This design comes from an exercise in tuning for small area, a short achievable clock period and few clock cycles per item on the open sky130 flow, not from production work. At most, simulation tests tie the RTL to the original design; equivalence was not proved. Not every run is shown, and edits may drop behaviour that the tests do not exercise. The RTL of runs 2 to 5 was laid out without a check of its function. Power figures rest on the tool's default switching activity, not on a simulated workload.

$ cat flow/config.mk
export PLATFORM = sky130hd
export DESIGN_NAME = HP_FP_Pipelined_Adder
export DESIGN_NICKNAME = HP_FP_Pipelined_Adder
export VERILOG_FILES = /design/flow/design.v
export SDC_FILE = /design/flow/constraint.sdc
export NUM_CORES = 4
export LEC_CHECK = 0
export CAP_MARGIN = 20
export CORE_MARGIN = 2
export CORE_UTILIZATION = 40
export SLEW_MARGIN = 20
$ cat flow/constraint.sdc
create_clock -name core_clock -period 6.0 [get_ports {clk}]
set_input_delay 1.2000 -clock core_clock [delete_from_list [all_inputs] [get_ports {clk}]]
set_output_delay 1.2000 -clock core_clock [all_outputs]
set_load 0.01 [all_outputs]
$ cat flow/design.v
module HP_FP_Pipelined_Adder (  
	input clk,
	input rst,
	input [15:0] in1,
	input [15:0] in2,
	input enable,
	output reg done,
	output [15:0] sum
);
	parameter [2:0]			S0 = 3'b000,
							S1 = 3'b001,
							S2 = 3'b011,
							S3 = 3'b010,
							S4 = 3'b110,
							S5 = 3'b111,
							S6 = 3'b101,
							S7 = 3'b100;
	reg Sg1, Sg2;  
	reg overflow, underflow;
	reg [2:0] cur_state;
	reg [4:0] E1, E2;  
	reg [12:0] M1, M2;  
	wire fv, fu;
	wire [14:0] M1comp, M2comp;
	wire [14:0] addout, fsum;
	assign M1comp = (Sg1 == 1'b1) ? ~({2'b00, M1}) + 1 : {2'b00, M1} ;  
	assign M2comp = (Sg2 == 1'b1) ? ~({2'b00, M2}) + 1 : {2'b00, M2} ;  
	assign addout = M1comp + M2comp;  
	assign fsum = (addout[14] == 1'b0) ? addout : ~addout + 1;
	assign fv = fsum[14] ^ fsum[13];
	assign fu = ~M1[12];
	assign sum = {Sg1, E1, M1[11:2]};  
	always @ (posedge clk) begin
		if (rst) begin
			cur_state <= S0;
			done <= 1'b0;
		end
		else case (cur_state)
			S0: begin  
				if (enable == 1'b1) begin
					E1 <= in1[14:10];
					Sg1 <= in1[15];
					M1[11:0] <= {in1[9:0], 2'b00};
					if (in1[14:0] == 0) M1[12] <= 1'b0;
					else M1[12] <= 1'b1;
					done <= 1'b0;
					overflow <= 1'b0;
					underflow <= 1'b0;
					cur_state <= S1;
				end
			end
			S1: begin  
				E2 <= in2[14:10];
				Sg2 <= in2[15];
				M2[11:0] <= {in2[9:0], 2'b00};
				if (in2[14:0] == 0) M2[12] <= 1'b0;
				else M2[12] <= 1'b1;
				cur_state <= S2;
			end
			S2: begin  
				begin
					if (E1 == E2) cur_state <= S3;
					else if (E1 < E2) begin  
						M1 <= {1'b0, M1[12:1]};
						E1 <= E1 + 1;
					end
					else if (E2 < E1) begin  
						M2 <= {1'b0, M2[12:1]};
						E2 <= E2 + 1;
					end
				end
			end
			S3: begin
				Sg1 <= addout[14];
				if (fv == 1'b0) M1 <= fsum[12:0];
				else begin
					M1 <= fsum[13:1];
					E1 <= E1 + 1;
				end
				cur_state <= S4;
			end
			S4: begin  
				if (M1 == 0) begin
					E1 <= 8'h00;
					cur_state <= S6;
				end
				else cur_state <= S5;
			end
			S5: begin
				if (E1 == 0) begin
					underflow <= 1'b1;
					cur_state <= S6;
				end
				else if (fu == 1'b0) cur_state <= S6;
				else begin
					M1 <= {M1[11:0], 1'b0};
					E1 <= E1 - 1;
				end
			end
			S6: begin
				if (E1 == 31) overflow <= 1'b1;
				done <= 1'b1;
				cur_state <= S0;
			end
		endcase
	end
endmodule
$ cat flow/run.sh
#!/bin/bash
# synth_recipe.tcl (not shown) runs the flow's synth.tcl, then flattens the netlist and writes it again
# the make line also repeats each setting of config.mk as NAME=value (left out here)
make -C /OpenROAD-flow-scripts/flow DESIGN_CONFIG=/design/flow/config.mk WORK_HOME=/design/flow/orfs CLKGATE_MAP_FILE= SYNTH_SCRIPT=/design/flow/synth_recipe.tcl finish
==> impl_metrics.py, run 1 <==
metrics = {
    "outcome": {
        "status": "complete, no violations",
    },
    "power_and_ir_drop": {
        "power.leakage_nw": 1.80,
        "powerDensity_nw_per_um2": 316,
        "p_comb_mw": 0.889,
        "p_sw_mw": 0.682,
        "seqPwrFrac": 0.286,
        "p_sw_frac": 0.448,
        "p_total_mw": 1.52,
    },
    "cells_and_area": {
        "drive_gt1_frac": 0.0544,
        "final_core_util": 0.471,
        "num-fill-cells": 1048,
    },
    "min_path": {
        "min-delay-start": "done$_SDFFE_PP0P_",
        "holdPathEnd": "done$_SDFFE_PP0P_",
    },
    "sta": {
        "max_freq_ghz": 0.181,
        "period_share": 0.922,
        "fin_crit_ps": 5530,
    },
    "worst_setup_path": {
        "crit_path_start_kind": "flop",
        "reg2reg_to": "E1[4]$_DFFE_PP_",
        "crit_path_max_fanout": 25,
        "cp_num_buf_inv": 0,
        "cp_slowest_stage_delay_ps": 720,
        "reg2regPathDepth": 15,
    },
    "logic_synthesis": {
        "synth-adder-area-share": 0.0873,
        "synth-compound-area-share": 0.204,
        "ys_ff_latch": 42,
        "synth_ff_type": "edfxtp_1",
        "synth_nets": 566,
        "yosys_warnings": 1,
    },
    "clock_tree": {
        "tritoncts": "done",
    },
    "placed_design": {
        "dp_slack_ps": 572,
    },
    "global_route": {
        "grt_max_degree": 31,
    },
}
Testbench counts for the RTL of run 1, summed over its fixed seeds: cycles 32,470, items 3,200.
run 1: layer usage:
metal / GRT usage / routed length [um] / vias up
met5: 0 / 0 / -
met4: 0.0376 / 97 / 0
met3: 0.0227 / 429 / 8
met2: 0.337 / 5270 / 67
met1: 0.259 / 4770 / 1755
li1: - / - / 1875
run 1: cell usage in the layout (no fill, tap or decap), types with 10 or more instances in the layout:
cell type,count
clkdlybuf4s50_1,51
mux2i_1,10
nand2_1,67
nor3_1,12
nor2_1,44
xnor2_1,34
inv_1,20
nand3_1,13
o21ai_0,23
xor2_1,13
edfxtp_1,38
a21o_1,13
ha_1,26
a21oi_1,35
run 1: synthesized netlist by cell type (2+ instances only):
cell type | instances | share of area
buf_4 | 12 | 0.022
nand4_1 | 6 | 0.0090
o31ai_1 | 8 | 0.014
o21ai_0 | 23 | 0.028
xnor2_1 | 34 | 0.071
nor4_1 | 8 | 0.012
and4_1 | 3 | 0.0063
mux2i_1 | 10 | 0.024
buf_1 | 2 | 0.0018
mux2_2 | 2 | 0.0054
o22ai_1 | 2 | 0.0030
a21oi_1 | 36 | 0.043
nor2_1 | 45 | 0.040
xnor2_2 | 2 | 0.0078
a31oi_1 | 6 | 0.0090
inv_1 | 20 | 0.018
nand2_1 | 67 | 0.060
or4_1 | 5 | 0.0090
nand3_1 | 13 | 0.016
and3_1 | 4 | 0.0060
o31a_1 | 2 | 0.0042
a22o_1 | 3 | 0.0063
dfxtp_1 | 4 | 0.019
o21a_1 | 4 | 0.0072
nor3_1 | 12 | 0.014
buf_2 | 2 | 0.0024
o211ai_1 | 6 | 0.011
nor2b_1 | 5 | 0.0075
a211oi_1 | 5 | 0.0090
xor2_1 | 13 | 0.027
or3_1 | 5 | 0.0075
or2_2 | 4 | 0.0060
a21o_1 | 13 | 0.023
ha_1 | 26 | 0.078
fa_1 | 2 | 0.0096
edfxtp_1 | 38 | 0.27
nand2b_1 | 6 | 0.0090
o41ai_1 | 3 | 0.0063
and2_1 | 4 | 0.0060
clkbuf_1 | 16 | 0.014
run 1: cell type report:
cell class	instances	area [um2]	share of cell area
multi-input combinational	409	2730	0.566
clock buffer	7	86.3	0.0179
sequential	42	1220	0.253
clock inverter	1	5.00	0.00104
inverter	20	75.1	0.0156
timing repair buffer	54	533	0.111
tap	136	170	0.0353
Figure 1. Signal wires by layer (run 1).
Drawn at 4 px/um. Two of the layers only.
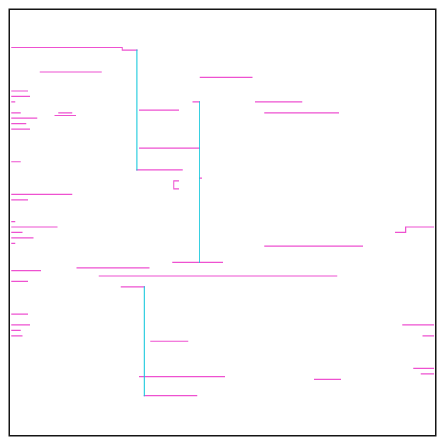
magenta -> met3  # wire length 430 um
cyan -> met4  # wire length 97.2 um
GRT Total Usage: 0.193
final wirelength: 10600 um
WL/cell: 15.8 um
via count: 3705

Figure 2. The metal 3 layer (run 1).
Drawn at 4 px/um.
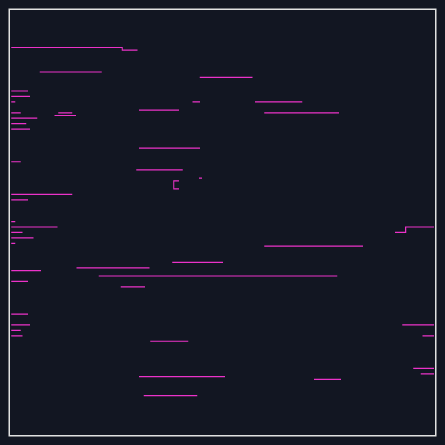
share of all routed wire = 4.1%
wire length on this layer = 430 um
global-route met3 utilization: 0.0227

Figure 3. Top view of the die (run 1).
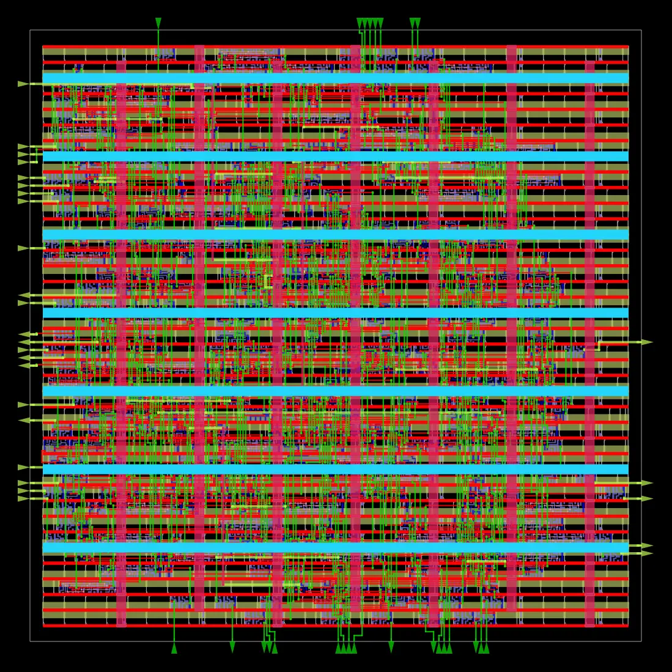
die area: 11300 um2
Die Width: 106 um
die height: 106 um
final std cells w/o fill: 669
# rows: 37

Figure 4. Routing congestion (run 1).
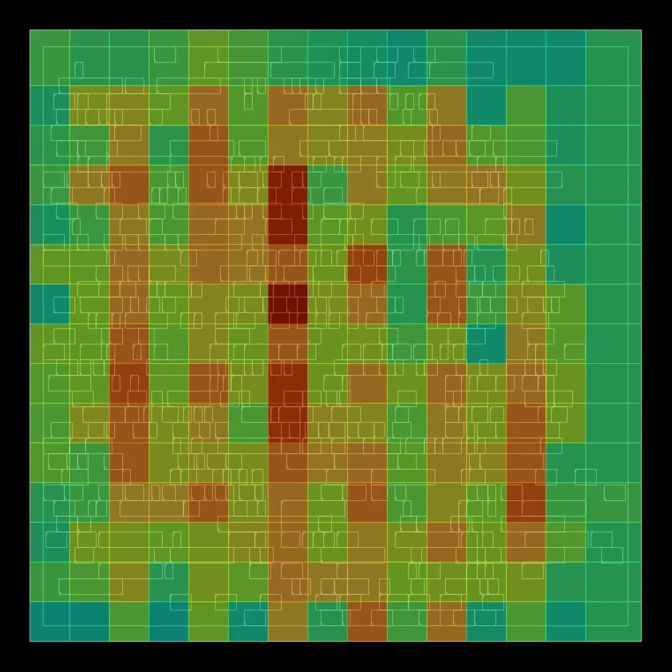

==> run 2: changes to the inputs <==
==> flow/design.v (replaced) <==
module HP_FP_Pipelined_Adder (  
	input clk,
	input rst,
	input [15:0] in1,
	input [15:0] in2,
	input enable,
	output reg done,
	output [15:0] sum
);
	reg busy;
	reg [19:0] R;
	wire [15:0] x1 = R[15:0];
	wire [15:0] x2 = in2;
	wire [4:0] e1 = x1[14:10];
	wire [4:0] e2 = x2[14:10];
	wire [10:0] ma1 = {|x1[14:0], x1[9:0]};
	wire [10:0] ma2 = {|x2[14:0], x2[9:0]};
	wire [5:0] d12 = {1'b0, e1} - {1'b0, e2};
	wire [4:0] d21 = e2 - e1;
	wire gt = d12[5];                  
	wire eq = (e1 == e2);
	wire [4:0] d = gt ? d21 : d12[4:0];
	wire [10:0] mb = gt ? ma2 : ma1;
	wire [10:0] msr = gt ? ma1 : ma2;
	wire [4:0] eb = gt ? e2 : e1;
	wire [12:0] ms = {msr, 2'b00} >> d;
	wire sub = x1[15] ^ x2[15];
	wire [13:0] far = sub ? {1'b0, mb, 2'b00} - {1'b0, ms} : {1'b0, mb, 2'b00} + {1'b0, ms};
	wire [11:0] nd = {1'b0, ma2} - {1'b0, ma1};
	wire neg = eq & sub & ~nd[11];
	wire [13:0] f = neg ? {1'b0, nd[10:0], 2'b00} : far;
	wire sb = (gt | neg) ? x2[15] : x1[15];
	wire [4:0] er = R[18:14];
	wire [13:0] fr = R[13:0];
	wire nz = |fr;
	wire [13:0] lim = (er <= 5'd12) ? (14'd1 << (5'd12 - er)) : 14'd0;
	wire [13:0] mm = fr | lim;
	reg [3:0] t;
	integer i;
	always @(*) begin
		t = 4'd0;
		for (i = 0; i < 14; i = i + 1)
			if (mm[i]) t = 4'd13 - i[3:0];
	end
	wire [13:0] ns = fr << t;
	wire [4:0] en = nz ? (er + 5'd1 - {1'b0, t}) : 5'd0;
	assign sum = {R[19] & nz, en, ns[12:3]};
	always @(posedge clk) begin
		if (busy) R <= {sb, eb, f};
		else if (enable) R[15:0] <= in1;
	end
	always @(posedge clk) begin
		if (rst) begin
			busy <= 1'b0;
			done <= 1'b0;
		end else if (busy) begin
			busy <= 1'b0;
			done <= 1'b1;
		end else if (enable) begin
			busy <= 1'b1;
			done <= 1'b0;
		end
	end
endmodule
--- a/flow/config.mk
+++ b/flow/config.mk
@@ -5,6 +5,7 @@
 export SDC_FILE = /design/flow/constraint.sdc
 export NUM_CORES = 4
 export LEC_CHECK = 0
+export ABC_AREA = 1
 export CAP_MARGIN = 20
 export CORE_MARGIN = 2
 export CORE_UTILIZATION = 40
Figure 5. Routing congestion (run 2).
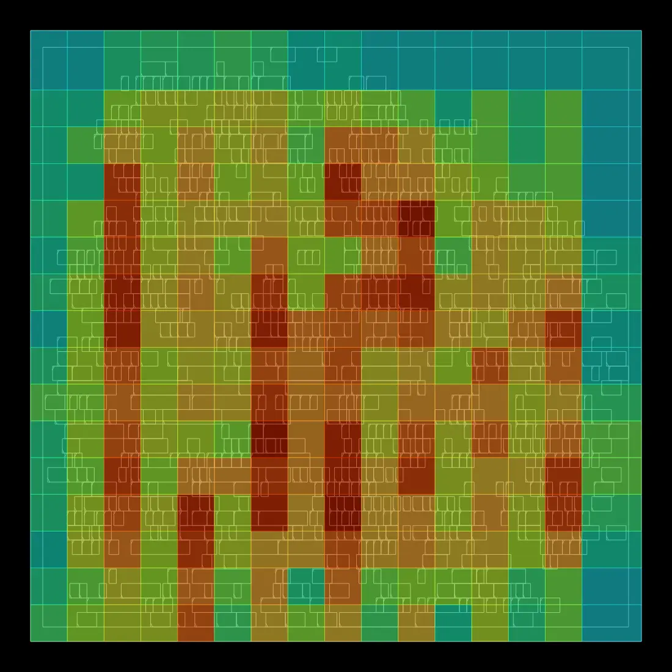
global-route met3 utilization: 0.0445
WL/cell: 16.3 um

==> run 2 against run 1 <==
  * Sequential cell count fell by 20
  * Sequential power fell by 46%
  * Still clean on timing, DRC and antenna
  * Largest cell class unchanged
  * Critical endpoint is now R[12]$_DFFE_PP_
  * Global-route usage rose by 6.3 points
  * Final cell count is 53% higher
  * Combinational power rose by 69%
  * Fmax barely moved
  * Non-clock buffer count increased by 16
  * Critical path type is now in2reg
  * Clock skew decreased by 0.85 ps
  * Via count is 51% higher
  * Hold slack worse by 54 ps
  * Largest power group unchanged
  * Sequential share of layout area fell by 14 points
==> impl_metrics.py, run 2 <==
metrics = {
    "clock_tree": {
        "tritoncts": "done",
    },
    "sta": {
        "fin_crit_ps": 5540,
        "maxSlewHeadroom": 0.466,
        "max_slew.worst_pin.slew_ps": 800,
        "max_freq_ghz": 0.181,
        "period_share": 0.923,
    },
    "floorplanning": {
        "die_height_um": 115,
        "dieArea_um2": 13100,
        "fp.dieW_um": 115,
        "std_cell_rows": 40,
    },
    "cells_and_area": {
        "reg_top3": "R: 20 flops, busy: 1 flops, done: 1 flops",
        "instances_no_fill": 1025,
        "final_common_cell": "nand2_1",
        "final_cell_mix": "nand2_1, inv_1, nand3_1, nor2_1, o21ai_0",
        "drive_gt1_frac": 0.0706,
    },
    "logic_synthesis": {
        "synthTopCellsByArea": "nand2_1, ha_1, edfxtp_1",
        "ys_seq_area_frac": 0.131,
        "synth_ff_type": "edfxtp_1",
        "synthTopCellsByCount": "nand2_1, inv_1, nand3_1, nor2_1, o21ai_0",
        "synth_nets": 917,
        "synth_most_common_cell": "nand2_1",
        "yosysTopAreaCellShare": 0.157,
        "synth_top_area_cell": "nand2_1",
        "yosys_warnings": 1,
        "ys_ff_latch": 22,
    },
    "placed_design": {
        "portBuffers": 51,
    },
    "outcome": {
        "status": "complete, no violations",
    },
    "worst_setup_path": {
        "cp_slowest_stage_delay_ps": 460,
        "crit_path_max_fanout": 11,
        "crit_path_start_kind": "input port",
        "cp_num_buf_inv": 3,
        "critPathMostFrequentCell": "nand2_1",
    },
    "power_and_ir_drop": {
        "power.leakage_nw": 2.89,
        "powerDensity_nw_per_um2": 331,
    },
    "global_route": {
        "grt_max_degree": 25,
        "grt_pass1_vias": 5189,
        "overflow": 0,
    },
}
Figure 6. Signal wires by layer (run 2).
Drawn at 4 px/um. Two of the layers only.
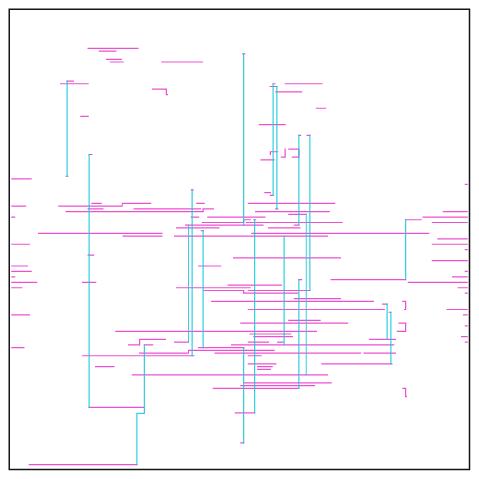
magenta -> met3  # wire length 1280 um
cyan -> met4  # wire length 585 um
final wirelength: 16700 um
GRT Total Usage: 0.256
via count: 5591

-- run 2: worst paths after layout --
kind / slack, ps / from / end / cells past startpoint
worst max-delay path: 460 / in2[14] / R[12]$_DFFE_PP_ / 27
worst min-delay path: 500 / done$_SDFFE_PP0P_ / done$_SDFFE_PP0P_ / 2
worst max register to register: 1180 / R[11]$_DFFE_PP_ / R[12]$_DFFE_PP_ / 26
worst min register to register: 500 / done$_SDFFE_PP0P_ / done$_SDFFE_PP0P_ / 2
-- run 2: per-layer routing --
metal  GRT usage  up-vias  routed length, um
met5           0        -                  0
met4      0.0724        0                584
met3      0.0445       38               1280
met2       0.419      215               7380
met1       0.346     2499               7480
li1            -     2839                  -
-- run 2: repair_timing --
action / CTS / global route
endpoints found under the setup margin: 0 / 2
setup buffers: 0 / 3
gates resized for setup: 0 / 2
-- run 2: final cells by class --
class,count,area [um2]
Clock buffer,4,78.8
Fill cell,1267,6270
Inverter,122,460
Tap cell,147,184
Multi-Input combinational cell,660,3670
Timing Repair Buffer,70,653
Sequential cell,22,641
-- run 2: report_power, final --
group	leakage (nW)	internal, mW	switching (mW)
clock network	0.0382	0.0908	0.0574
registers	0.213	0.196	0.0415
logic	2.64	0.557	0.943
-- run 2: per-stage QoR --
| stage | total power, mW | hold slack, ps | util | setup WS, ps | instance area [um2] |
|---|---|---|---|---|---|
| detailed placement | 1.70 | 486 | 0.465 | 200 | 5570 |
| global placement | 1.70 | 473 | 0.465 | 291 | 5570 |
| global route | 2.08 | 564 | 0.475 | 22.9 | 5690 |
| finish | 1.88 | 497 | 0.475 | 465 | 5690 |
| floorplan | 1.26 | 507 | - | 1090 | 4900 |
| CTS | 1.86 | 499 | 0.472 | 430 | 5640 |
-- run 2: kinds of logic after synthesis --
logic type,after synthesis,share of synthesized area
buf+inv,146,0.124
fa+ha+maj,55,0.148
flops,22,0.131
xor+xnor,14,0.0250
compound gates,156,0.178
simple gates,434,0.394
Figure 7. Port wiring (run 2).
Drawn at 4 px/um.
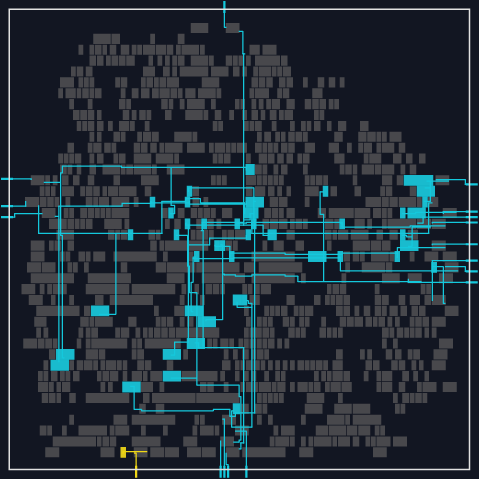

==> run 3: changes to the inputs <==
==> flow/flow/run.sh (new file) <==
#!/bin/bash
# Standard layout, but the port buffers use a small fast buffer instead of the
# default delay-buffer cell.
set -euo pipefail
export BUFFER_PORTS_ARGS="-buffer_cell sky130_fd_sc_hd__buf_2"
bash standard.sh > standard.log 2>&1
==> flow/standard.sh (new file) <==
#!/bin/bash
# synth_recipe.tcl (not shown) runs the flow's synth.tcl, then flattens the netlist and writes it again
# the make line also repeats each setting of config.mk as NAME=value (left out here)
make -C /OpenROAD-flow-scripts/flow DESIGN_CONFIG=/design/flow/config.mk WORK_HOME=/design/flow/orfs CLKGATE_MAP_FILE= SYNTH_SCRIPT=/design/flow/synth_recipe.tcl "${@:-finish}"
removed: flow/run.sh
Figure 8. Port wiring (run 3).
Drawn at 4 px/um.
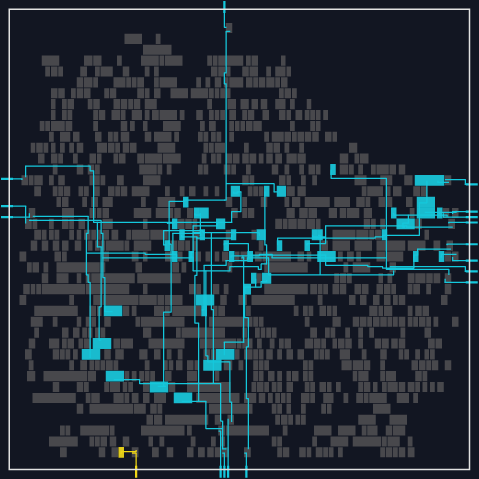
cyan -> `in2`  # direction input, end cells 46, buffers 16, wire 1250 um
yellow -> `enable`  # direction input, end cells 1, buffers 1, wire 9.00 um
quantity of I/O buffers inserted on ports: 51
# IOs: 52

Figure 9. Zoomed window (run 3).
Window x 71 to 101, y 14 to 44 um. Cells in grey, sequential cells in the stronger grey; small squares are vias.
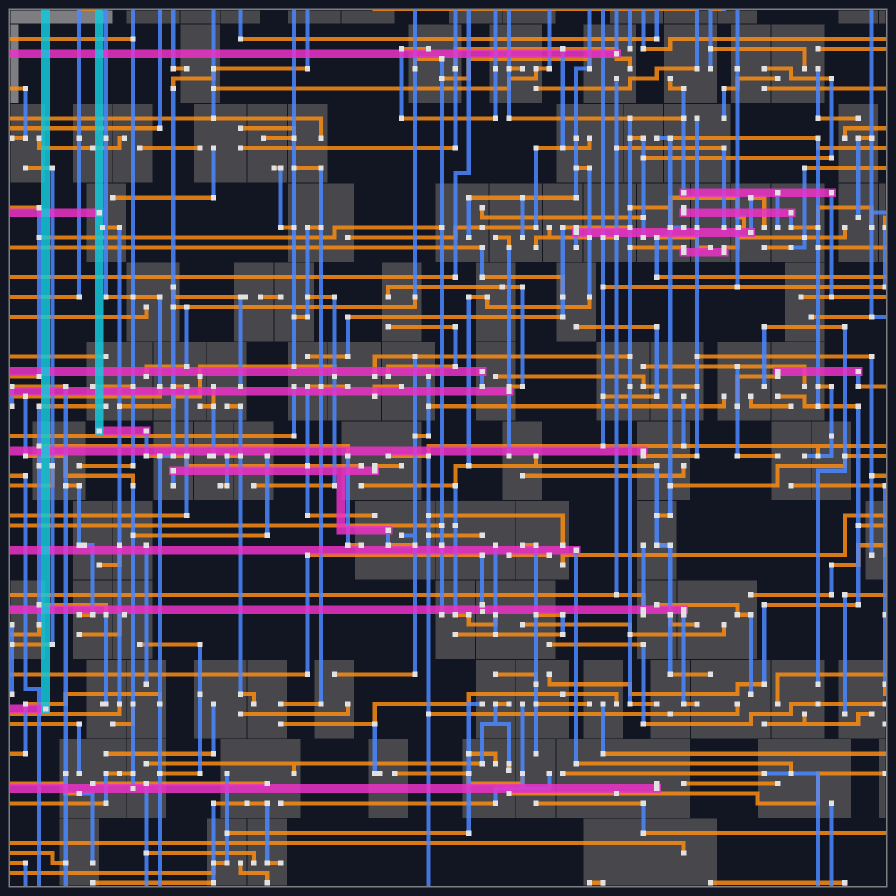
magenta -> met3
orange -> met1
cyan -> met4
blue -> met2
most frequent = nand2_1 (29), nand3_1 (18), inv_1 (11)
cells with their middle in the window = 92
sequential cells in the window = 0

==> run 3 against run 2 <==
  * Power down 3.2%
  * Register-to-register slack worse by 290 ps
  * Synthesized cell count unchanged
  * Combinational power down 7%
  * Design area down 6.3%
  * First-iteration DRC count down 6.5%
  * Sequential cell count unchanged
  * Worst setup slack better by 140 ps
==> impl_metrics.py, run 3 <==
metrics = {
    "outcome": {
        "status": "complete, no violations",
    },
    "clock_tree": {
        "ctsResizeCount": 0,
        "post_cts_buffers": 0,
        "tritoncts": "done",
    },
    "floorplanning": {
        "dieArea_um2": 13100,
        "std_cell_rows": 40,
    },
    "detailed_routing": {
        "dr_wl_met2_um": 7170,
        "routed.top_layer": "met4",
    },
    "sta": {
        "fin_crit_ps": 5400,
        "maxSlewHeadroom": 0.432,
        "max_slew.worst_pin.slew_ps": 851,
    },
    "logic_synthesis": {
        "synth_nets": 917,
        "synth_ff_type": "edfxtp_1",
    },
    "cells_and_area": {
        "final_common_cell": "nand2_1",
        "regArea_um2": 641,
        "num-fill-cells": 1314,
        "reg_top3": "R: 20 flops, busy: 1 flops, done: 1 flops",
        "instances_no_fill": 1008,
    },
    "power_and_ir_drop": {
        "pwr-share-comb": 0.765,
        "p_sw_mw": 1.02,
        "power.leakage_nw": 2.82,
    },
    "global_route": {
        "overflow": 0,
        "grt_use_met1": 0.364,
        "grt_max_degree": 29,
    },
    "worst_setup_path": {
        "crit_path_max_fanout": 18,
    },
}
-- run 3: cell counts after synthesis --
Identical to the previous run, type by type.
-- run 3: power groups by stage --
stage          Clock [mW]  Sequential, mW  Combinational (mW)
4_1_cts             0.192           0.238                1.39
3_3_place_gp            0           0.241                1.40
2_1_floorplan           0           0.215                1.05
5_1_grt             0.197           0.241                1.59
3_5_place_dp            0           0.241                1.39
6_report            0.189           0.239                1.40
-- run 3: cells by family after synthesis --
family | share of synthesized area
adders and majority gates | 0.148
xor gates and xnor gates | 0.0250
DFF | 0.131
buffers and inverters | 0.124
and+or+nand+nor | 0.394
AOI/OAI and AO/OA | 0.178
-- run 3: critical path, stage by stage --
cell and delay, ps:
buf_2 80, inv_1 60, ha_1 380, a21oi_4 340, nand3_4 270, inv_4 210
nand2_1 80, nand2_2 190, a21oi_1 70, o311ai_0 450, nand3_1 210, ha_1 390
a21oi_1 140, nand2_1 70, a21boi_0 230, o21ai_0 150, nand3_1 80, nand2_1 60
a21o_1 150, a211oi_1 250, nor2_1 80, nand2_1 60, nand3_1 70, nand2_1 80
nand2_1 40
-- run 3: worst min path at each step --
stage | from | to | slack [ps] | cells past startpoint
after floorplan | busy$_SDFF_PP0_ | R[16]$_DFFE_PP_ | 510 | 0
after global placement | done$_SDFFE_PP0P_ | done$_SDFFE_PP0P_ | 470 | 2
after detailed placement | done$_SDFFE_PP0P_ | done$_SDFFE_PP0P_ | 480 | 2
after CTS | done$_SDFFE_PP0P_ | done$_SDFFE_PP0P_ | 500 | 2
after global routing | done$_SDFFE_PP0P_ | done$_SDFFE_PP0P_ | 580 | 2
final | done$_SDFFE_PP0P_ | done$_SDFFE_PP0P_ | 500 | 2
-- run 3: cell type report --
cell class / instances / share of cell area
clock buffers: 3 / 0.0141
clock inverters: 1 / 0.00563
inverters: 122 / 0.0864
multi-input cells: 659 / 0.685
flip-flops and latches: 22 / 0.120
well taps: 147 / 0.0345
repair buffers: 54 / 0.0545
-- run 3: per-stage QoR --
step | setup slack (ps) | hold WS, ps
2_1_floorplan | 1090 | 507
3_3_place_gp | 431 | 474
3_5_place_dp | 359 | 481
4_1_cts | 636 | 497
5_1_grt | 81.0 | 581
6_report | 603 | 498
Figure 10. Signal wires by layer (run 3).
Drawn at 4 px/um. Two of the layers only.
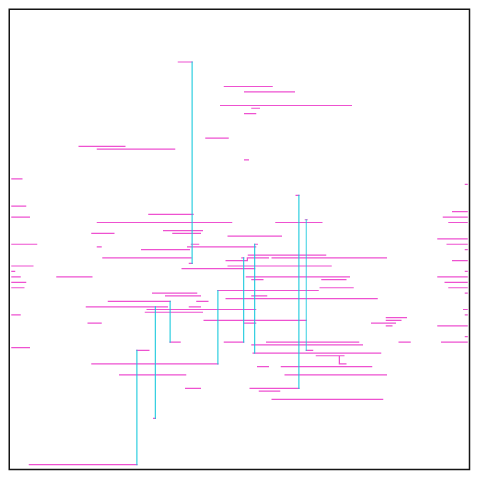

==> run 4: changes to the inputs <==
--- a/flow/design.v
+++ b/flow/design.v
@@ -18,22 +18,22 @@
 	wire [5:0] d12 = {1'b0, e1} - {1'b0, e2};
 	wire [4:0] d21 = e2 - e1;
 	wire gt = d12[5];                  
-	wire eq = (e1 == e2);
 	wire [4:0] d = gt ? d21 : d12[4:0];
-	wire [10:0] mb = gt ? ma2 : ma1;
-	wire [10:0] msr = gt ? ma1 : ma2;
+	wire swap = x2[14:0] > x1[14:0];   
+	wire [10:0] mb = swap ? ma2 : ma1;
+	wire [10:0] msr = swap ? ma1 : ma2;
 	wire [4:0] eb = gt ? e2 : e1;
 	wire [12:0] ms = {msr, 2'b00} >> d;
 	wire sub = x1[15] ^ x2[15];
-	wire [13:0] far = sub ? {1'b0, mb, 2'b00} - {1'b0, ms} : {1'b0, mb, 2'b00} + {1'b0, ms};
-	wire [11:0] nd = {1'b0, ma2} - {1'b0, ma1};
-	wire neg = eq & sub & ~nd[11];
-	wire [13:0] f = neg ? {1'b0, nd[10:0], 2'b00} : far;
-	wire sb = (gt | neg) ? x2[15] : x1[15];
+	wire [14:0] fc = {1'b0, mb, 2'b00, 1'b1} + {{1'b0, ms} ^ {14{sub}}, sub};
+	wire [13:0] f = fc[14:1];
+	wire sb = swap ? x2[15] : x1[15];
 	wire [4:0] er = R[18:14];
 	wire [13:0] fr = R[13:0];
 	wire nz = |fr;
-	wire [13:0] lim = (er <= 5'd12) ? (14'd1 << (5'd12 - er)) : 14'd0;
+	reg [13:0] lim;
+	integer k;
+	always @(*) for (k = 0; k < 14; k = k + 1) lim[k] = (er == 5'd12 - k);
 	wire [13:0] mm = fr | lim;
 	reg [3:0] t;
 	integer i;
Figure 11. Signal wires by layer (run 4).
Drawn at 4 px/um. Two of the layers only.
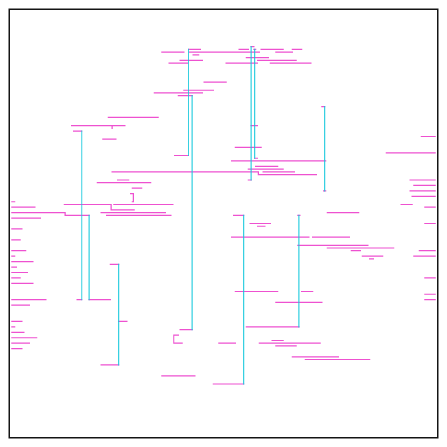
magenta -> met3  # wire length 720 um
cyan -> met4  # wire length 325 um
final wirelength: 13300 um
WL/cell: 15.6 um
via count: 4583
GRT Total Usage: 0.240

Figure 12. Routing congestion (run 4).
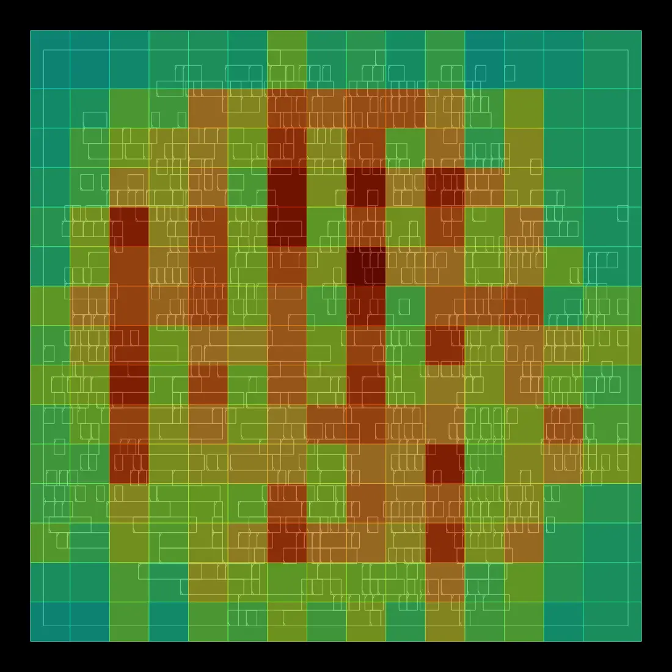
fin util: 0.449
Most Used Layer, Global Route: met2

==> run 4 against run 3 <==
  * Synthesized area is 14% lower
  * Final cell count is 15% lower
  * Still clean
  * Clock power is 29% lower
==> impl_metrics.py, run 4 <==
metrics = {
    "outcome": {
        "status": "complete, no violations",
    },
    "logic_synthesis": {
        "synth_top_family_by_area": "simple AND/OR/NAND/NOR gates",
        "yosysTopAreaCellShare": 0.164,
        "ys_seq_area_frac": 0.152,
        "synth_top_area_cell": "nand2_1",
        "synthMuxAreaShare": 0.00474,
        "synth-compound-area-share": 0.172,
        "yosys_warnings": 1,
        "post_synth_and_or_nand_nor_area_fraction": 0.381,
        "ys_ff_latch": 22,
        "synthTopCellsByArea": "nand2_1, edfxtp_1, ha_1",
        "synthXorXnorAreaFrac": 0.0495,
        "synth_most_common_cell": "nand2_1",
        "syn_area_per_cell_um2": 6.17,
        "synth-adder-area-share": 0.133,
        "synth_nets": 763,
        "synthTopCellsByCount": "nand2_1, inv_1, nand3_1, nor2_1, o21ai_0",
        "synth_ff_type": "edfxtp_1",
    },
    "placed_design": {
        "postPlaceCellArea_um2": 4540,
        "portBuffers": 51,
    },
    "floorplanning": {
        "die_height_um": 107,
        "ios": 52,
        "dieArea_um2": 11400,
        "std_cell_rows": 37,
    },
    "worst_setup_path": {
        "crit_path_max_fanout": 36,
        "cp_slowest_stage_delay_ps": 450,
        "critical-path-top-delay-family": "simple AND/OR/NAND/NOR gates",
        "crit_path_start_kind": "input port",
        "critical-path-slowest-cell": "ha_1",
        "critPathMostFrequentCell": "nand2_1",
        "cp_num_buf_inv": 3,
    },
    "sta": {
        "maxSlewHeadroom": 0.525,
        "max_slew.worst_pin.slew_ps": 712,
        "max_freq_ghz": 0.183,
        "period_share": 0.909,
        "fin_crit_ps": 5450,
    },
    "power_and_ir_drop": {
        "powerDensity_nw_per_um2": 378,
        "p_total_mw": 1.75,
        "power.leakage_nw": 2.39,
    },
    "detailed_routing": {
        "vias_per_cell": 5.35,
    },
    "clock_tree": {
        "post_cts_buffers": 0,
        "tritoncts": "done",
        "hold_buffers": 0,
        "ctsResizeCount": 0,
    },
    "cells_and_area": {
        "largest_reg_flops": 20,
        "instances_no_fill": 857,
        "final_common_cell": "nand2_1",
        "final_cell_area_um2": 4610,
        "final_cell_mix": "nand2_1, inv_1, nand3_1, nor2_1, o21ai_0",
        "reg_top3": "R: 20 flops, busy: 1 flops, done: 1 flops",
        "drive_gt1_frac": 0.133,
    },
    "global_route": {
        "overflow": 0,
        "grt_pass1_vias": 4293,
        "grt_max_degree": 37,
    },
}
## run 4: cell types whose count changed in the layout (fill, tap and decap cells not counted), moves of 7 or more
cell	previous run	this run
nand3_1	94	61
inv_1	117	85
nor2_1	76	53
nand2_1	205	184
a21oi_1	57	38
ha_1	50	40
nand3_2	2	9
o21ai_0	59	52
## run 4: cell type report
cell class                 count  area (um2)
clock inverter                 1        30.0
multi-input combinational    553        3120
fill                        1115        5660
timing repair buffer          54         278
sequential                    22         641
tap                          136         170
inverter                      88         330
clock buffer                   3        41.3
## run 4: kinds of logic after synthesis
family                     count (synthesis)
adders and majority gates                 43
buffers and inverters                    110
xor gates and xnor gates                  23
AOI/OAI and AO/OA                        130
DFF                                       22
and+or+nand+nor                          355
muxes                                      2
## run 4: worst paths after layout
check                           slack (ps)               from  cells past startpoint                end
worst max-delay path                   550            in2[10]                     27    R[13]$_DFFE_PP_
worst min-delay path                   520  done$_SDFFE_PP0P_                      2  done$_SDFFE_PP0P_
worst max register to register         980    R[14]$_DFFE_PP_                     27    R[13]$_DFFE_PP_
worst min register to register         520  done$_SDFFE_PP0P_                      2  done$_SDFFE_PP0P_
## run 4: per-layer routing
| metal | global-route usage | routed length (um) | up-vias |
|---|---|---|---|
| li1 | - | - | 2343 |
| met1 | 0.331 | 6160 | 2045 |
| met2 | 0.403 | 6150 | 173 |
| met3 | 0.0170 | 720 | 22 |
| met4 | 0.0668 | 325 | 0 |
| met5 | 0 | 0 | - |
## run 4: power breakdown
group	internal, mW	switching (mW)
sequential	0.199	0.0413
combinational	0.475	0.895
clock	0.0891	0.0457
total	0.763	0.982
## run 4: metrics by stage
| step | worst slack [ps] | hold slack [ps] |
|---|---|---|
| detailed placement | 364 | 496 |
| CTS | 615 | 514 |
| floorplan | 1420 | 530 |
| global route | 43.5 | 553 |
| global placement | 373 | 473 |
| finish | 545 | 516 |
## run 4: worst reg2reg max path, stage by stage (launching register included)
cell and delay, ps:
edfxtp_1 500, inv_1 180, ha_1 440, nand2_1 140, inv_1 70, nand2_1 60, nand2_1 50, a21oi_1 260
nand2_2 220, nand2_4 330, nand2_1 120, nand2_1 80, nor2_1 40, a31oi_1 200, nand2_1 70, o21ai_0 100
o21ai_0 160, nor2_1 180, xor2_1 170, ha_1 320, a21oi_1 190, inv_1 50, a31oi_1 260, nor2_1 70
nor3_1 220, nand3_1 110, nand3_1 110, nand2_1 60
Figure 13. Port wiring (run 4).
Drawn at 4 px/um.
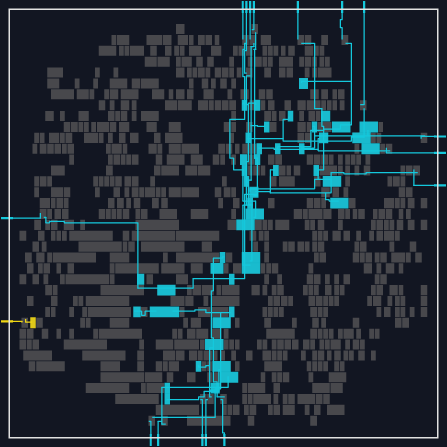

==> run 5: changes to the inputs <==
--- a/flow/design.v
+++ b/flow/design.v
@@ -8,7 +8,7 @@
 	output [15:0] sum
 );
 	reg busy;
-	reg [19:0] R;
+	reg [18:0] R;
 	wire [15:0] x1 = R[15:0];
 	wire [15:0] x2 = in2;
 	wire [4:0] e1 = x1[14:10];
@@ -18,8 +18,9 @@
 	wire [5:0] d12 = {1'b0, e1} - {1'b0, e2};
 	wire [4:0] d21 = e2 - e1;
 	wire gt = d12[5];                  
+	wire eq = (e1 == e2);
 	wire [4:0] d = gt ? d21 : d12[4:0];
-	wire swap = x2[14:0] > x1[14:0];   
+	wire swap = gt | (eq & (x2[9:0] > x1[9:0]));
 	wire [10:0] mb = swap ? ma2 : ma1;
 	wire [10:0] msr = swap ? ma1 : ma2;
 	wire [4:0] eb = gt ? e2 : e1;
@@ -28,9 +29,9 @@
 	wire [14:0] fc = {1'b0, mb, 2'b00, 1'b1} + {{1'b0, ms} ^ {14{sub}}, sub};
 	wire [13:0] f = fc[14:1];
 	wire sb = swap ? x2[15] : x1[15];
-	wire [4:0] er = R[18:14];
-	wire [13:0] fr = R[13:0];
-	wire nz = |fr;
+	wire [4:0] er = R[17:13];
+	wire [13:0] fr = {R[12:0], 1'b0};
+	wire nz = |R[12:0];
 	reg [13:0] lim;
 	integer k;
 	always @(*) for (k = 0; k < 14; k = k + 1) lim[k] = (er == 5'd12 - k);
@@ -44,9 +45,9 @@
 	end
 	wire [13:0] ns = fr << t;
 	wire [4:0] en = nz ? (er + 5'd1 - {1'b0, t}) : 5'd0;
-	assign sum = {R[19] & nz, en, ns[12:3]};
+	assign sum = {R[18] & nz, en, ns[12:3]};
 	always @(posedge clk) begin
-		if (busy) R <= {sb, eb, f};
+		if (busy) R <= {sb, eb, f[13:1]};
 		else if (enable) R[15:0] <= in1;
 	end
 	always @(posedge clk) begin
Figure 14. Port wiring (run 5).
Drawn at 4 px/um.
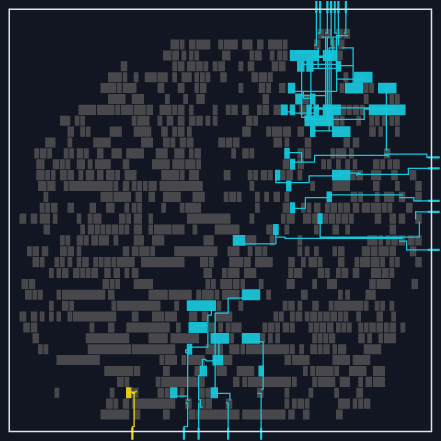
yellow -> `enable`  # direction input, end cells 1, buffers 1, wire 12.6 um
cyan -> `in2`  # direction input, end cells 47, buffers 16, wire 723 um

==> run 5 against run 4 <==
  * Critical path depth rose by 1
  * Power is 13% lower
  * Clock power decreased by 27%
  * Register-to-register slack better by 100 ps
  * Worst setup slack improved by 130 ps
  * Critical path type unchanged
  * Clock-buffer cell count unchanged
  * Die area shrank 2.9%
  * Fmax up 2.4%
  * Combinational power down 13%
==> impl_metrics.py, run 5 <==
metrics = {
    "outcome": {
        "status": "complete, no violations",
    },
    "global_route": {
        "grt.total_usage": 0.234,
        "grt_pass1_vias": 4244,
        "overflow": 0,
    },
    "power_and_ir_drop": {
        "p_total_mw": 1.51,
        "power.leakage_nw": 2.26,
    },
    "cells_and_area": {
        "largest_reg_flops": 19,
        "reg_top3": "R: 19 flops, busy: 1 flops, done: 1 flops",
        "drive_gt1_frac": 0.128,
        "final_core_util": 0.454,
    },
    "detailed_routing": {
        "num_vias": 4457,
        "wirelength_um": 13000,
    },
    "worst_setup_path": {
        "crit_path_start_kind": "input port",
        "crit_path_max_fanout": 21,
        "reg2regPathDepth": 28,
        "critPathMostFrequentCell": "nand2_1",
        "critical-path-top-delay-family": "simple AND/OR/NAND/NOR gates",
        "r2r-start": "R[9]$_DFFE_PP_",
    },
    "clock_tree": {
        "post_cts_buffers": 0,
        "tritoncts": "done",
    },
    "placed_design": {
        "portBuffers": 51,
    },
    "logic_synthesis": {
        "ys_seq_area_frac": 0.149,
        "synth_top_area_cell": "nand2_1",
        "synth_most_common_cell": "nand2_1",
        "synthTopCellsByArea": "nand2_1, edfxtp_1, ha_1",
        "synthTopCellsByCount": "nand2_1, inv_1, nand3_1, o21ai_0, nor2_1",
        "synth_nets": 741,
        "ys_ff_latch": 21,
    },
    "floorplanning": {
        "std_cell_rows": 36,
    },
    "sta": {
        "period_share": 0.888,
    },
}
Figure 15. Zoomed window (run 5).
Window x 64 to 94, y 11 to 41 um. Cells in grey, sequential cells in the stronger grey; small squares are vias.
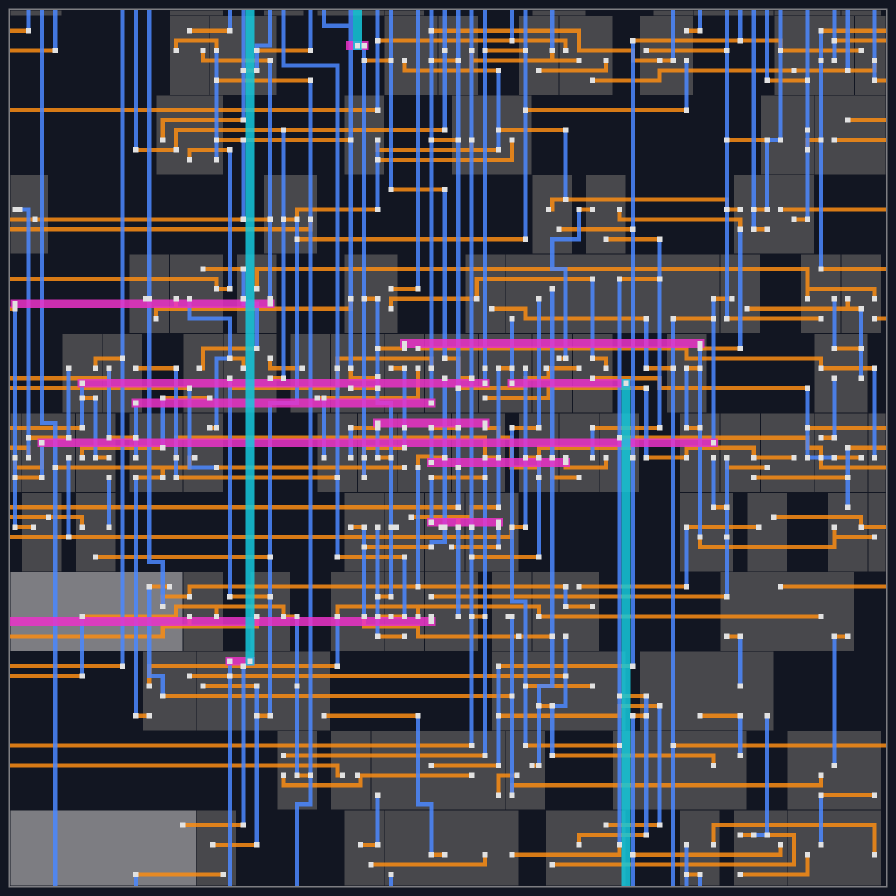
orange -> met1
magenta -> met3
cyan -> met4
blue -> met2
sequential cells in the window = 2
cells with their middle in the window = 92
most frequent = nand2_1 (21), inv_1 (18), o21ai_0 (10)
netlist names of flops here include = `R` (2)

==> run 5: changes by cell type in the layout (fill, tap and decap cells not counted), moves of 4 or more <==
cell and delta:
a31oi_1 -5, inv_1 -8, o21ai_0 +7, o211ai_1 +5, a21oi_1 -9, nand3b_1 +4
nand2_2 -5, clkinv_1 +4
==> run 5: power by group <==
part	leakage (nW)	switching (mW)	internal [mW]	total, mW
sequential	0.205	0.0337	0.188	0.221
clock	0.0217	0.0517	0.0469	0.0986
combinational	2.04	0.775	0.419	1.19
total	2.26	0.861	0.653	1.51
==> run 5: logic make-up after synthesis <==
| family | Yosys count | synth area share |
|---|---|---|
| AOI/OAI and AO/OA | 126 | 0.173 |
| DFF | 21 | 0.149 |
| and+or+nand+nor | 348 | 0.386 |
| adders and majority gates | 41 | 0.131 |
| xor gates and xnor gates | 24 | 0.0513 |
| muxes | 1 | 0.00244 |
| buffers and inverters | 104 | 0.107 |
==> run 5: worst reg2reg max path, delay by kind of cell, from the launching register on <==
family	cells	cell delay [ps]
AND/OR/NAND/NOR	16	1910
AO/OA/AOI/OAI	5	850
adder cells (fa/ha/maj)	2	700
flip-flops	1	540
buffers and inverters	4	540
XOR/XNOR	1	160
==> run 5: how the worst max path moves through the flow <==
stage | start | to | cells past startpoint
2_1_floorplan | in2[12] | R[12]$_DFFE_PP_ | 23
3_3_place_gp | in2[14] | R[10]$_DFFE_PP_ | 25
3_5_place_dp | in2[14] | R[12]$_DFFE_PP_ | 28
4_1_cts | in2[14] | R[10]$_DFFE_PP_ | 25
5_1_grt | in2[13] | R[12]$_DFFE_PP_ | 27
6_report | in2[14] | R[12]$_DFFE_PP_ | 28
==> run 5: routing by layer <==
| layer | vias to the layer above | GRT usage | share of wire |
|---|---|---|---|
| li1 | 2283 | - | - |
| met1 | 2003 | 0.315 | 0.46 |
| met2 | 147 | 0.402 | 0.47 |
| met3 | 24 | 0.0200 | 0.048 |
| met4 | 0 | 0.0600 | 0.022 |
| met5 | - | 0 | 0 |
==> run 5: cell type report <==
class | instances | area [um2]
clock inverters | 1 | 7.51
clock buffers | 3 | 41.3
flip-flops and latches | 21 | 611
multi-input cells | 540 | 3050
well taps | 133 | 166
repair buffers | 55 | 285
fillers | 1052 | 5390
inverters | 84 | 318
Figure 16. The metal 3 layer (run 5).
Drawn at 4 px/um.
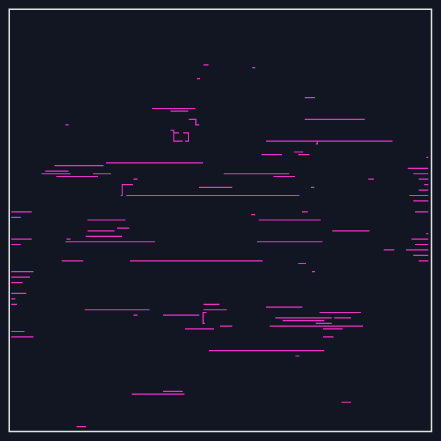

==> run 6: changes to the inputs <==
--- a/flow/design.v
+++ b/flow/design.v
@@ -7,6 +7,23 @@
 	output reg done,
 	output [15:0] sum
 );
+	function automatic [14:0] skadd14(input [13:0] a, input [13:0] b, input ci);
+		reg [13:0] g, p, G, P;
+		integer i, l, j;
+		begin
+			g = a & b; p = a ^ b;
+			G = g; P = p;
+			G[0] = g[0] | (p[0] & ci);
+			for (l = 0; l < 4; l = l + 1)
+				for (i = 0; i < 14; i = i + 1)
+					if ((i >> l) & 1) begin
+						j = ((i >> l) << l) - 1;
+						G[i] = G[i] | (P[i] & G[j]);
+						P[i] = P[i] & P[j];
+					end
+			skadd14 = {G[13], p ^ {G[12:0], ci}};
+		end
+	endfunction
 	reg busy;
 	reg [18:0] R;
 	wire [15:0] x1 = R[15:0];
@@ -26,8 +43,8 @@
 	wire [4:0] eb = gt ? e2 : e1;
 	wire [12:0] ms = {msr, 2'b00} >> d;
 	wire sub = x1[15] ^ x2[15];
-	wire [14:0] fc = {1'b0, mb, 2'b00, 1'b1} + {{1'b0, ms} ^ {14{sub}}, sub};
-	wire [13:0] f = fc[14:1];
+	wire [14:0] fc = skadd14({1'b0, mb, 2'b00}, {1'b0, ms} ^ {14{sub}}, sub);
+	wire [13:0] f = fc[13:0];
 	wire sb = swap ? x2[15] : x1[15];
 	wire [4:0] er = R[17:13];
 	wire [13:0] fr = {R[12:0], 1'b0};
Figure 17. The metal 3 layer (run 6).
Drawn at 4 px/um.
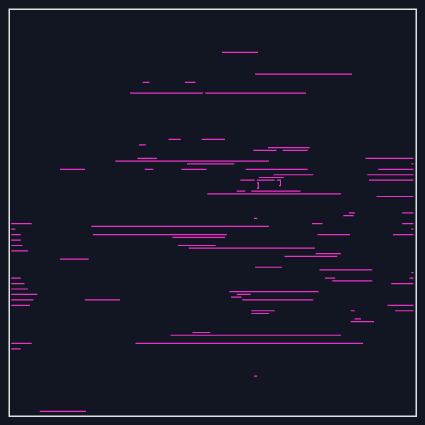
longest straight run = 56.6 um
main direction = horizontal
nets with wire on the layer = 78
global-route met3 utilization: 0.0152
final wirelength: 11700 um
via count: 4180

Figure 18. Routing congestion (run 6).
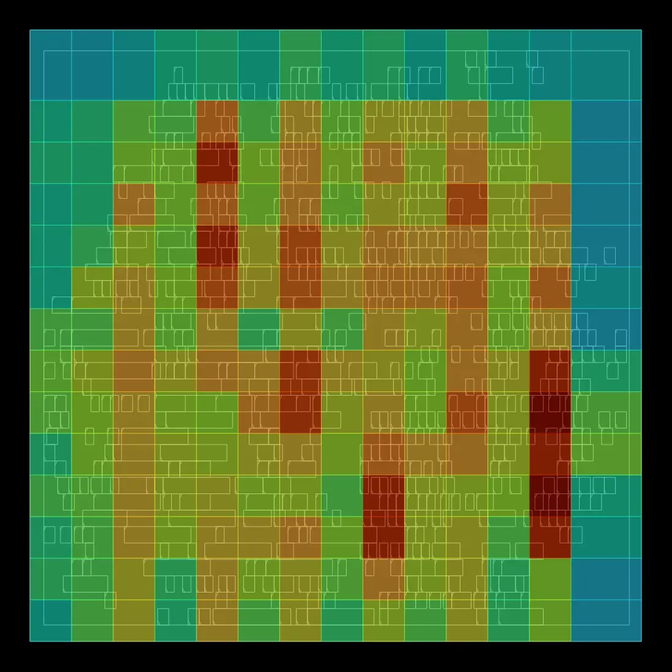
grt met1 use: 0.320
fin util: 0.458
met2 GRT Util: 0.382
WL/cell: 14.8 um
GRT Total Usage: 0.226

==> run 6 against run 5 <==
  * Synthesized area down 7.4%
  * Routed wire length shrank 10%
  * Die area is 7.1% lower
  * Fmax fell by 3.3%
  * Register-to-register slack got worse by 100 ps
  * Sequential power up 4%
  * Global-route usage down 0.81 points
  * Design area shrank 5.4%
  * Sequential cell count is the same
  * Worst setup slack worse by 180 ps
  * Critical path depth up 3
  * Non-clock buffer count rose by 3
  * Still clean on timing, DRC and antenna
==> impl_metrics.py, run 6 <==
metrics = {
    "placed_design": {
        "postPlaceCellArea_um2": 4180,
        "portBuffers": 51,
    },
    "cells_and_area": {
        "reg_top3": "R: 19 flops, busy: 1 flops, done: 1 flops",
        "final_cell_area_um2": 4230,
        "instances_no_fill": 789,
        "num-fill-cells": 1032,
        "drive_gt1_frac": 0.117,
        "largest_reg_flops": 19,
        "final_common_cell": "nand2_1",
        "final_cell_mix": "nand2_1, nand3_1, inv_1, buf_2, o21ai_0",
    },
    "sta": {
        "fin_crit_ps": 5510,
        "max_freq_ghz": 0.181,
        "max_slew.worst_pin.slew_ps": 823,
        "maxSlewHeadroom": 0.451,
    },
    "outcome": {
        "status": "complete, no violations",
    },
    "worst_setup_path": {
        "critPathMostFrequentCell": "nand2_1",
        "critical-path-top-delay-family": "simple AND/OR/NAND/NOR gates",
        "arrival_ps": 5520,
        "cp_slowest_stage_delay_ps": 470,
        "crit_path_max_fanout": 28,
        "crit_path_start_kind": "input port",
        "critical-path-slowest-cell": "xor2_2",
        "cp_num_buf_inv": 3,
    },
    "clock_tree": {
        "tritoncts": "done",
        "hold_buffers": 0,
        "post_cts_buffers": 0,
    },
    "logic_synthesis": {
        "synth_top_area_cell": "nand2_1",
        "synth_nets": 697,
        "syn_area_per_cell_um2": 6.14,
        "synth_ff_type": "edfxtp_1",
        "yosysTopAreaCellShare": 0.180,
        "synthTopCellsByArea": "nand2_1, edfxtp_1, nand3_1",
        "yosys_warnings": 1,
        "ys_seq_area_frac": 0.161,
        "synthTopCellsByCount": "nand2_1, nand3_1, inv_1, o21ai_0, ha_1",
        "ys_ff_latch": 21,
        "synth_most_common_cell": "nand2_1",
    },
    "global_route": {
        "antenna_found_initial": 0,
        "overflow": 0,
        "grt_pass1_vias": 3801,
        "grt_max_degree": 31,
    },
    "floorplanning": {
        "ios": 52,
        "std_cell_rows": 35,
        "dieArea_um2": 10300,
        "die_height_um": 101,
        "fp.dieW_um": 101,
    },
    "power_and_ir_drop": {
        "p_total_mw": 1.40,
        "power.leakage_nw": 2.17,
    },
    "detailed_routing": {
        "vias_per_cell": 5.30,
    },
}
Testbench counts for the RTL of run 6, summed over its fixed seeds: cycles 6,400, items 3,200.
-- run 6: cell count changes after synthesis, moves of 8 or more --
| cell | previous run | this run |
|---|---|---|
| o21ai_0 | 59 | 40 |
| nand3_1 | 59 | 108 |
| o21ai_1 | 11 | 3 |
| nor2_1 | 50 | 32 |
| nand2_2 | 11 | 3 |
| inv_1 | 77 | 65 |
| o211ai_1 | 10 | 2 |
-- run 6: repair_timing --
| item | 4_1_cts | 5_1_grt |
|---|---|---|
| gates resized for setup | 0 | 3 |
| endpoints found under the setup margin | 0 | 3 |
| hold endpoints to repair | 0 | 0 |
-- run 6: metal layers --
metal	part of all wire	wire length, um	GRT usage
met1	0.47	5460	0.320
met2	0.45	5310	0.382
met3	0.067	780	0.0152
met4	0.011	123	0.0437
met5	0	0	0
-- run 6: report_power, final --
group	switching [mW]	internal (mW)	total, mW
sequential	0.0398	0.190	0.230
combinational	0.679	0.400	1.08
clock	0.0469	0.0462	0.0931
-- run 6: worst paths after layout --
kind                          start           endpoint  slack (ps)  cells after the start
setup reg to reg    R[14]$_DFFE_PP_    R[12]$_DFFE_PP_         980                     29
setup / recovery            in2[14]    R[12]$_DFFE_PP_         490                     31
hold reg to reg   done$_SDFFE_PP0P_  done$_SDFFE_PP0P_         450                      2
hold / removal    done$_SDFFE_PP0P_  done$_SDFFE_PP0P_         450                      2
-- run 6: per-stage QoR --
step	setup WS [ps]	hold slack, ps
6_report	490	454
5_1_grt	68.9	481
4_1_cts	406	458
3_5_place_dp	140	446
3_3_place_gp	207	445
2_1_floorplan	1050	477
-- run 6: cells by family (layout without fill, tap and decap cells) --
logic type,after synthesis,count (layout),share of synthesized area
xor+xnor,23,23,0.0571
flops,21,21,0.161
simple gates,354,354,0.410
fa+ha+maj,44,44,0.157
buf+inv,89,131,0.0911
compound gates,86,86,0.120
mux,1,1,0.00363
-- run 6: area by class of cell --
| class | instances | area (um2) | area share |
|---|---|---|---|
| Timing Repair Buffer | 58 | 308 | 0.0727 |
| Sequential cell | 21 | 611 | 0.144 |
| Inverter | 69 | 263 | 0.0621 |
| Clock inverter | 1 | 5.00 | 0.00118 |
| Clock buffer | 3 | 41.3 | 0.00975 |
| Multi-Input combinational cell | 508 | 2840 | 0.672 |
| Tap cell | 129 | 161 | 0.0381 |
Figure 19. Zoomed window (run 6).
Window x 61 to 91, y 10 to 40 um. Cells in grey, sequential cells in the stronger grey; small squares are vias.
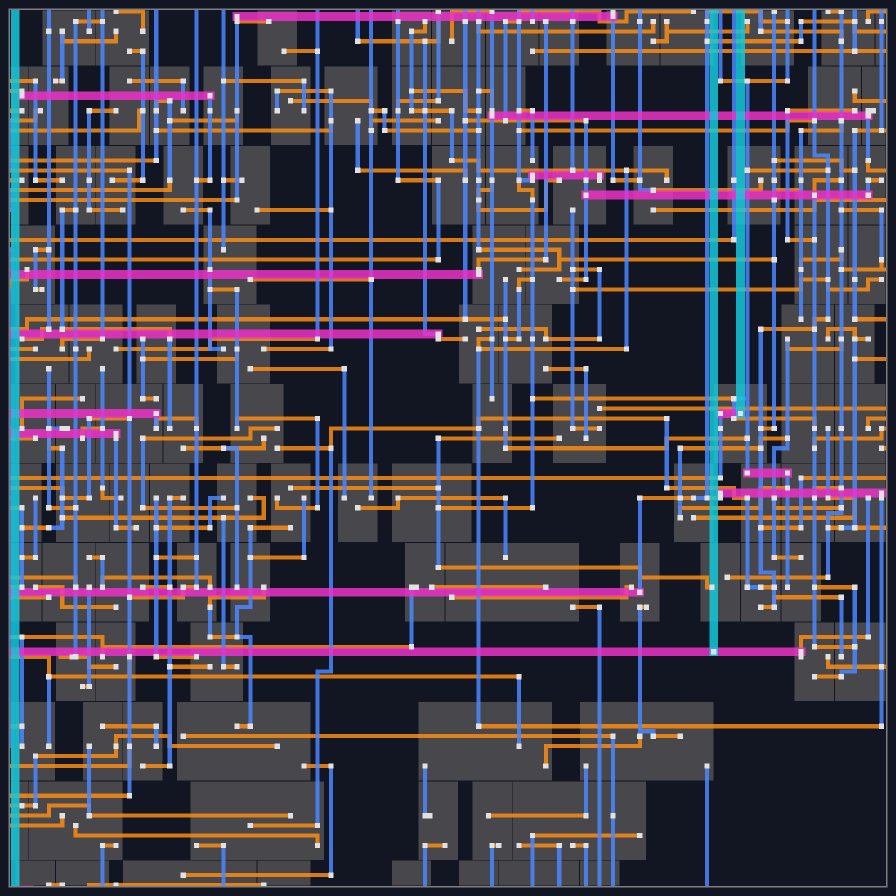

==> run 7: changes to the inputs <==
--- a/flow/config.mk
+++ b/flow/config.mk
@@ -9,4 +9,5 @@
 export CAP_MARGIN = 20
 export CORE_MARGIN = 2
 export CORE_UTILIZATION = 40
+export SETUP_SLACK_MARGIN = 1.0
 export SLEW_MARGIN = 20
Figure 20. Zoomed window (run 7).
Window x 61 to 91, y 10 to 40 um. Cells in grey, sequential cells in the stronger grey; small squares are vias.
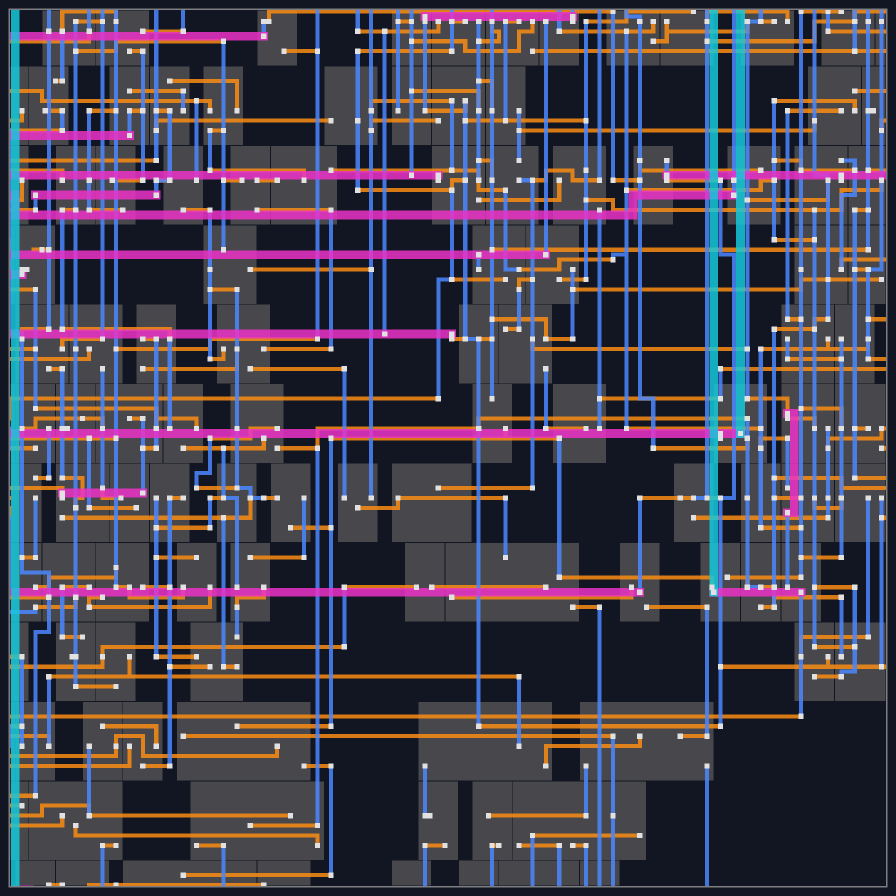
cyan -> met4
magenta -> met3
orange -> met1
blue -> met2
cells with their middle in the window = 96
sequential cells in the window = 0
most frequent = nand3_1 (30), nand2_1 (26), inv_1 (14)

==> run 7 against run 6 <==
  * Clock power shrank 0.9%
  * Worst setup slack gained 570 ps
  * Register-to-register slack gained 480 ps
  * Sequential share of layout area shrank 1.9 points
  * Via count grew 6.7%
==> impl_metrics.py, run 7 <==
metrics = {
    "detailed_routing": {
        "wl_per_cell_um": 15.6,
        "vias_per_cell": 5.44,
        "m1WireLength_um": 5730,
    },
    "cells_and_area": {
        "num-fill-cells": 968,
        "drive_gt1_frac": 0.241,
        "largest_reg_flops": 19,
    },
    "placed_design": {
        "portBuffers": 51,
    },
    "floorplanning": {
        "ios": 52,
        "fp.dieW_um": 101,
    },
    "power_and_ir_drop": {
        "powerDensity_nw_per_um2": 343,
        "p_total_mw": 1.67,
        "power.leakage_nw": 2.40,
    },
    "worst_setup_path": {
        "crit_path_start_kind": "input port",
        "r2r-start": "R[12]$_DFFE_PP_",
        "critical-path-slowest-cell": "ha_4",
        "arrival_ps": 4960,
        "critPathMostFrequentCell": "nand2_1",
        "crit_path_max_fanout": 8,
    },
    "min_path": {
        "min-delay-start": "done$_SDFFE_PP0P_",
        "holdPathEnd": "done$_SDFFE_PP0P_",
        "whs_path_depth": 2,
    },
    "global_route": {
        "overflow": 0,
        "antenna_found_initial": 0,
    },
    "logic_synthesis": {
        "synthTopCellsByCount": "nand2_1, nand3_1, inv_1, o21ai_0, ha_1",
        "ys_ff_latch": 21,
        "synth_most_common_cell": "nand2_1",
        "synth_nets": 697,
        "ys_seq_area_frac": 0.161,
        "synth_ff_type": "edfxtp_1",
    },
    "sta": {
        "fin_crit_ps": 4940,
        "max_freq_ghz": 0.202,
        "period_share": 0.824,
        "maxSlewHeadroom": 0.473,
    },
    "outcome": {
        "status": "complete, no violations",
    },
}
Figure 21. The metal 3 layer (run 7).
Drawn at 4 px/um.
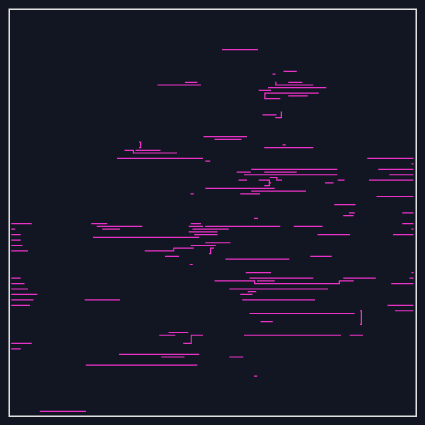
wire length on this layer = 813 um
nets with wire on the layer = 95
final wirelength: 12800 um
via count: 4458
global-route met3 utilization: 0.00966

[run 7: cell counts after synthesis]
No cell type changed its count.
[run 7: power breakdown]
group | switching [mW] | internal [mW] | total (mW)
Combinational | 0.797 | 0.551 | 1.35
Clock | 0.0461 | 0.0462 | 0.0923
Sequential | 0.0406 | 0.190 | 0.231
[run 7: area by class of cell]
type,count,area (um2),share of cell area
inverters,69,262,0.0536
flip-flops and latches,21,611,0.125
repair buffers,85,549,0.113
clock buffers,3,41.3,0.00847
clock inverters,1,5.00,0.00103
well taps,129,161,0.0331
multi-input cells,511,3250,0.666
[run 7: kinds of logic (layout without fill, tap and decap cells)]
logic type      Yosys count  in the layout  share of synthesized area
flops                    21             21                      0.161
buf+inv                  89            158                     0.0911
fa+ha+maj                44             44                      0.157
xor+xnor                 23             23                     0.0571
mux                       1              1                    0.00363
compound gates           86             86                      0.120
simple gates            354            357                      0.410
[run 7: repair_timing]
| item | in CTS | in global routing |
|---|---|---|
| hold endpoints to repair | 0 | 0 |
| endpoints found under the setup margin | 8 | 9 |
| hold buffers | 0 | 0 |
| buffers inserted | 10 | 16 |
| pin swaps | 5 | 28 |
| gates cloned | 1 | 3 |
| gates resized for setup | 19 | 71 |
[run 7: through the flow]
stage	area (um2)	setup slack [ps]
2_1_floorplan	3790	1050
3_3_place_gp	4180	207
3_5_place_dp	4180	140
4_1_cts	4430	999
5_1_grt	4880	835
6_report	4880	1060
[run 7: worst max-delay path by stage]
| stage | cells after the start | to | slack (ps) | startpoint |
|---|---|---|---|---|
| finish | 26 | R[12]$_DFFE_PP_ | 1060 | in2[12] |
| global route | 29 | R[8]$_DFFE_PP_ | 830 | in2[14] |
| CTS | 31 | R[12]$_DFFE_PP_ | 1000 | in2[13] |
| detailed placement | 24 | R[8]$_DFFE_PP_ | 140 | in2[14] |
| global placement | 24 | R[8]$_DFFE_PP_ | 210 | in2[14] |
| floorplan | 31 | R[12]$_DFFE_PP_ | 1050 | in2[14] |
[run 7: per-layer routing]
| metal | GRT usage | vias to the layer above |
|---|---|---|
| li1 | - | 2216 |
| met1 | 0.334 | 2032 |
| met2 | 0.396 | 196 |
| met3 | 0.00966 | 14 |
| met4 | 0.0426 | 0 |
| met5 | 0 | - |
[run 7: worst max-delay path, delay by kind of cell]
kind	cells	cell delay [ps]
fa+ha+maj	2	610
simple gates	14	1320
compound gates	4	680
xor+xnor	2	420
buf+inv	3	430
mux	1	270
Figure 22. Top view of the die (run 7).
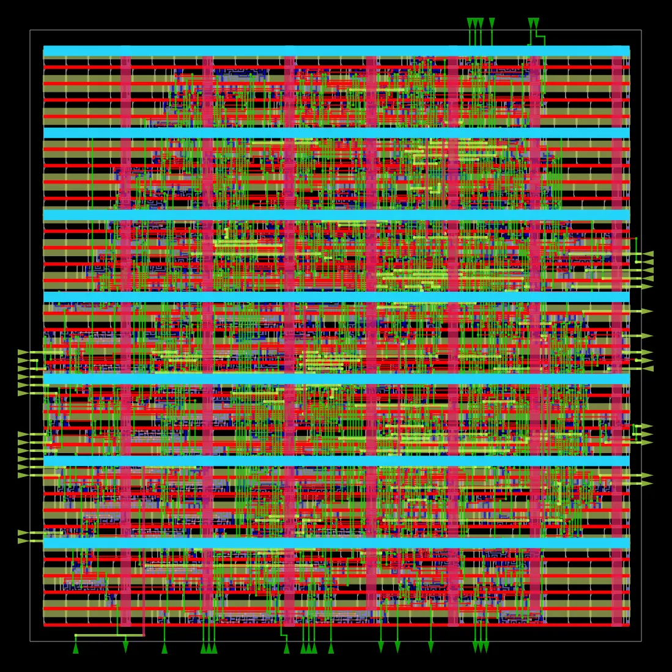

==> run 8: changes to the inputs <==
--- a/flow/config.mk
+++ b/flow/config.mk
@@ -9,5 +9,5 @@
 export CAP_MARGIN = 20
 export CORE_MARGIN = 2
 export CORE_UTILIZATION = 40
-export SETUP_SLACK_MARGIN = 1.0
+export SETUP_SLACK_MARGIN = 0.5
 export SLEW_MARGIN = 20
Figure 23. Top view of the die (run 8).
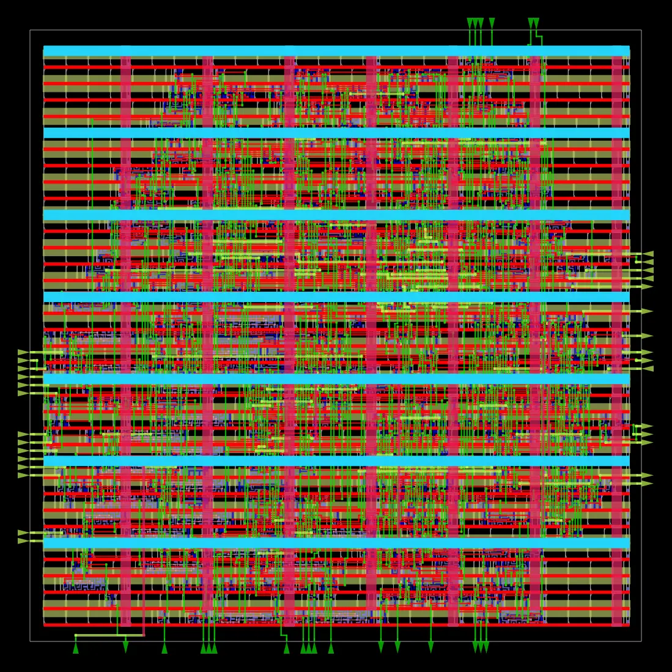
final wirelength: 11900 um
fin util: 0.471

Figure 24. Zoomed window (run 8).
Window x 61 to 91, y 10 to 40 um. Cells in grey, sequential cells in the stronger grey; small squares are vias.
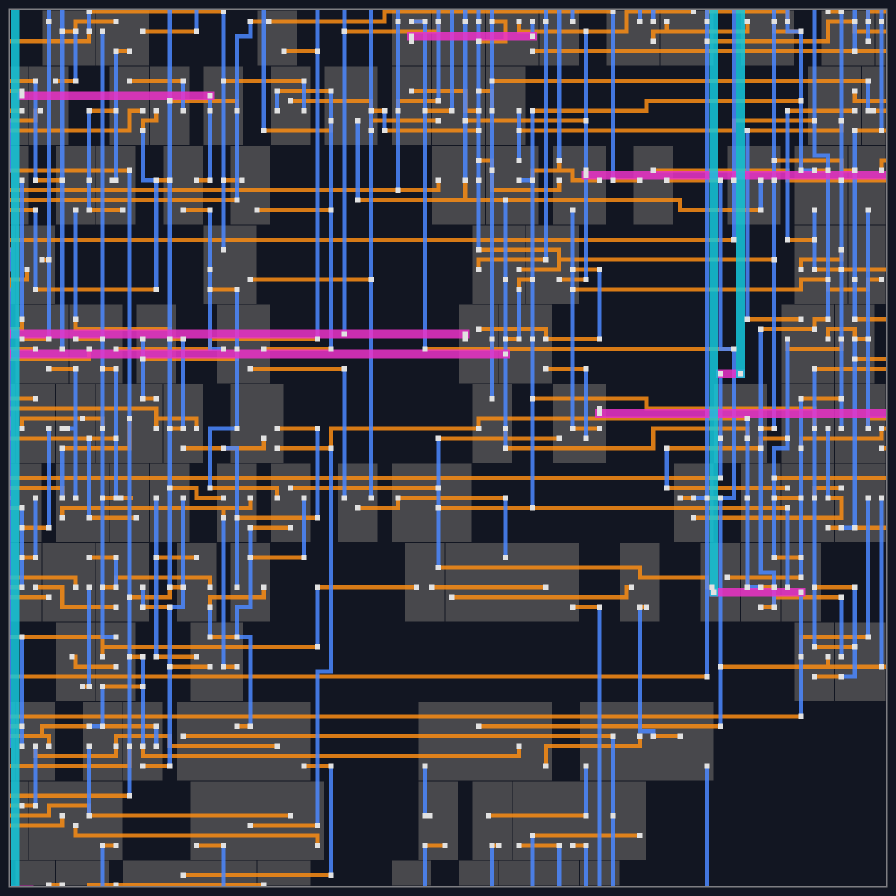
blue -> met2
cyan -> met4
magenta -> met3
orange -> met1
sequential cells in the window = 0
most frequent = nand3_1 (30), nand2_1 (27), inv_1 (14)
cells with their middle in the window = 96

==> run 8 against run 7 <==
  * Clock-buffer cell count is the same
  * Sequential share of layout area increased by 1.5 points
  * Sequential power barely moved
  * Die area unchanged
  * Synthesized cell count unchanged
  * Fmax is 4.2% lower
  * Routed wire length decreased by 7.0%
  * Worst setup slack got worse by 220 ps
  * Critical endpoint is now R[8]$_DFFE_PP_
==> impl_metrics.py, run 8 <==
metrics = {
    "outcome": {
        "status": "complete, no violations",
    },
    "worst_setup_path": {
        "critPathMostFrequentCell": "nand2_1",
        "path_depth": 23,
        "arrival_ps": 5140,
        "cp_num_buf_inv": 3,
        "cp_slowest_stage_delay_ps": 420,
        "critical-path-top-delay-family": "adder cells",
        "reg2regPathDepth": 23,
    },
    "global_route": {
        "overflow": 0,
        "grt_use_met2": 0.382,
        "grt_use_met1": 0.320,
        "grt_max_degree": 31,
        "gr-usage-met3": 0.0152,
        "grt_pass1_vias": 3801,
    },
    "floorplanning": {
        "fp.dieW_um": 101,
        "die_height_um": 101,
        "ios": 52,
        "std_cell_rows": 35,
    },
    "logic_synthesis": {
        "synthTopCellsByCount": "nand2_1, nand3_1, inv_1, o21ai_0, ha_1",
        "synthTopCellsByArea": "nand2_1, edfxtp_1, nand3_1",
        "synth_ff_type": "edfxtp_1",
        "ys_ff_latch": 21,
        "syn_area_per_cell_um2": 6.14,
        "yosysTopAreaCellShare": 0.180,
        "synth_top_area_cell": "nand2_1",
        "synth_most_common_cell": "nand2_1",
    },
    "detailed_routing": {
        "m1WireLength_um": 5670,
        "num_vias": 4240,
        "dr_wl_met2_um": 5450,
        "wl_met3_um": 614,
    },
    "cells_and_area": {
        "drive_gt1_frac": 0.136,
        "largest_reg_flops": 19,
        "final_cell_mix": "nand2_1, nand3_1, inv_1, buf_2, o21ai_0",
        "final_common_cell": "nand2_1",
        "instances_no_fill": 797,
    },
    "clock_tree": {
        "hold_buffers": 0,
        "tritoncts": "done",
    },
    "sta": {
        "max_slew.worst_pin.slew_ps": 788,
        "holdWs_ps": 454,
        "max_freq_ghz": 0.194,
        "fin_crit_ps": 5160,
    },
    "power_and_ir_drop": {
        "p_sw_frac": 0.542,
        "seqPwrFrac": 0.159,
        "pwr-share-comb": 0.777,
        "clkPwrFrac": 0.064,
        "p_sw_mw": 0.789,
        "powerDensity_nw_per_um2": 335,
        "power.leakage_nw": 2.22,
    },
    "placed_design": {
        "dp_slack_ps": 140,
        "postPlaceCellArea_um2": 4180,
    },
    "min_path": {
        "whs_path_depth": 2,
    },
}
run 8: changes by cell type in the layout (fill, tap and decap cells not counted), moves of 3 or more:
cell / before / now
nand2_1: 155 / 181
ha_1: 29 / 36
o21ai_0: 35 / 39
nand3_1: 96 / 107
ha_4: 8 / 1
o21ai_1: 7 / 4
nand2_4: 5 / 1
nand2_2: 25 / 3
nand3_2: 14 / 3
buf_4: 31 / 14
run 8: worst paths after layout:
check	start	end	slack, ps
setup / recovery	in2[12]	R[8]$_DFFE_PP_	840
hold / removal	done$_SDFFE_PP0P_	done$_SDFFE_PP0P_	450
setup reg to reg	R[13]$_DFFE_PP_	R[8]$_DFFE_PP_	1240
hold reg to reg	done$_SDFFE_PP0P_	done$_SDFFE_PP0P_	450
run 8: kinds of logic (layout without fill, tap and decap cells):
| kind of cell | count (synthesis) | after routing | synth area share |
|---|---|---|---|
| DFF | 21 | 21 | 0.161 |
| buffers and inverters | 89 | 138 | 0.0911 |
| and+or+nand+nor | 354 | 355 | 0.410 |
| AOI/OAI and AO/OA | 86 | 86 | 0.120 |
| adders and majority gates | 44 | 44 | 0.157 |
| xor gates and xnor gates | 23 | 23 | 0.0571 |
| muxes | 1 | 1 | 0.00363 |
run 8: what timing repair did:
action / in CTS / in global routing
endpoints found under the setup margin: 4 / 6
gates cloned: 0 / 1
pin swaps: 0 / 4
gates resized for setup: 1 / 13
setup buffers: 0 / 7
run 8: worst reg2reg max path: stages, from the launching register on:
cell      delay, ps
edfxtp_1        500
inv_1           130
ha_1            440
nand4_1         110
or2_1           290
nand3_4         190
mux2i_2         390
xor2_4          180
buf_4           170
a21oi_2         150
nand2_1          70
nand2_1          50
nand2_1          50
ha_1            310
a21oi_1         150
nand2_1         100
nand3_1          70
nand2_1          80
a21o_1          200
a21oi_2         160
inv_1            70
fa_1            370
xnor2_1         150
o21ai_0          80
run 8: power groups by stage:
stage	Clock, mW	Combinational (mW)	Sequential [mW]
4_1_cts	0.0937	1.08	0.229
2_1_floorplan	0	0.798	0.211
3_5_place_dp	0	1.07	0.232
5_1_grt	0.0993	1.28	0.233
3_3_place_gp	0	1.07	0.233
6_report	0.0930	1.13	0.231
run 8: final cells by class:
type                    instances  area, um2
multi-input cells             509       2910
inverters                      69        262
repair buffers                 65        360
clock buffers                   3       41.3
fillers                      1023       4890
well taps                     129        161
clock inverters                 1       5.00
flip-flops and latches         21        611
Figure 25. Port wiring (run 8).
Drawn at 4 px/um.
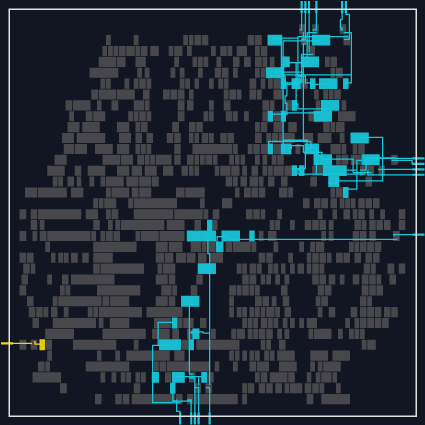

==> run 9: changes to the inputs <==
--- a/flow/config.mk
+++ b/flow/config.mk
@@ -8,6 +8,6 @@
 export ABC_AREA = 1
 export CAP_MARGIN = 20
 export CORE_MARGIN = 2
-export CORE_UTILIZATION = 40
+export CORE_UTILIZATION = 65
 export SETUP_SLACK_MARGIN = 0.5
 export SLEW_MARGIN = 20
Figure 26. Port wiring (run 9).
Drawn at 6 px/um.
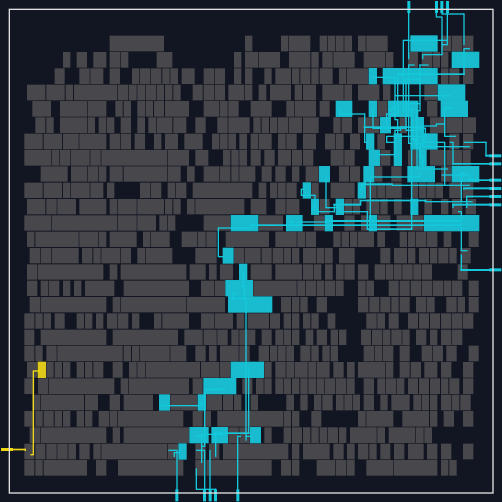
cyan -> `in2`  # direction input, end cells 47, buffers 16, wire 629 um
yellow -> `enable`  # direction input, end cells 1, buffers 1, wire 17.7 um

==> run 9 against run 8 <==
  * Largest power group unchanged
  * Final cell count fell by 6.5%
  * Sequential power fell by 2%
  * Utilization rose by 34 points
  * Die area fell by 37%
  * Register-to-register slack got worse by 330 ps
  * Via count rose by 9.4%
  * Clock power barely moved
  * Fmax fell by 5.4%
  * Sequential cell count did not move
  * Sequential share of layout area fell by 0.46 points
==> impl_metrics.py, run 9 <==
metrics = {
    "cells_and_area": {
        "instances_no_fill": 745,
        "reg_top3": "R: 19 flops, busy: 1 flops, done: 1 flops",
        "largest_reg_flops": 19,
        "final_cell_mix": "nand2_1, nand3_1, inv_1, buf_2, o21ai_0",
        "drive_gt1_frac": 0.193,
        "multi_input_area_um2": 3090,
    },
    "worst_setup_path": {
        "critical-path-slowest-cell": "o211ai_1",
        "r2r-start": "R[6]$_DFFE_PP_",
        "crit_path_start_kind": "input port",
        "crit_path_max_fanout": 6,
    },
    "global_route": {
        "overflow": 0,
        "grt_use_met1": 0.497,
        "grt.total_usage": 0.373,
        "gr-usage-met3": 0.0517,
        "grt_max_degree": 31,
        "grt.busiest_layer": "met2",
    },
    "power_and_ir_drop": {
        "powerDensity_nw_per_um2": 353,
        "seqPwrFrac": 0.143,
        "p_sw_frac": 0.551,
        "p_int_mw": 0.713,
    },
    "placed_design": {
        "portBuffers": 51,
        "postPlaceCellArea_um2": 4110,
    },
    "logic_synthesis": {
        "ys_ff_latch": 21,
        "yosys_warnings": 1,
        "synth_nets": 697,
        "ys_seq_area_frac": 0.161,
        "synthTopCellsByCount": "nand2_1, nand3_1, inv_1, o21ai_0, ha_1",
    },
    "floorplanning": {
        "ios": 52,
        "std_cell_rows": 27,
        "dieArea_um2": 6460,
    },
    "outcome": {
        "status": "complete, no violations",
    },
    "sta": {
        "period_share": 0.909,
    },
    "detailed_routing": {
        "vias_per_cell": 6.23,
    },
    "clock_tree": {
        "hold_buffers": 0,
        "tritoncts": "done",
    },
    "min_path": {
        "min-delay-start": "done$_SDFFE_PP0P_",
    },
}
Figure 27. Signal wires by layer (run 9).
Drawn at 6 px/um. Two of the layers only.
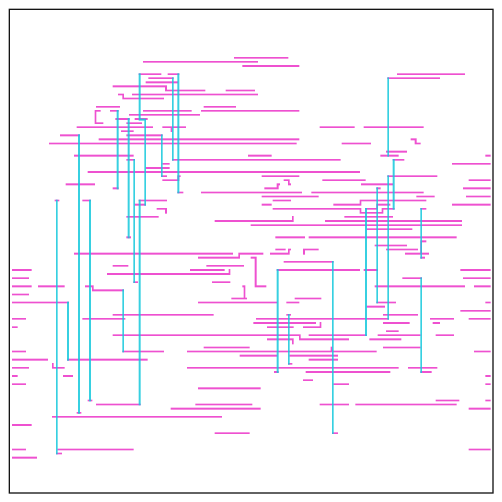
via count: 4640
final wirelength: 12500 um

==> run 9: changes by cell type in the layout (fill, tap and decap cells not counted), sizes merged <==
| cell | change |
|---|---|
| buf | +5 |
| clkbuf | +1 |
| clkinv | -1 |
==> run 9: path summary, 6_finish.rpt <==
path | to | slack [ps]
setup / recovery | R[12]$_DFFE_PP_ | 540
setup reg to reg | R[12]$_DFFE_PP_ | 910
hold / removal | done$_SDFFE_PP0P_ | 460
hold reg to reg | done$_SDFFE_PP0P_ | 460
==> run 9: repair_timing <==
item / in CTS / in global routing
pin swaps: 0 / 15
resized for setup: 1 / 52
setup buffers: 0 / 10
cloned: 0 / 2
setup endpoints to repair: 1 / 5
==> run 9: worst max-delay path, delay by kind of cell <==
kind | cells | cell delay [ps]
AOI/OAI and AO/OA | 4 | 800
buffers and inverters | 2 | 340
and+or+nand+nor | 27 | 2530
adders and majority gates | 2 | 570
==> run 9: power by group through the flow <==
stage	Clock, mW	Combinational (mW)	Sequential (mW)
after floorplan	0	0.798	0.211
after global placement	0	1.05	0.226
after detailed placement	0	1.10	0.227
after CTS	0.0916	1.10	0.224
after global routing	0.0993	1.39	0.228
final	0.0928	1.27	0.227
==> run 9: kinds of logic (layout without fill, tap and decap cells) <==
group                      Yosys count  count (layout)  synth area share
muxes                                1               1           0.00363
and+or+nand+nor                    354             355             0.410
xor gates and xnor gates            23              23            0.0571
DFF                                 21              21             0.161
AOI/OAI and AO/OA                   86              86             0.120
buffers and inverters               89             143            0.0911
adders and majority gates           44              44             0.157
==> run 9: final cells by class <==
type,count,area share
inverters,69,0.0576
flip-flops and latches,21,0.136
multi-input cells,509,0.686
clock buffers,4,0.0100
repair buffers,70,0.0902
well taps,72,0.0200
==> run 9: metal layers <==
layer  part of all wire  wire length [um]  vias up
met1               0.39              4890     2080
met3               0.11              1360       47
met5                  0                 0        -
met2               0.46              5820      330
met4              0.036               453        0
li1                   -                 -     2183
Figure 28. Zoomed window (run 9).
Window x 45 to 75, y 5 to 35 um. Cells in grey, sequential cells in the stronger grey; small squares are vias.
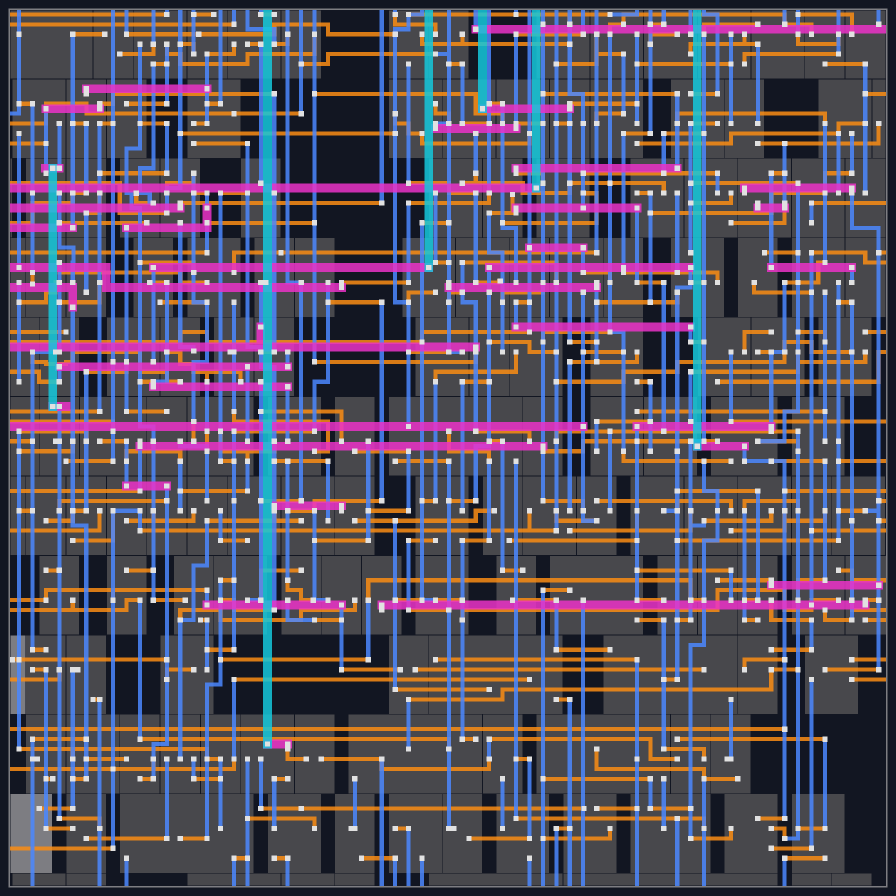

==> run 10: changes to the inputs <==
==> flow/flow/run.sh (replaced) <==
#!/bin/bash
# Standard layout, but the port buffers use a small fast buffer instead of the
# default delay-buffer cell.
set -euo pipefail
export BUFFER_PORTS_ARGS="-buffer_cell sky130_fd_sc_hd__buf_1"
bash standard.sh > standard.log 2>&1
--- a/flow/config.mk
+++ b/flow/config.mk
@@ -8,6 +8,6 @@
 export ABC_AREA = 1
 export CAP_MARGIN = 20
 export CORE_MARGIN = 2
-export CORE_UTILIZATION = 65
+export CORE_UTILIZATION = 40
 export SETUP_SLACK_MARGIN = 0.5
 export SLEW_MARGIN = 20
Figure 29. Zoomed window (run 10).
Window x 61 to 91, y 10 to 40 um. Cells in grey, sequential cells in the stronger grey; small squares are vias.
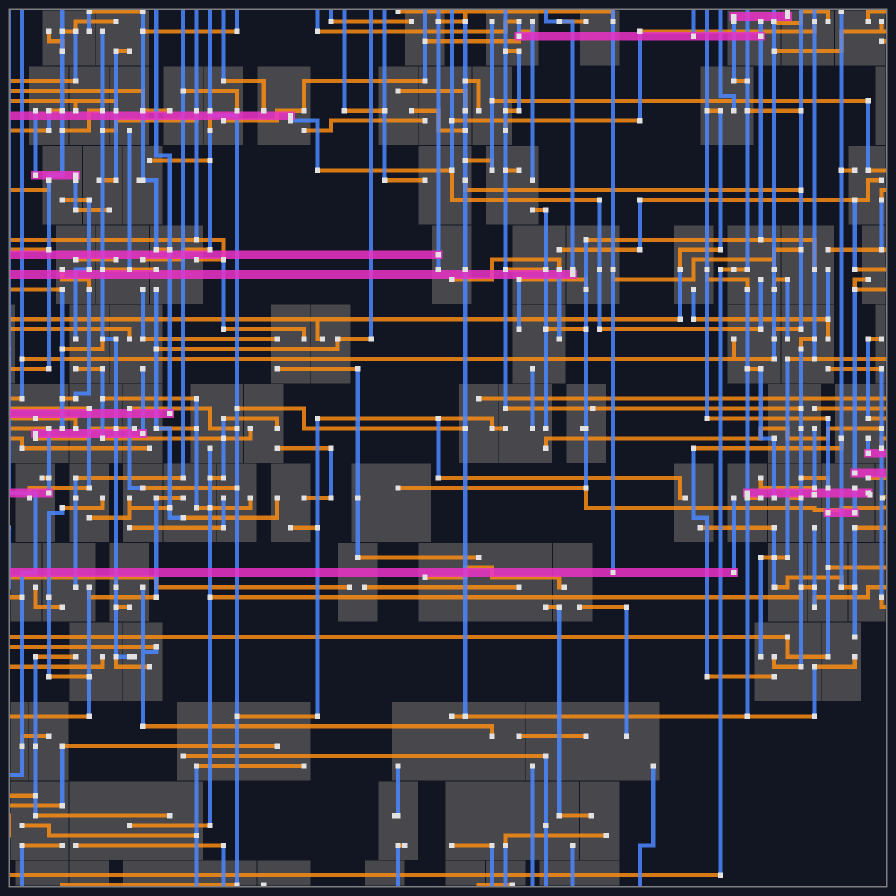

==> run 10 against run 9 <==
  * Sequential power up 2%
  * Global-route usage down 14 points
  * Critical path depth down 9
  * Sequential share of layout area up 0.64 points
  * Clock skew about the same
  * Design area down 4.5%
  * Synthesized cell count unchanged
  * Final cell count up 6.6%
  * Sequential cell count unchanged
  * Register-to-register slack better by 400 ps
  * Largest cell class unchanged
==> impl_metrics.py, run 10 <==
metrics = {
    "outcome": {
        "status": "complete, no violations",
    },
    "global_route": {
        "grt_use_met1": 0.356,
        "grt_max_degree": 31,
        "grt.busiest_layer": "met2",
    },
    "detailed_routing": {
        "wl_met3_um": 568,
        "wl_per_cell_um": 15.1,
        "vias_per_cell": 5.25,
        "routed.top_layer": "met4",
        "num_vias": 4168,
        "wirelength_um": 12000,
    },
    "worst_setup_path": {
        "crit_path_max_fanout": 10,
        "reg2reg_to": "R[8]$_DFFE_PP_",
        "cp_num_buf_inv": 4,
        "cp_slowest_stage_delay_ps": 430,
        "worst-r2r-setup-slack_ps": 1310,
        "critical-path-top-delay-family": "simple AND/OR/NAND/NOR gates",
        "arrival_ps": 5090,
        "crit_path_start_kind": "input port",
        "critPathMostFrequentCell": "nand2_1",
        "critical-path-slowest-cell": "ha_2",
    },
    "logic_synthesis": {
        "ys_seq_area_frac": 0.161,
        "synthTopCellsByArea": "nand2_1, edfxtp_1, nand3_1",
        "synth_ff_type": "edfxtp_1",
        "ys_ff_latch": 21,
        "synth_nets": 697,
        "yosys_warnings": 1,
        "synth_top_area_cell": "nand2_1",
        "syn_area_per_cell_um2": 6.14,
        "yosysTopAreaCellShare": 0.180,
        "synth_most_common_cell": "nand2_1",
    },
    "power_and_ir_drop": {
        "power.leakage_nw": 2.07,
        "p_sw_mw": 0.800,
        "powerDensity_nw_per_um2": 339,
        "seqPwrFrac": 0.159,
        "p_int_mw": 0.654,
    },
    "placed_design": {
        "postPlaceCellArea_um2": 4110,
    },
    "floorplanning": {
        "dieArea_um2": 10300,
        "die_height_um": 101,
        "ios": 52,
    },
    "clock_tree": {
        "tritoncts": "done",
    },
    "sta": {
        "max_freq_ghz": 0.196,
        "fin_crit_ps": 5110,
        "period_share": 0.852,
        "maxSlewHeadroom": 0.474,
    },
    "cells_and_area": {
        "regArea_um2": 611,
        "final_cell_mix": "nand2_1, nand3_1, inv_1, buf_1, o21ai_0",
        "num-fill-cells": 1043,
    },
    "min_path": {
        "whs_path_depth": 2,
        "holdPathEnd": "done$_SDFFE_PP0P_",
    },
}
Figure 30. Top view of the die (run 10).
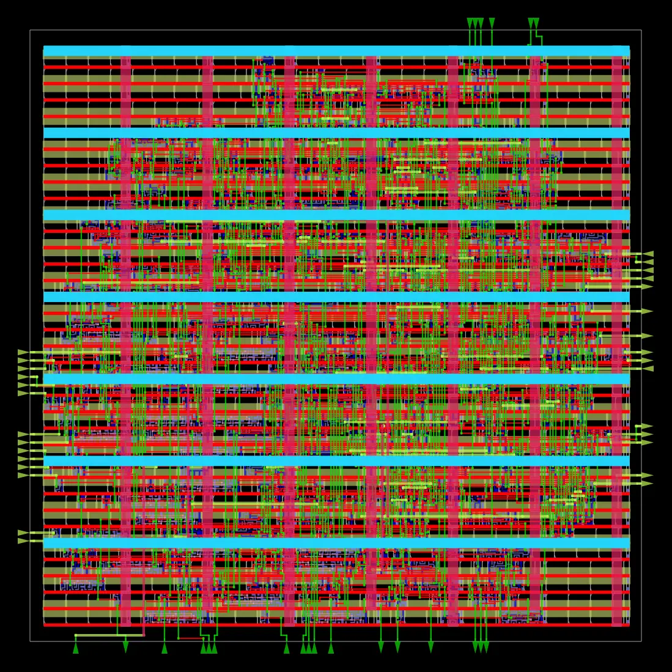
final std cells w/o fill: 794
# rows: 35

## run 10: cell counts after synthesis
Identical to the previous run, type by type.
## run 10: timing repair
item / 4_1_cts / 5_1_grt
buffers inserted: 0 / 4
pin swaps: 0 / 4
setup endpoints to repair: 3 / 6
gates cloned: 0 / 1
hold buffers: 0 / 0
gates resized for setup: 2 / 16
## run 10: logic make-up after synthesis
| kind of cell | share of synthesized area |
|---|---|
| AND/OR/NAND/NOR | 0.410 |
| buffers and inverters | 0.0911 |
| AO/OA/AOI/OAI | 0.120 |
| adder cells (fa/ha/maj) | 0.157 |
| XOR/XNOR | 0.0571 |
| flip-flops | 0.161 |
| multiplexers | 0.00363 |
## run 10: stage by stage
stage / setup WS, ps / std cells / hold WS (ps) / power (mW)
after floorplan: 1050 / 618 / 477 / 1.01
after CTS: 560 / 789 / 466 / 1.40
after global placement: 183 / 785 / 451 / 1.29
after detailed placement: 165 / 785 / 453 / 1.30
final: 890 / 794 / 461 / 1.45
after global routing: 528 / 794 / 504 / 1.61
## run 10: worst max path at each step
stage / end / from / slack, ps / cells past startpoint
finish: R[8]$_DFFE_PP_ / in2[12] / 890 / 26
floorplan: R[12]$_DFFE_PP_ / in2[14] / 1050 / 31
global route: R[12]$_DFFE_PP_ / in2[7] / 530 / 34
global placement: R[8]$_DFFE_PP_ / in2[14] / 180 / 24
detailed placement: R[12]$_DFFE_PP_ / in2[14] / 160 / 30
CTS: R[12]$_DFFE_PP_ / in2[14] / 560 / 30
## run 10: worst min-delay path, cell delays in order, from the launching register on
cell and delay, ps:
dfxtp_1 320, nand2_1 60, a21oi_1 50
## run 10: power groups by stage
stage	sequential (mW)	combinational, mW	clock (mW)
2_1_floorplan	0.211	0.798	0
3_3_place_gp	0.232	1.06	0
3_5_place_dp	0.232	1.06	0
4_1_cts	0.229	1.07	0.0953
5_1_grt	0.233	1.27	0.101
6_report	0.231	1.13	0.0944
## run 10: cell type report
class	count	area share
inverter	69	0.0609
clock inverter	1	0.00117
multi-input combinational	509	0.682
sequential	21	0.142
timing repair buffer	62	0.0667
tap	129	0.0376
clock buffer	3	0.00962
Figure 31. Port wiring (run 10).
Drawn at 4 px/um.
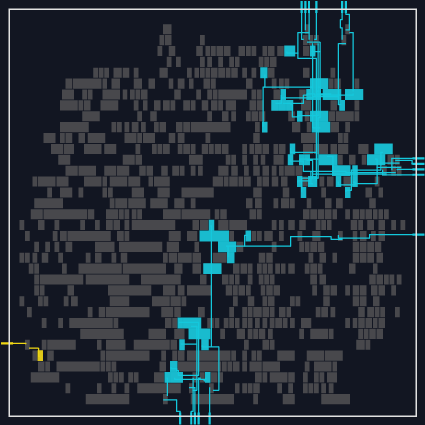

==> run 11: changes to the inputs <==
--- a/flow/config.mk
+++ b/flow/config.mk
@@ -9,5 +9,5 @@
 export CAP_MARGIN = 20
 export CORE_MARGIN = 2
 export CORE_UTILIZATION = 40
-export SETUP_SLACK_MARGIN = 0.5
+export SETUP_SLACK_MARGIN = 0.7
 export SLEW_MARGIN = 20
Figure 32. Port wiring (run 11).
Drawn at 4 px/um.
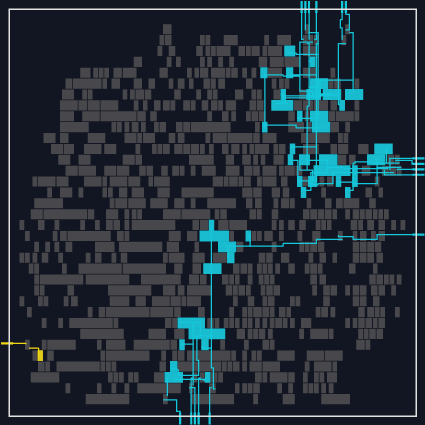
cyan -> `in2`  # direction input, end cells 47, buffers 16, wire 665 um
yellow -> `enable`  # direction input, end cells 1, buffers 1, wire 8.10 um

==> run 11 against run 10 <==
  * Sequential cell count unchanged
  * Critical path depth fell by 2
  * Non-clock buffer count increased by 4
  * Utilization up 3.2 points
  * Hold slack barely moved
  * Die area unchanged
  * Design area is 6.9% higher
  * Power grew 8.0%
  * Synthesized area is the same
==> impl_metrics.py, run 11 <==
metrics = {
    "worst_setup_path": {
        "crit_path_start_kind": "input port",
        "r2r-start": "R[3]$_DFFE_PP_",
        "cp-endpoint": "R[8]$_DFFE_PP_",
        "cp.required_ps": 5990,
        "worst-r2r-setup-slack_ps": 1270,
        "arrival_ps": 5080,
        "setup.worst_path.start": "in2[9]",
        "reg2reg_to": "R[8]$_DFFE_PP_",
        "crit_path_max_fanout": 6,
        "reg2regPathDepth": 24,
    },
    "global_route": {
        "overflow": 0,
        "grt.total_usage": 0.239,
        "antenna_found_initial": 0,
        "grt_max_degree": 31,
    },
    "detailed_routing": {
        "routed.top_layer": "met4",
        "wl_per_cell_um": 15.9,
        "wl_met3_um": 602,
        "vias_per_cell": 5.41,
        "m1WireLength_um": 5980,
        "dr_wl_met2_um": 5840,
    },
    "logic_synthesis": {
        "ys_seq_area_frac": 0.161,
        "synth_most_common_cell": "nand2_1",
        "synth_ff_type": "edfxtp_1",
        "synthTopCellsByArea": "nand2_1, edfxtp_1, nand3_1",
        "synth_top_area_cell": "nand2_1",
        "yosys_warnings": 1,
        "syn_area_per_cell_um2": 6.14,
        "ys_ff_latch": 21,
        "synth_nets": 697,
        "yosysTopAreaCellShare": 0.180,
    },
    "min_path": {
        "holdPathEnd": "done$_SDFFE_PP0P_",
        "whs_path_depth": 2,
        "min-delay-start": "done$_SDFFE_PP0P_",
    },
    "cells_and_area": {
        "num-fill-cells": 1012,
        "reg_top3": "R: 19 flops, busy: 1 flops, done: 1 flops",
        "drive_gt1_frac": 0.140,
        "largest_reg_flops": 19,
        "final_common_cell": "nand2_1",
    },
    "power_and_ir_drop": {
        "power.leakage_nw": 2.16,
        "ir_worst_vdd_mv": 0.191,
    },
    "outcome": {
        "status": "complete, no violations",
    },
    "job": {
        "cap_violations": 0,
    },
    "placed_design": {
        "portBuffers": 51,
    },
    "sta": {
        "max_slew.worst_pin.slew_ps": 785,
        "period_share": 0.849,
        "holdWs_ps": 461,
        "maxSlewHeadroom": 0.476,
        "fin_crit_ps": 5100,
        "finalClockSkew_ps": 4.75,
        "max_freq_ghz": 0.196,
    },
    "clock_tree": {
        "clk_pin_slew_worst_paths_ps": 80,
        "hold_buffers": 0,
        "tritoncts": "done",
        "numCtsBuffers": 3,
    },
    "floorplanning": {
        "die_height_um": 101,
        "ios": 52,
        "fp.dieW_um": 101,
        "std_cell_rows": 35,
        "dieArea_um2": 10300,
    },
}
Figure 33. The metal 3 layer (run 11).
Drawn at 4 px/um.
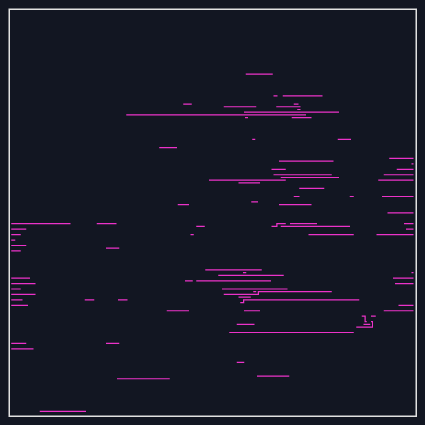
share of all routed wire = 4.8%
main direction = horizontal
nets with wire on the layer = 73
wire length on this layer = 603 um
longest straight run = 44.6 um
via count: 4328
final wirelength: 12700 um

## run 11: report_power, final
part           switching (mW)  internal [mW]
combinational           0.776          0.469
clock                  0.0482         0.0463
sequential             0.0415          0.190
total                   0.866          0.705
## run 11: cell families (layout without fill, tap and decap cells)
logic type               after synthesis  count (layout)  share of synthesized area
AND/OR/NAND/NOR                      354             357                      0.410
buffers and inverters                 89             139                     0.0911
AO/OA/AOI/OAI                         86              86                      0.120
adder cells (fa/ha/maj)               44              44                      0.157
XOR/XNOR                              23              23                     0.0571
flip-flops                            21              21                      0.161
multiplexers                           1               1                    0.00363
## run 11: layout make-up
type,instances,area [um2],area share
multi-input cells,511,3180,0.693
clock buffers,3,41.3,0.00899
inverters,69,262,0.0570
well taps,129,161,0.0352
flip-flops and latches,21,611,0.133
clock inverters,1,5.00,0.00109
repair buffers,66,328,0.0714
## run 11: worst max-delay path: stages
cell	delay, ps
buf_1	110
ha_1	320
nand2_2	80
nor2_4	100
nand4_1	120
o211ai_1	260
nand3_2	250
buf_6	220
nand3_2	70
nand3_1	90
nand2_2	130
nand2_1	90
nand3_1	100
nand3_1	100
xor2_1	160
ha_1	360
a21oi_2	160
nand2_2	80
a21o_1	210
a21oi_2	180
inv_1	70
fa_1	370
xnor2_1	150
o21ai_0	80
## run 11: per-stage QoR
| step | area (um2) | util | power (mW) | cells | worst slack (ps) |
|---|---|---|---|---|---|
| 4_1_cts | 4210 | 0.455 | 1.42 | 791 | 712 |
| 6_report | 4590 | 0.497 | 1.57 | 800 | 904 |
| 3_3_place_gp | 4110 | 0.445 | 1.29 | 785 | 183 |
| 5_1_grt | 4590 | 0.497 | 1.72 | 800 | 553 |
| 2_1_floorplan | 3790 | - | 1.01 | 618 | 1050 |
| 3_5_place_dp | 4110 | 0.445 | 1.30 | 785 | 165 |
## run 11: layer usage
metal | vias up | global-route usage
li1 | 2179 | -
met1 | 1991 | 0.356
met2 | 136 | 0.386
met3 | 22 | 0.00966
met4 | 0 | 0.0499
met5 | - | 0
## run 11: what timing repair did
item	in CTS	in global routing
setup buffers	1	6
pin swaps	2	26
setup endpoints to repair	5	8
resized for setup	4	73
cloned	1	3
Figure 34. Signal wires by layer (run 11).
Drawn at 4 px/um. Two of the layers only.
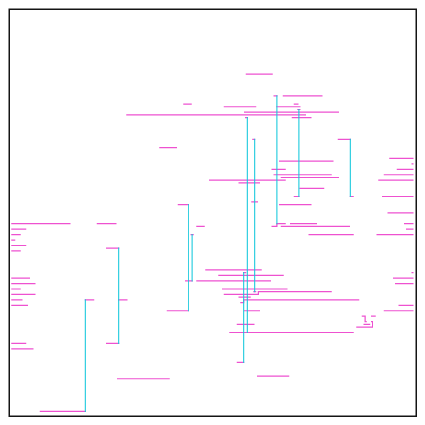

==> run 12: changes to the inputs <==
--- a/flow/config.mk
+++ b/flow/config.mk
@@ -9,5 +9,5 @@
 export CAP_MARGIN = 20
 export CORE_MARGIN = 2
 export CORE_UTILIZATION = 40
-export SETUP_SLACK_MARGIN = 0.7
+export SETUP_SLACK_MARGIN = 0.3
 export SLEW_MARGIN = 20
Figure 35. Signal wires by layer (run 12).
Drawn at 4 px/um. Two of the layers only.
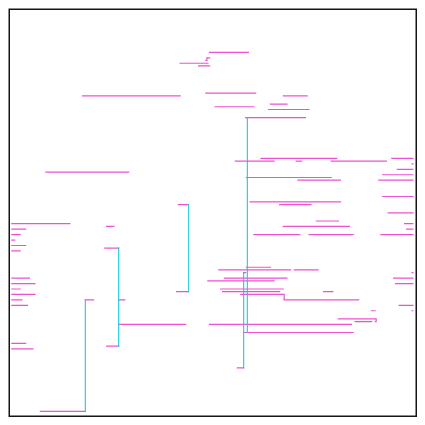
magenta -> met3  # wire length 647 um
cyan -> met4  # wire length 152 um
GRT Total Usage: 0.237
final wirelength: 12000 um
WL/cell: 15.2 um
via count: 4171

Figure 36. Port wiring (run 12).
Drawn at 4 px/um.
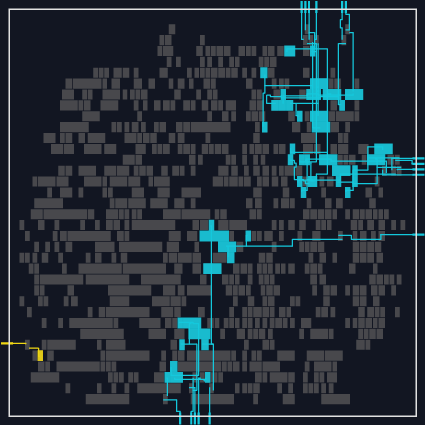
cyan -> `in2`  # direction input, end cells 47, buffers 16, wire 659 um
yellow -> `enable`  # direction input, end cells 1, buffers 1, wire 8.10 um

==> run 12 against run 11 <==
  * Global-route usage fell by 0.22 points
  * Worst setup slack got worse by 160 ps
  * Die area did not move
  * Clock skew rose by 1.0 ps
  * Utilization fell by 4.0 points
  * First-iteration DRC count fell by 19%
  * Routed wire length fell by 5.5%
  * Synthesized area did not move
  * Final cell count fell by 1.0%
  * Clock power rose by 0.5%
  * Non-clock buffer count fell by 6
==> impl_metrics.py, run 12 <==
metrics = {
    "cells_and_area": {
        "final_common_cell": "nand2_1",
        "drive_gt1_frac": 0.0483,
        "reg_top3": "R: 19 flops, busy: 1 flops, done: 1 flops",
        "num-fill-cells": 1047,
        "final_cell_mix": "nand2_1, nand3_1, inv_1, buf_1, o21ai_0",
        "instances_no_fill": 792,
        "largest_reg_flops": 19,
    },
    "logic_synthesis": {
        "ys_ff_latch": 21,
        "yosysTopAreaCellShare": 0.180,
        "synth_ff_type": "edfxtp_1",
        "synth_most_common_cell": "nand2_1",
        "ys_seq_area_frac": 0.161,
        "syn_area_per_cell_um2": 6.14,
        "synthTopCellsByCount": "nand2_1, nand3_1, inv_1, o21ai_0, ha_1",
        "yosys_warnings": 1,
        "synth_nets": 697,
        "synthTopCellsByArea": "nand2_1, edfxtp_1, nand3_1",
    },
    "sta": {
        "finalClockSkew_ps": 5.76,
        "fin_crit_ps": 5260,
        "holdWs_ps": 461,
        "max_freq_ghz": 0.190,
        "max_slew.worst_pin.slew_ps": 806,
        "maxSlewHeadroom": 0.462,
        "period_share": 0.877,
    },
    "floorplanning": {
        "fp.dieW_um": 101,
        "ios": 52,
        "dieArea_um2": 10300,
        "std_cell_rows": 35,
        "die_height_um": 101,
    },
    "global_route": {
        "antenna_found_initial": 0,
        "overflow": 0,
        "grt_pass1_vias": 3813,
        "grt_max_degree": 31,
    },
    "power_and_ir_drop": {
        "powerDensity_nw_per_um2": 337,
        "p_total_mw": 1.42,
        "power.leakage_nw": 2.05,
    },
    "outcome": {
        "status": "complete, no violations",
    },
    "worst_setup_path": {
        "critical-path-slowest-cell": "ha_2",
        "critical-path-top-delay-family": "adder cells",
        "crit_path_start_kind": "input port",
        "crit_path_max_fanout": 14,
        "path_cells": "buf_1 > inv_1 > ha_2 > nand4_1 > or2_1 > nand3_4 > mux2i_2 > xor2_4 > buf_4 > a21oi_1 > nand2_1 > nand2_1 > nand2_1 > ha_1 > a21oi_1 > nand2_1 > nand3_1 > nand2_1 > a21o_1 > a21oi_1 > inv_1 > fa_1 > xnor2_1 > o21ai_0",
        "cp_slowest_stage_delay_ps": 470,
        "cp_num_buf_inv": 4,
        "cp.required_ps": 5980,
    },
    "detailed_routing": {
        "vias_per_cell": 5.27,
    },
    "placed_design": {
        "portBuffers": 51,
        "dp_cells": 785,
    },
    "clock_tree": {
        "cts_max_path_buffers": 2,
        "clk_pin_slew_worst_paths_ps": 80,
        "numCtsBuffers": 3,
        "tritoncts": "done",
    },
    "job": {
        "cap_violations": 0,
    },
}
-- run 12: layout make-up --
type                       instances  area (um2)  area share
clock inverter                     1        5.00     0.00118
sequential                        21         611       0.145
multi-input combinational        509        2890       0.683
timing repair buffer              60         259      0.0613
tap                              129         161      0.0382
inverter                          69         263      0.0622
clock buffer                       3        41.3     0.00977
-- run 12: stage by stage --
stage	instance area (um2)	setup WS, ps	util
after floorplan	3790	1050	-
after global placement	4110	183	0.445
after detailed placement	4110	165	0.445
after CTS	4160	437	0.450
after global routing	4230	334	0.457
final	4230	740	0.457
-- run 12: final timing paths --
| path | startpoint | end | slack (ps) | depth (start not counted) |
|---|---|---|---|---|
| max | in2[14] | R[8]$_DFFE_PP_ | 740 | 24 |
| min | done$_SDFFE_PP0P_ | done$_SDFFE_PP0P_ | 460 | 2 |
| max reg2reg | R[13]$_DFFE_PP_ | R[8]$_DFFE_PP_ | 1210 | 23 |
| min reg2reg | done$_SDFFE_PP0P_ | done$_SDFFE_PP0P_ | 460 | 2 |
-- run 12: worst register-to-register path: cells and delay by family, from the launching register on --
kind                     cells  cell delay, ps
adder cells (fa/ha/maj)      3            1120
AND/OR/NAND/NOR              9            1030
AO/OA/AOI/OAI                5             790
flip-flops                   1             500
multiplexers                 1             390
buffers and inverters        3             370
XOR/XNOR                     2             280
-- run 12: cell families (layout without fill, tap and decap cells) --
family                   count (synthesis)  in the layout  synth area share
flip-flops                              21             21             0.161
multiplexers                             1              1           0.00363
adder cells (fa/ha/maj)                 44             44             0.157
AND/OR/NAND/NOR                        354            355             0.410
AO/OA/AOI/OAI                           86             86             0.120
XOR/XNOR                                23             23            0.0571
buffers and inverters                   89            133            0.0911
-- run 12: where the power goes --
group | switching [mW] | internal [mW] | total [mW]
Sequential | 0.0410 | 0.190 | 0.231
Clock | 0.0486 | 0.0463 | 0.0950
Combinational | 0.697 | 0.400 | 1.10
Total | 0.787 | 0.636 | 1.42
-- run 12: timing repair --
action	CTS	global route
setup endpoints to repair	0	6
resized for setup	0	9
setup buffers	0	2
endpoints found under the hold margin	0	0
-- run 12: routing by layer --
layer	share of wire	GRT usage
met1	0.48	0.356
met5	0	0
met2	0.45	0.381
met4	0.013	0.0468
met3	0.054	0.00897
Figure 37. The metal 3 layer (run 12).
Drawn at 4 px/um.
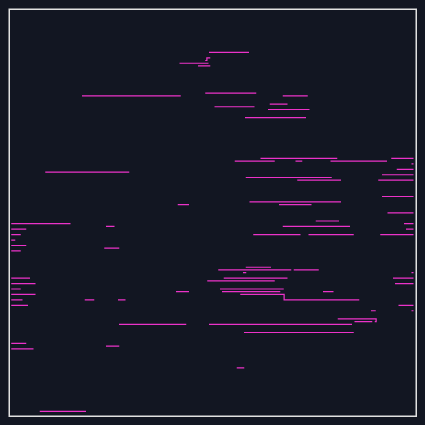

==> run 13: changes to the inputs <==
--- a/flow/config.mk
+++ b/flow/config.mk
@@ -9,5 +9,6 @@
 export CAP_MARGIN = 20
 export CORE_MARGIN = 2
 export CORE_UTILIZATION = 40
-export SETUP_SLACK_MARGIN = 0.3
+export CTS_CLUSTER_SIZE = 30
+export SETUP_SLACK_MARGIN = 0.5
 export SLEW_MARGIN = 20
Figure 38. The metal 3 layer (run 13).
Drawn at 4 px/um.
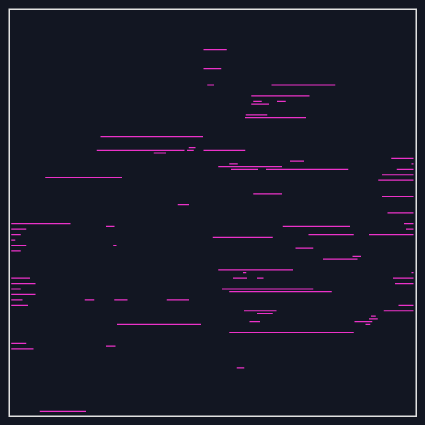
nets with wire on the layer = 72
longest straight run = 30.8 um
wire length on this layer = 568 um
final wirelength: 12000 um
via count: 4168
global-route met3 utilization: 0.00897

Figure 39. Signal wires by layer (run 13).
Drawn at 4 px/um. Two of the layers only.
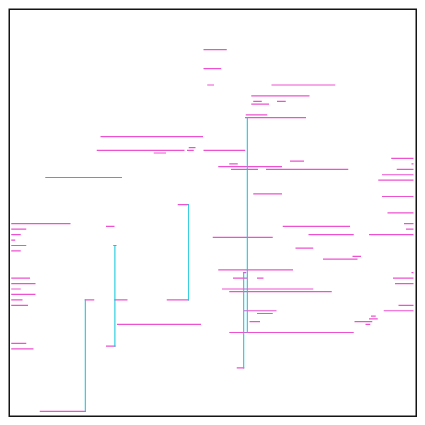
cyan -> met4  # wire length 154 um
magenta -> met3  # wire length 568 um
WL/cell: 15.1 um
GRT Total Usage: 0.238

==> run 13 against run 12 <==
  * Still clean on timing, DRC and antenna
  * Die area stayed put
  * Worst setup slack better by 150 ps
  * Fmax is 2.9% higher
  * First-iteration DRC count is 3.5% lower
  * Synthesized cell count stayed put
  * Critical path depth is 2 higher
  * Clock power is 0.6% lower
  * Hold slack hardly changed
  * Clock-buffer cell count stayed put
  * Sequential share of layout area is 0.23 points lower
  * Combinational power hardly changed
  * Critical path type unchanged
  * Largest power group unchanged
==> impl_metrics.py, run 13 <==
metrics = {
    "logic_synthesis": {
        "synth-adder-area-share": 0.157,
        "synth_ff_type": "edfxtp_1",
        "yosysTopAreaCellShare": 0.180,
        "syn_area_per_cell_um2": 6.14,
        "synthXorXnorAreaFrac": 0.0571,
        "synth_nets": 697,
        "synth_most_common_cell": "nand2_1",
        "synth_top_family_by_area": "simple AND/OR/NAND/NOR gates",
        "synth_top_area_cell": "nand2_1",
        "ys_ff_latch": 21,
        "yosys_warnings": 1,
        "synthTopCellsByCount": "nand2_1, nand3_1, inv_1, o21ai_0, ha_1",
        "synthMuxAreaShare": 0.00363,
    },
    "worst_setup_path": {
        "arrival_ps": 5090,
        "setup.worst_path.start": "in2[12]",
        "r2r-start": "R[13]$_DFFE_PP_",
        "worst-r2r-setup-slack_ps": 1310,
    },
    "floorplanning": {
        "die_height_um": 101,
        "fp.dieW_um": 101,
        "dieArea_um2": 10300,
    },
    "detailed_routing": {
        "vias_per_cell": 5.25,
    },
    "clock_tree": {
        "hold_buffers": 0,
        "tritoncts": "done",
        "cts_max_path_buffers": 2,
        "clk_pin_slew_worst_paths_ps": 80,
    },
    "placed_design": {
        "dp_cells": 785,
        "dp_slack_ps": 165,
        "portBuffers": 51,
    },
    "power_and_ir_drop": {
        "powerDensity_nw_per_um2": 339,
    },
    "global_route": {
        "overflow": 0,
        "antenna_found_initial": 0,
    },
    "min_path": {
        "min-delay-start": "done$_SDFFE_PP0P_",
    },
    "sta": {
        "finalClockSkew_ps": 5.64,
        "max_slew.worst_pin.slew_ps": 789,
        "fin_crit_ps": 5110,
        "setup_slack_ps": 890,
        "max_freq_ghz": 0.196,
        "holdWs_ps": 461,
    },
    "cells_and_area": {
        "largest_reg_flops": 19,
        "final_cell_mix": "nand2_1, nand3_1, inv_1, buf_1, o21ai_0",
        "drive_gt1_frac": 0.0602,
    },
    "outcome": {
        "status": "complete, no violations",
    },
}
[run 13: cell counts after synthesis]
No cell type changed its count.
[run 13: final timing paths]
kind	to	cells after the start
worst max register to register	R[8]$_DFFE_PP_	26
worst min register to register	done$_SDFFE_PP0P_	2
worst max-delay path	R[8]$_DFFE_PP_	26
worst min-delay path	done$_SDFFE_PP0P_	2
[run 13: power breakdown]
| part | switching [mW] | total (mW) | internal [mW] |
|---|---|---|---|
| Sequential | 0.0412 | 0.231 | 0.190 |
| Clock | 0.0481 | 0.0944 | 0.0463 |
| Combinational | 0.711 | 1.13 | 0.418 |
| Total | 0.800 | 1.45 | 0.654 |
[run 13: metal layers]
layer,track usage,vias to the layer above,wire (um)
li1,-,2168,-
met1,0.356,1856,5880
met2,0.382,133,5400
met3,0.00897,11,568
met4,0.0468,0,154
met5,0,-,0
[run 13: final cells by class]
class                           count  area [um2]
Fill cell                        1043        4950
Timing Repair Buffer               62         287
Clock buffer                        3        41.3
Clock inverter                      1        5.00
Inverter                           69         262
Tap cell                          129         161
Sequential cell                    21         611
Multi-Input combinational cell    509        2930
[run 13: cell families (layout without fill, tap and decap cells)]
group,count (synthesis),count (layout)
mux,1,1
buf+inv,89,135
simple gates,354,355
fa+ha+maj,44,44
compound gates,86,86
xor+xnor,23,23
flops,21,21
[run 13: metrics by stage]
step | util | area (um2) | power, mW
after detailed placement | 0.445 | 4110 | 1.30
after global routing | 0.465 | 4290 | 1.61
after CTS | 0.451 | 4170 | 1.40
after floorplan | - | 3790 | 1.01
after global placement | 0.445 | 4110 | 1.29
final | 0.465 | 4290 | 1.45
[run 13: what timing repair did]
action / 4_1_cts / 5_1_grt
resized for setup: 2 / 16
setup endpoints to repair: 3 / 6
pin swaps: 0 / 4
endpoints found under the hold margin: 0 / 0
gates cloned: 0 / 1
buffers inserted: 0 / 4
[run 13: critical path, stage by stage]
cell and delay (ps):
buf_1 110, ha_2 430, nand4_1 110, or2_1 290, nand3_4 170, buf_4 160
mux2i_4 290, xor2_4 230, inv_2 70, nand2_1 70, nor2_1 50, nand2_2 70
nand3_1 90, nand2_1 80, nand2_1 60, ha_1 270, nand3_1 80, nand2_1 90
nand3_1 70, nand2_1 80, a21o_1 190, a21oi_2 170, inv_1 70, fa_1 370
xnor2_1 150, o21ai_0 80

==> layout pictures side by side <==
Zoomed window.
panel A
Window x 61 to 91, y 10 to 40 um. Cells in grey, sequential cells in the stronger grey; small squares are vias.
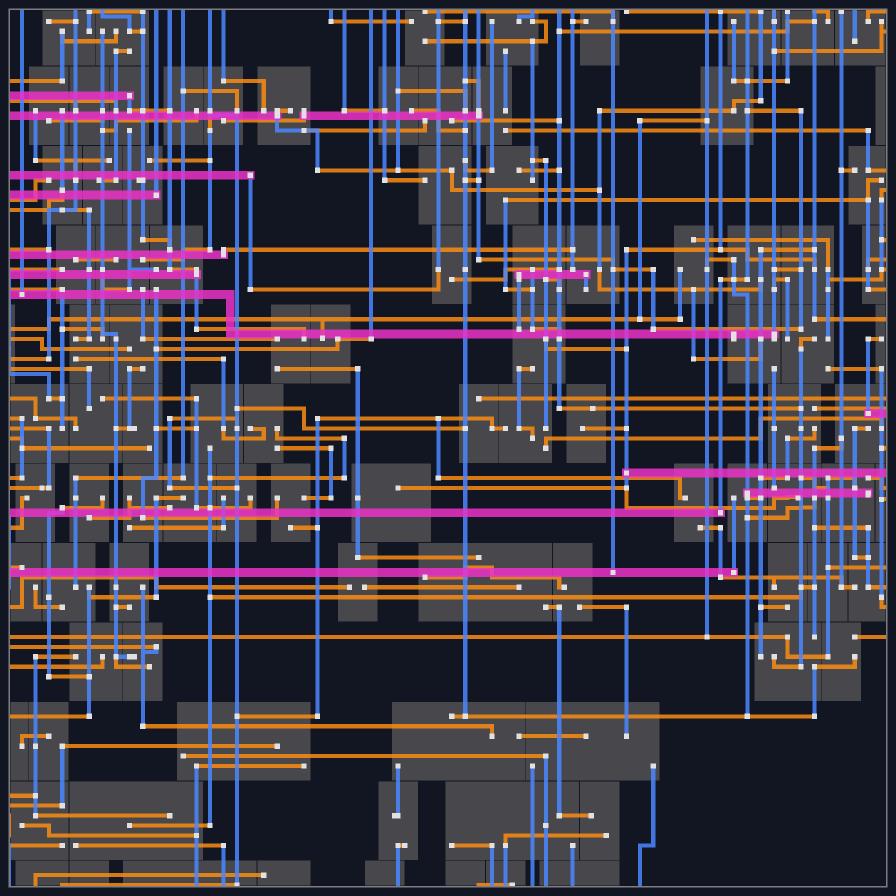
panel B
Window x 65 to 95, y 12 to 42 um. Cells in grey, sequential cells in the stronger grey; small squares are vias.
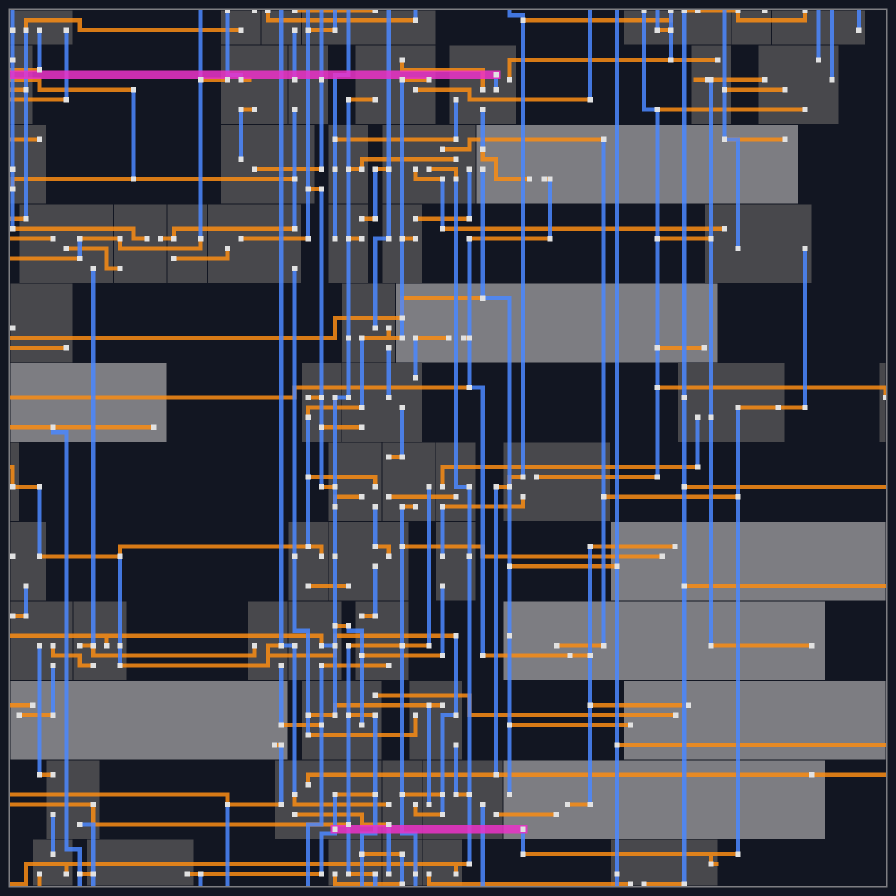
panel C
Window x 71 to 101, y 14 to 44 um. Cells in grey, sequential cells in the stronger grey; small squares are vias.
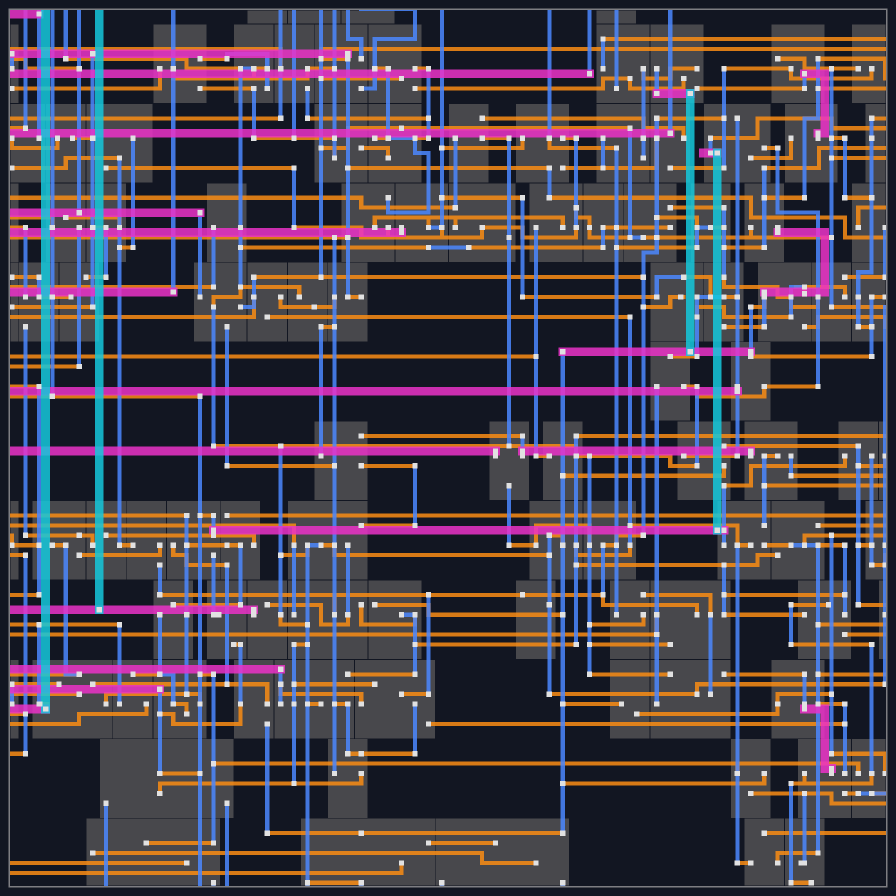
panel D
Window x 65 to 95, y 12 to 42 um. Cells in grey, sequential cells in the stronger grey; small squares are vias.
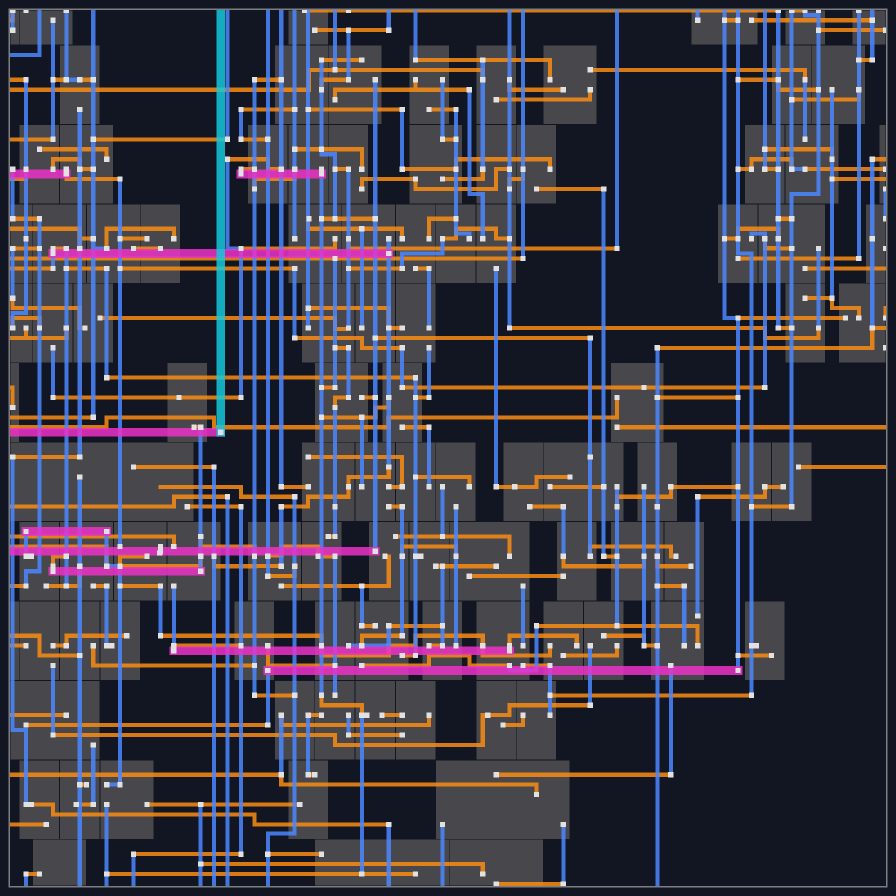
run 1 -> panel B
run 2 -> panel C
run 12 -> panel A
run 4 -> panel D

Key to panel B:
magenta -> met3
orange -> met1
blue -> met2
cells with their middle in the window = 53
sequential cells in the window = 7
most frequent = nor2_1 (8), edfxtp_1 (7), nand2_1 (7)
netlist names of flops here include = `M1` (7)

static timing again, ports no longer ideal:
The flow's constraints put no driver on any port. The routed layouts listed below were extracted and timed again, unchanged, in two steps.
Step 1 (the two cells are an assumption about what drives the block):
set clk [get_ports {clk}]
set_driving_cell -lib_cell sky130_fd_sc_hd__clkbuf_16 $clk
set_driving_cell -lib_cell sky130_fd_sc_hd__buf_2 [delete_from_list [all_inputs] $clk]
Step 2 also shifts input and output timing later by t, the mid clock arrival at the registers, as if the neighbouring blocks saw the same clock.
Slacks: ideal ports / drivers / drivers and shift; pairs: ideal ports / drivers.
| run | t (ns) | setup WS [ns] | slew at the worst register clock pin (ns) | worst data-port slew with drivers (ns) |
|---|---|---|---|---|
| run 1 | 0.327 | 0.469 / 0.469 / 0.469 | 0.09 / 0.09 | 0.04 |
| run 2 | 0.286 | 0.465 / 0.461 / 0.175 | 0.07 / 0.07 | 0.04 |
| run 3 | 0.286 | 0.603 / 0.612 / 0.325 | 0.06 / 0.06 | 0.04 |
| run 4 | 0.283 | 0.545 / 0.550 / 0.266 | 0.08 / 0.08 | 0.03 |
| run 5 | 0.286 | 0.672 / 0.676 / 0.390 | 0.09 / 0.09 | 0.04 |
| run 6 | 0.281 | 0.490 / 0.494 / 0.213 | 0.08 / 0.08 | 0.03 |
| run 7 | 0.280 | 1.057 / 1.063 / 0.783 | 0.08 / 0.08 | 0.04 |
| run 8 | 0.280 | 0.840 / 0.845 / 0.565 | 0.08 / 0.08 | 0.03 |
| run 9 | 0.281 | 0.545 / 0.548 / 0.267 | 0.08 / 0.08 | 0.04 |
| run 10 | 0.283 | 0.890 / 0.889 / 0.606 | 0.08 / 0.08 | 0.04 |
| run 11 | 0.283 | 0.904 / 0.907 / 0.623 | 0.08 / 0.08 | 0.04 |
| run 12 | 0.284 | 0.740 / 0.739 / 0.455 | 0.08 / 0.08 | 0.04 |
| run 13 | 0.283 | 0.890 / 0.889 / 0.606 | 0.08 / 0.08 | 0.04 |
After both steps every run listed still meets setup and hold. The setup slack of run 2, which loses most, moves by -0.004 ns with the drivers and by -0.290 ns with both steps.
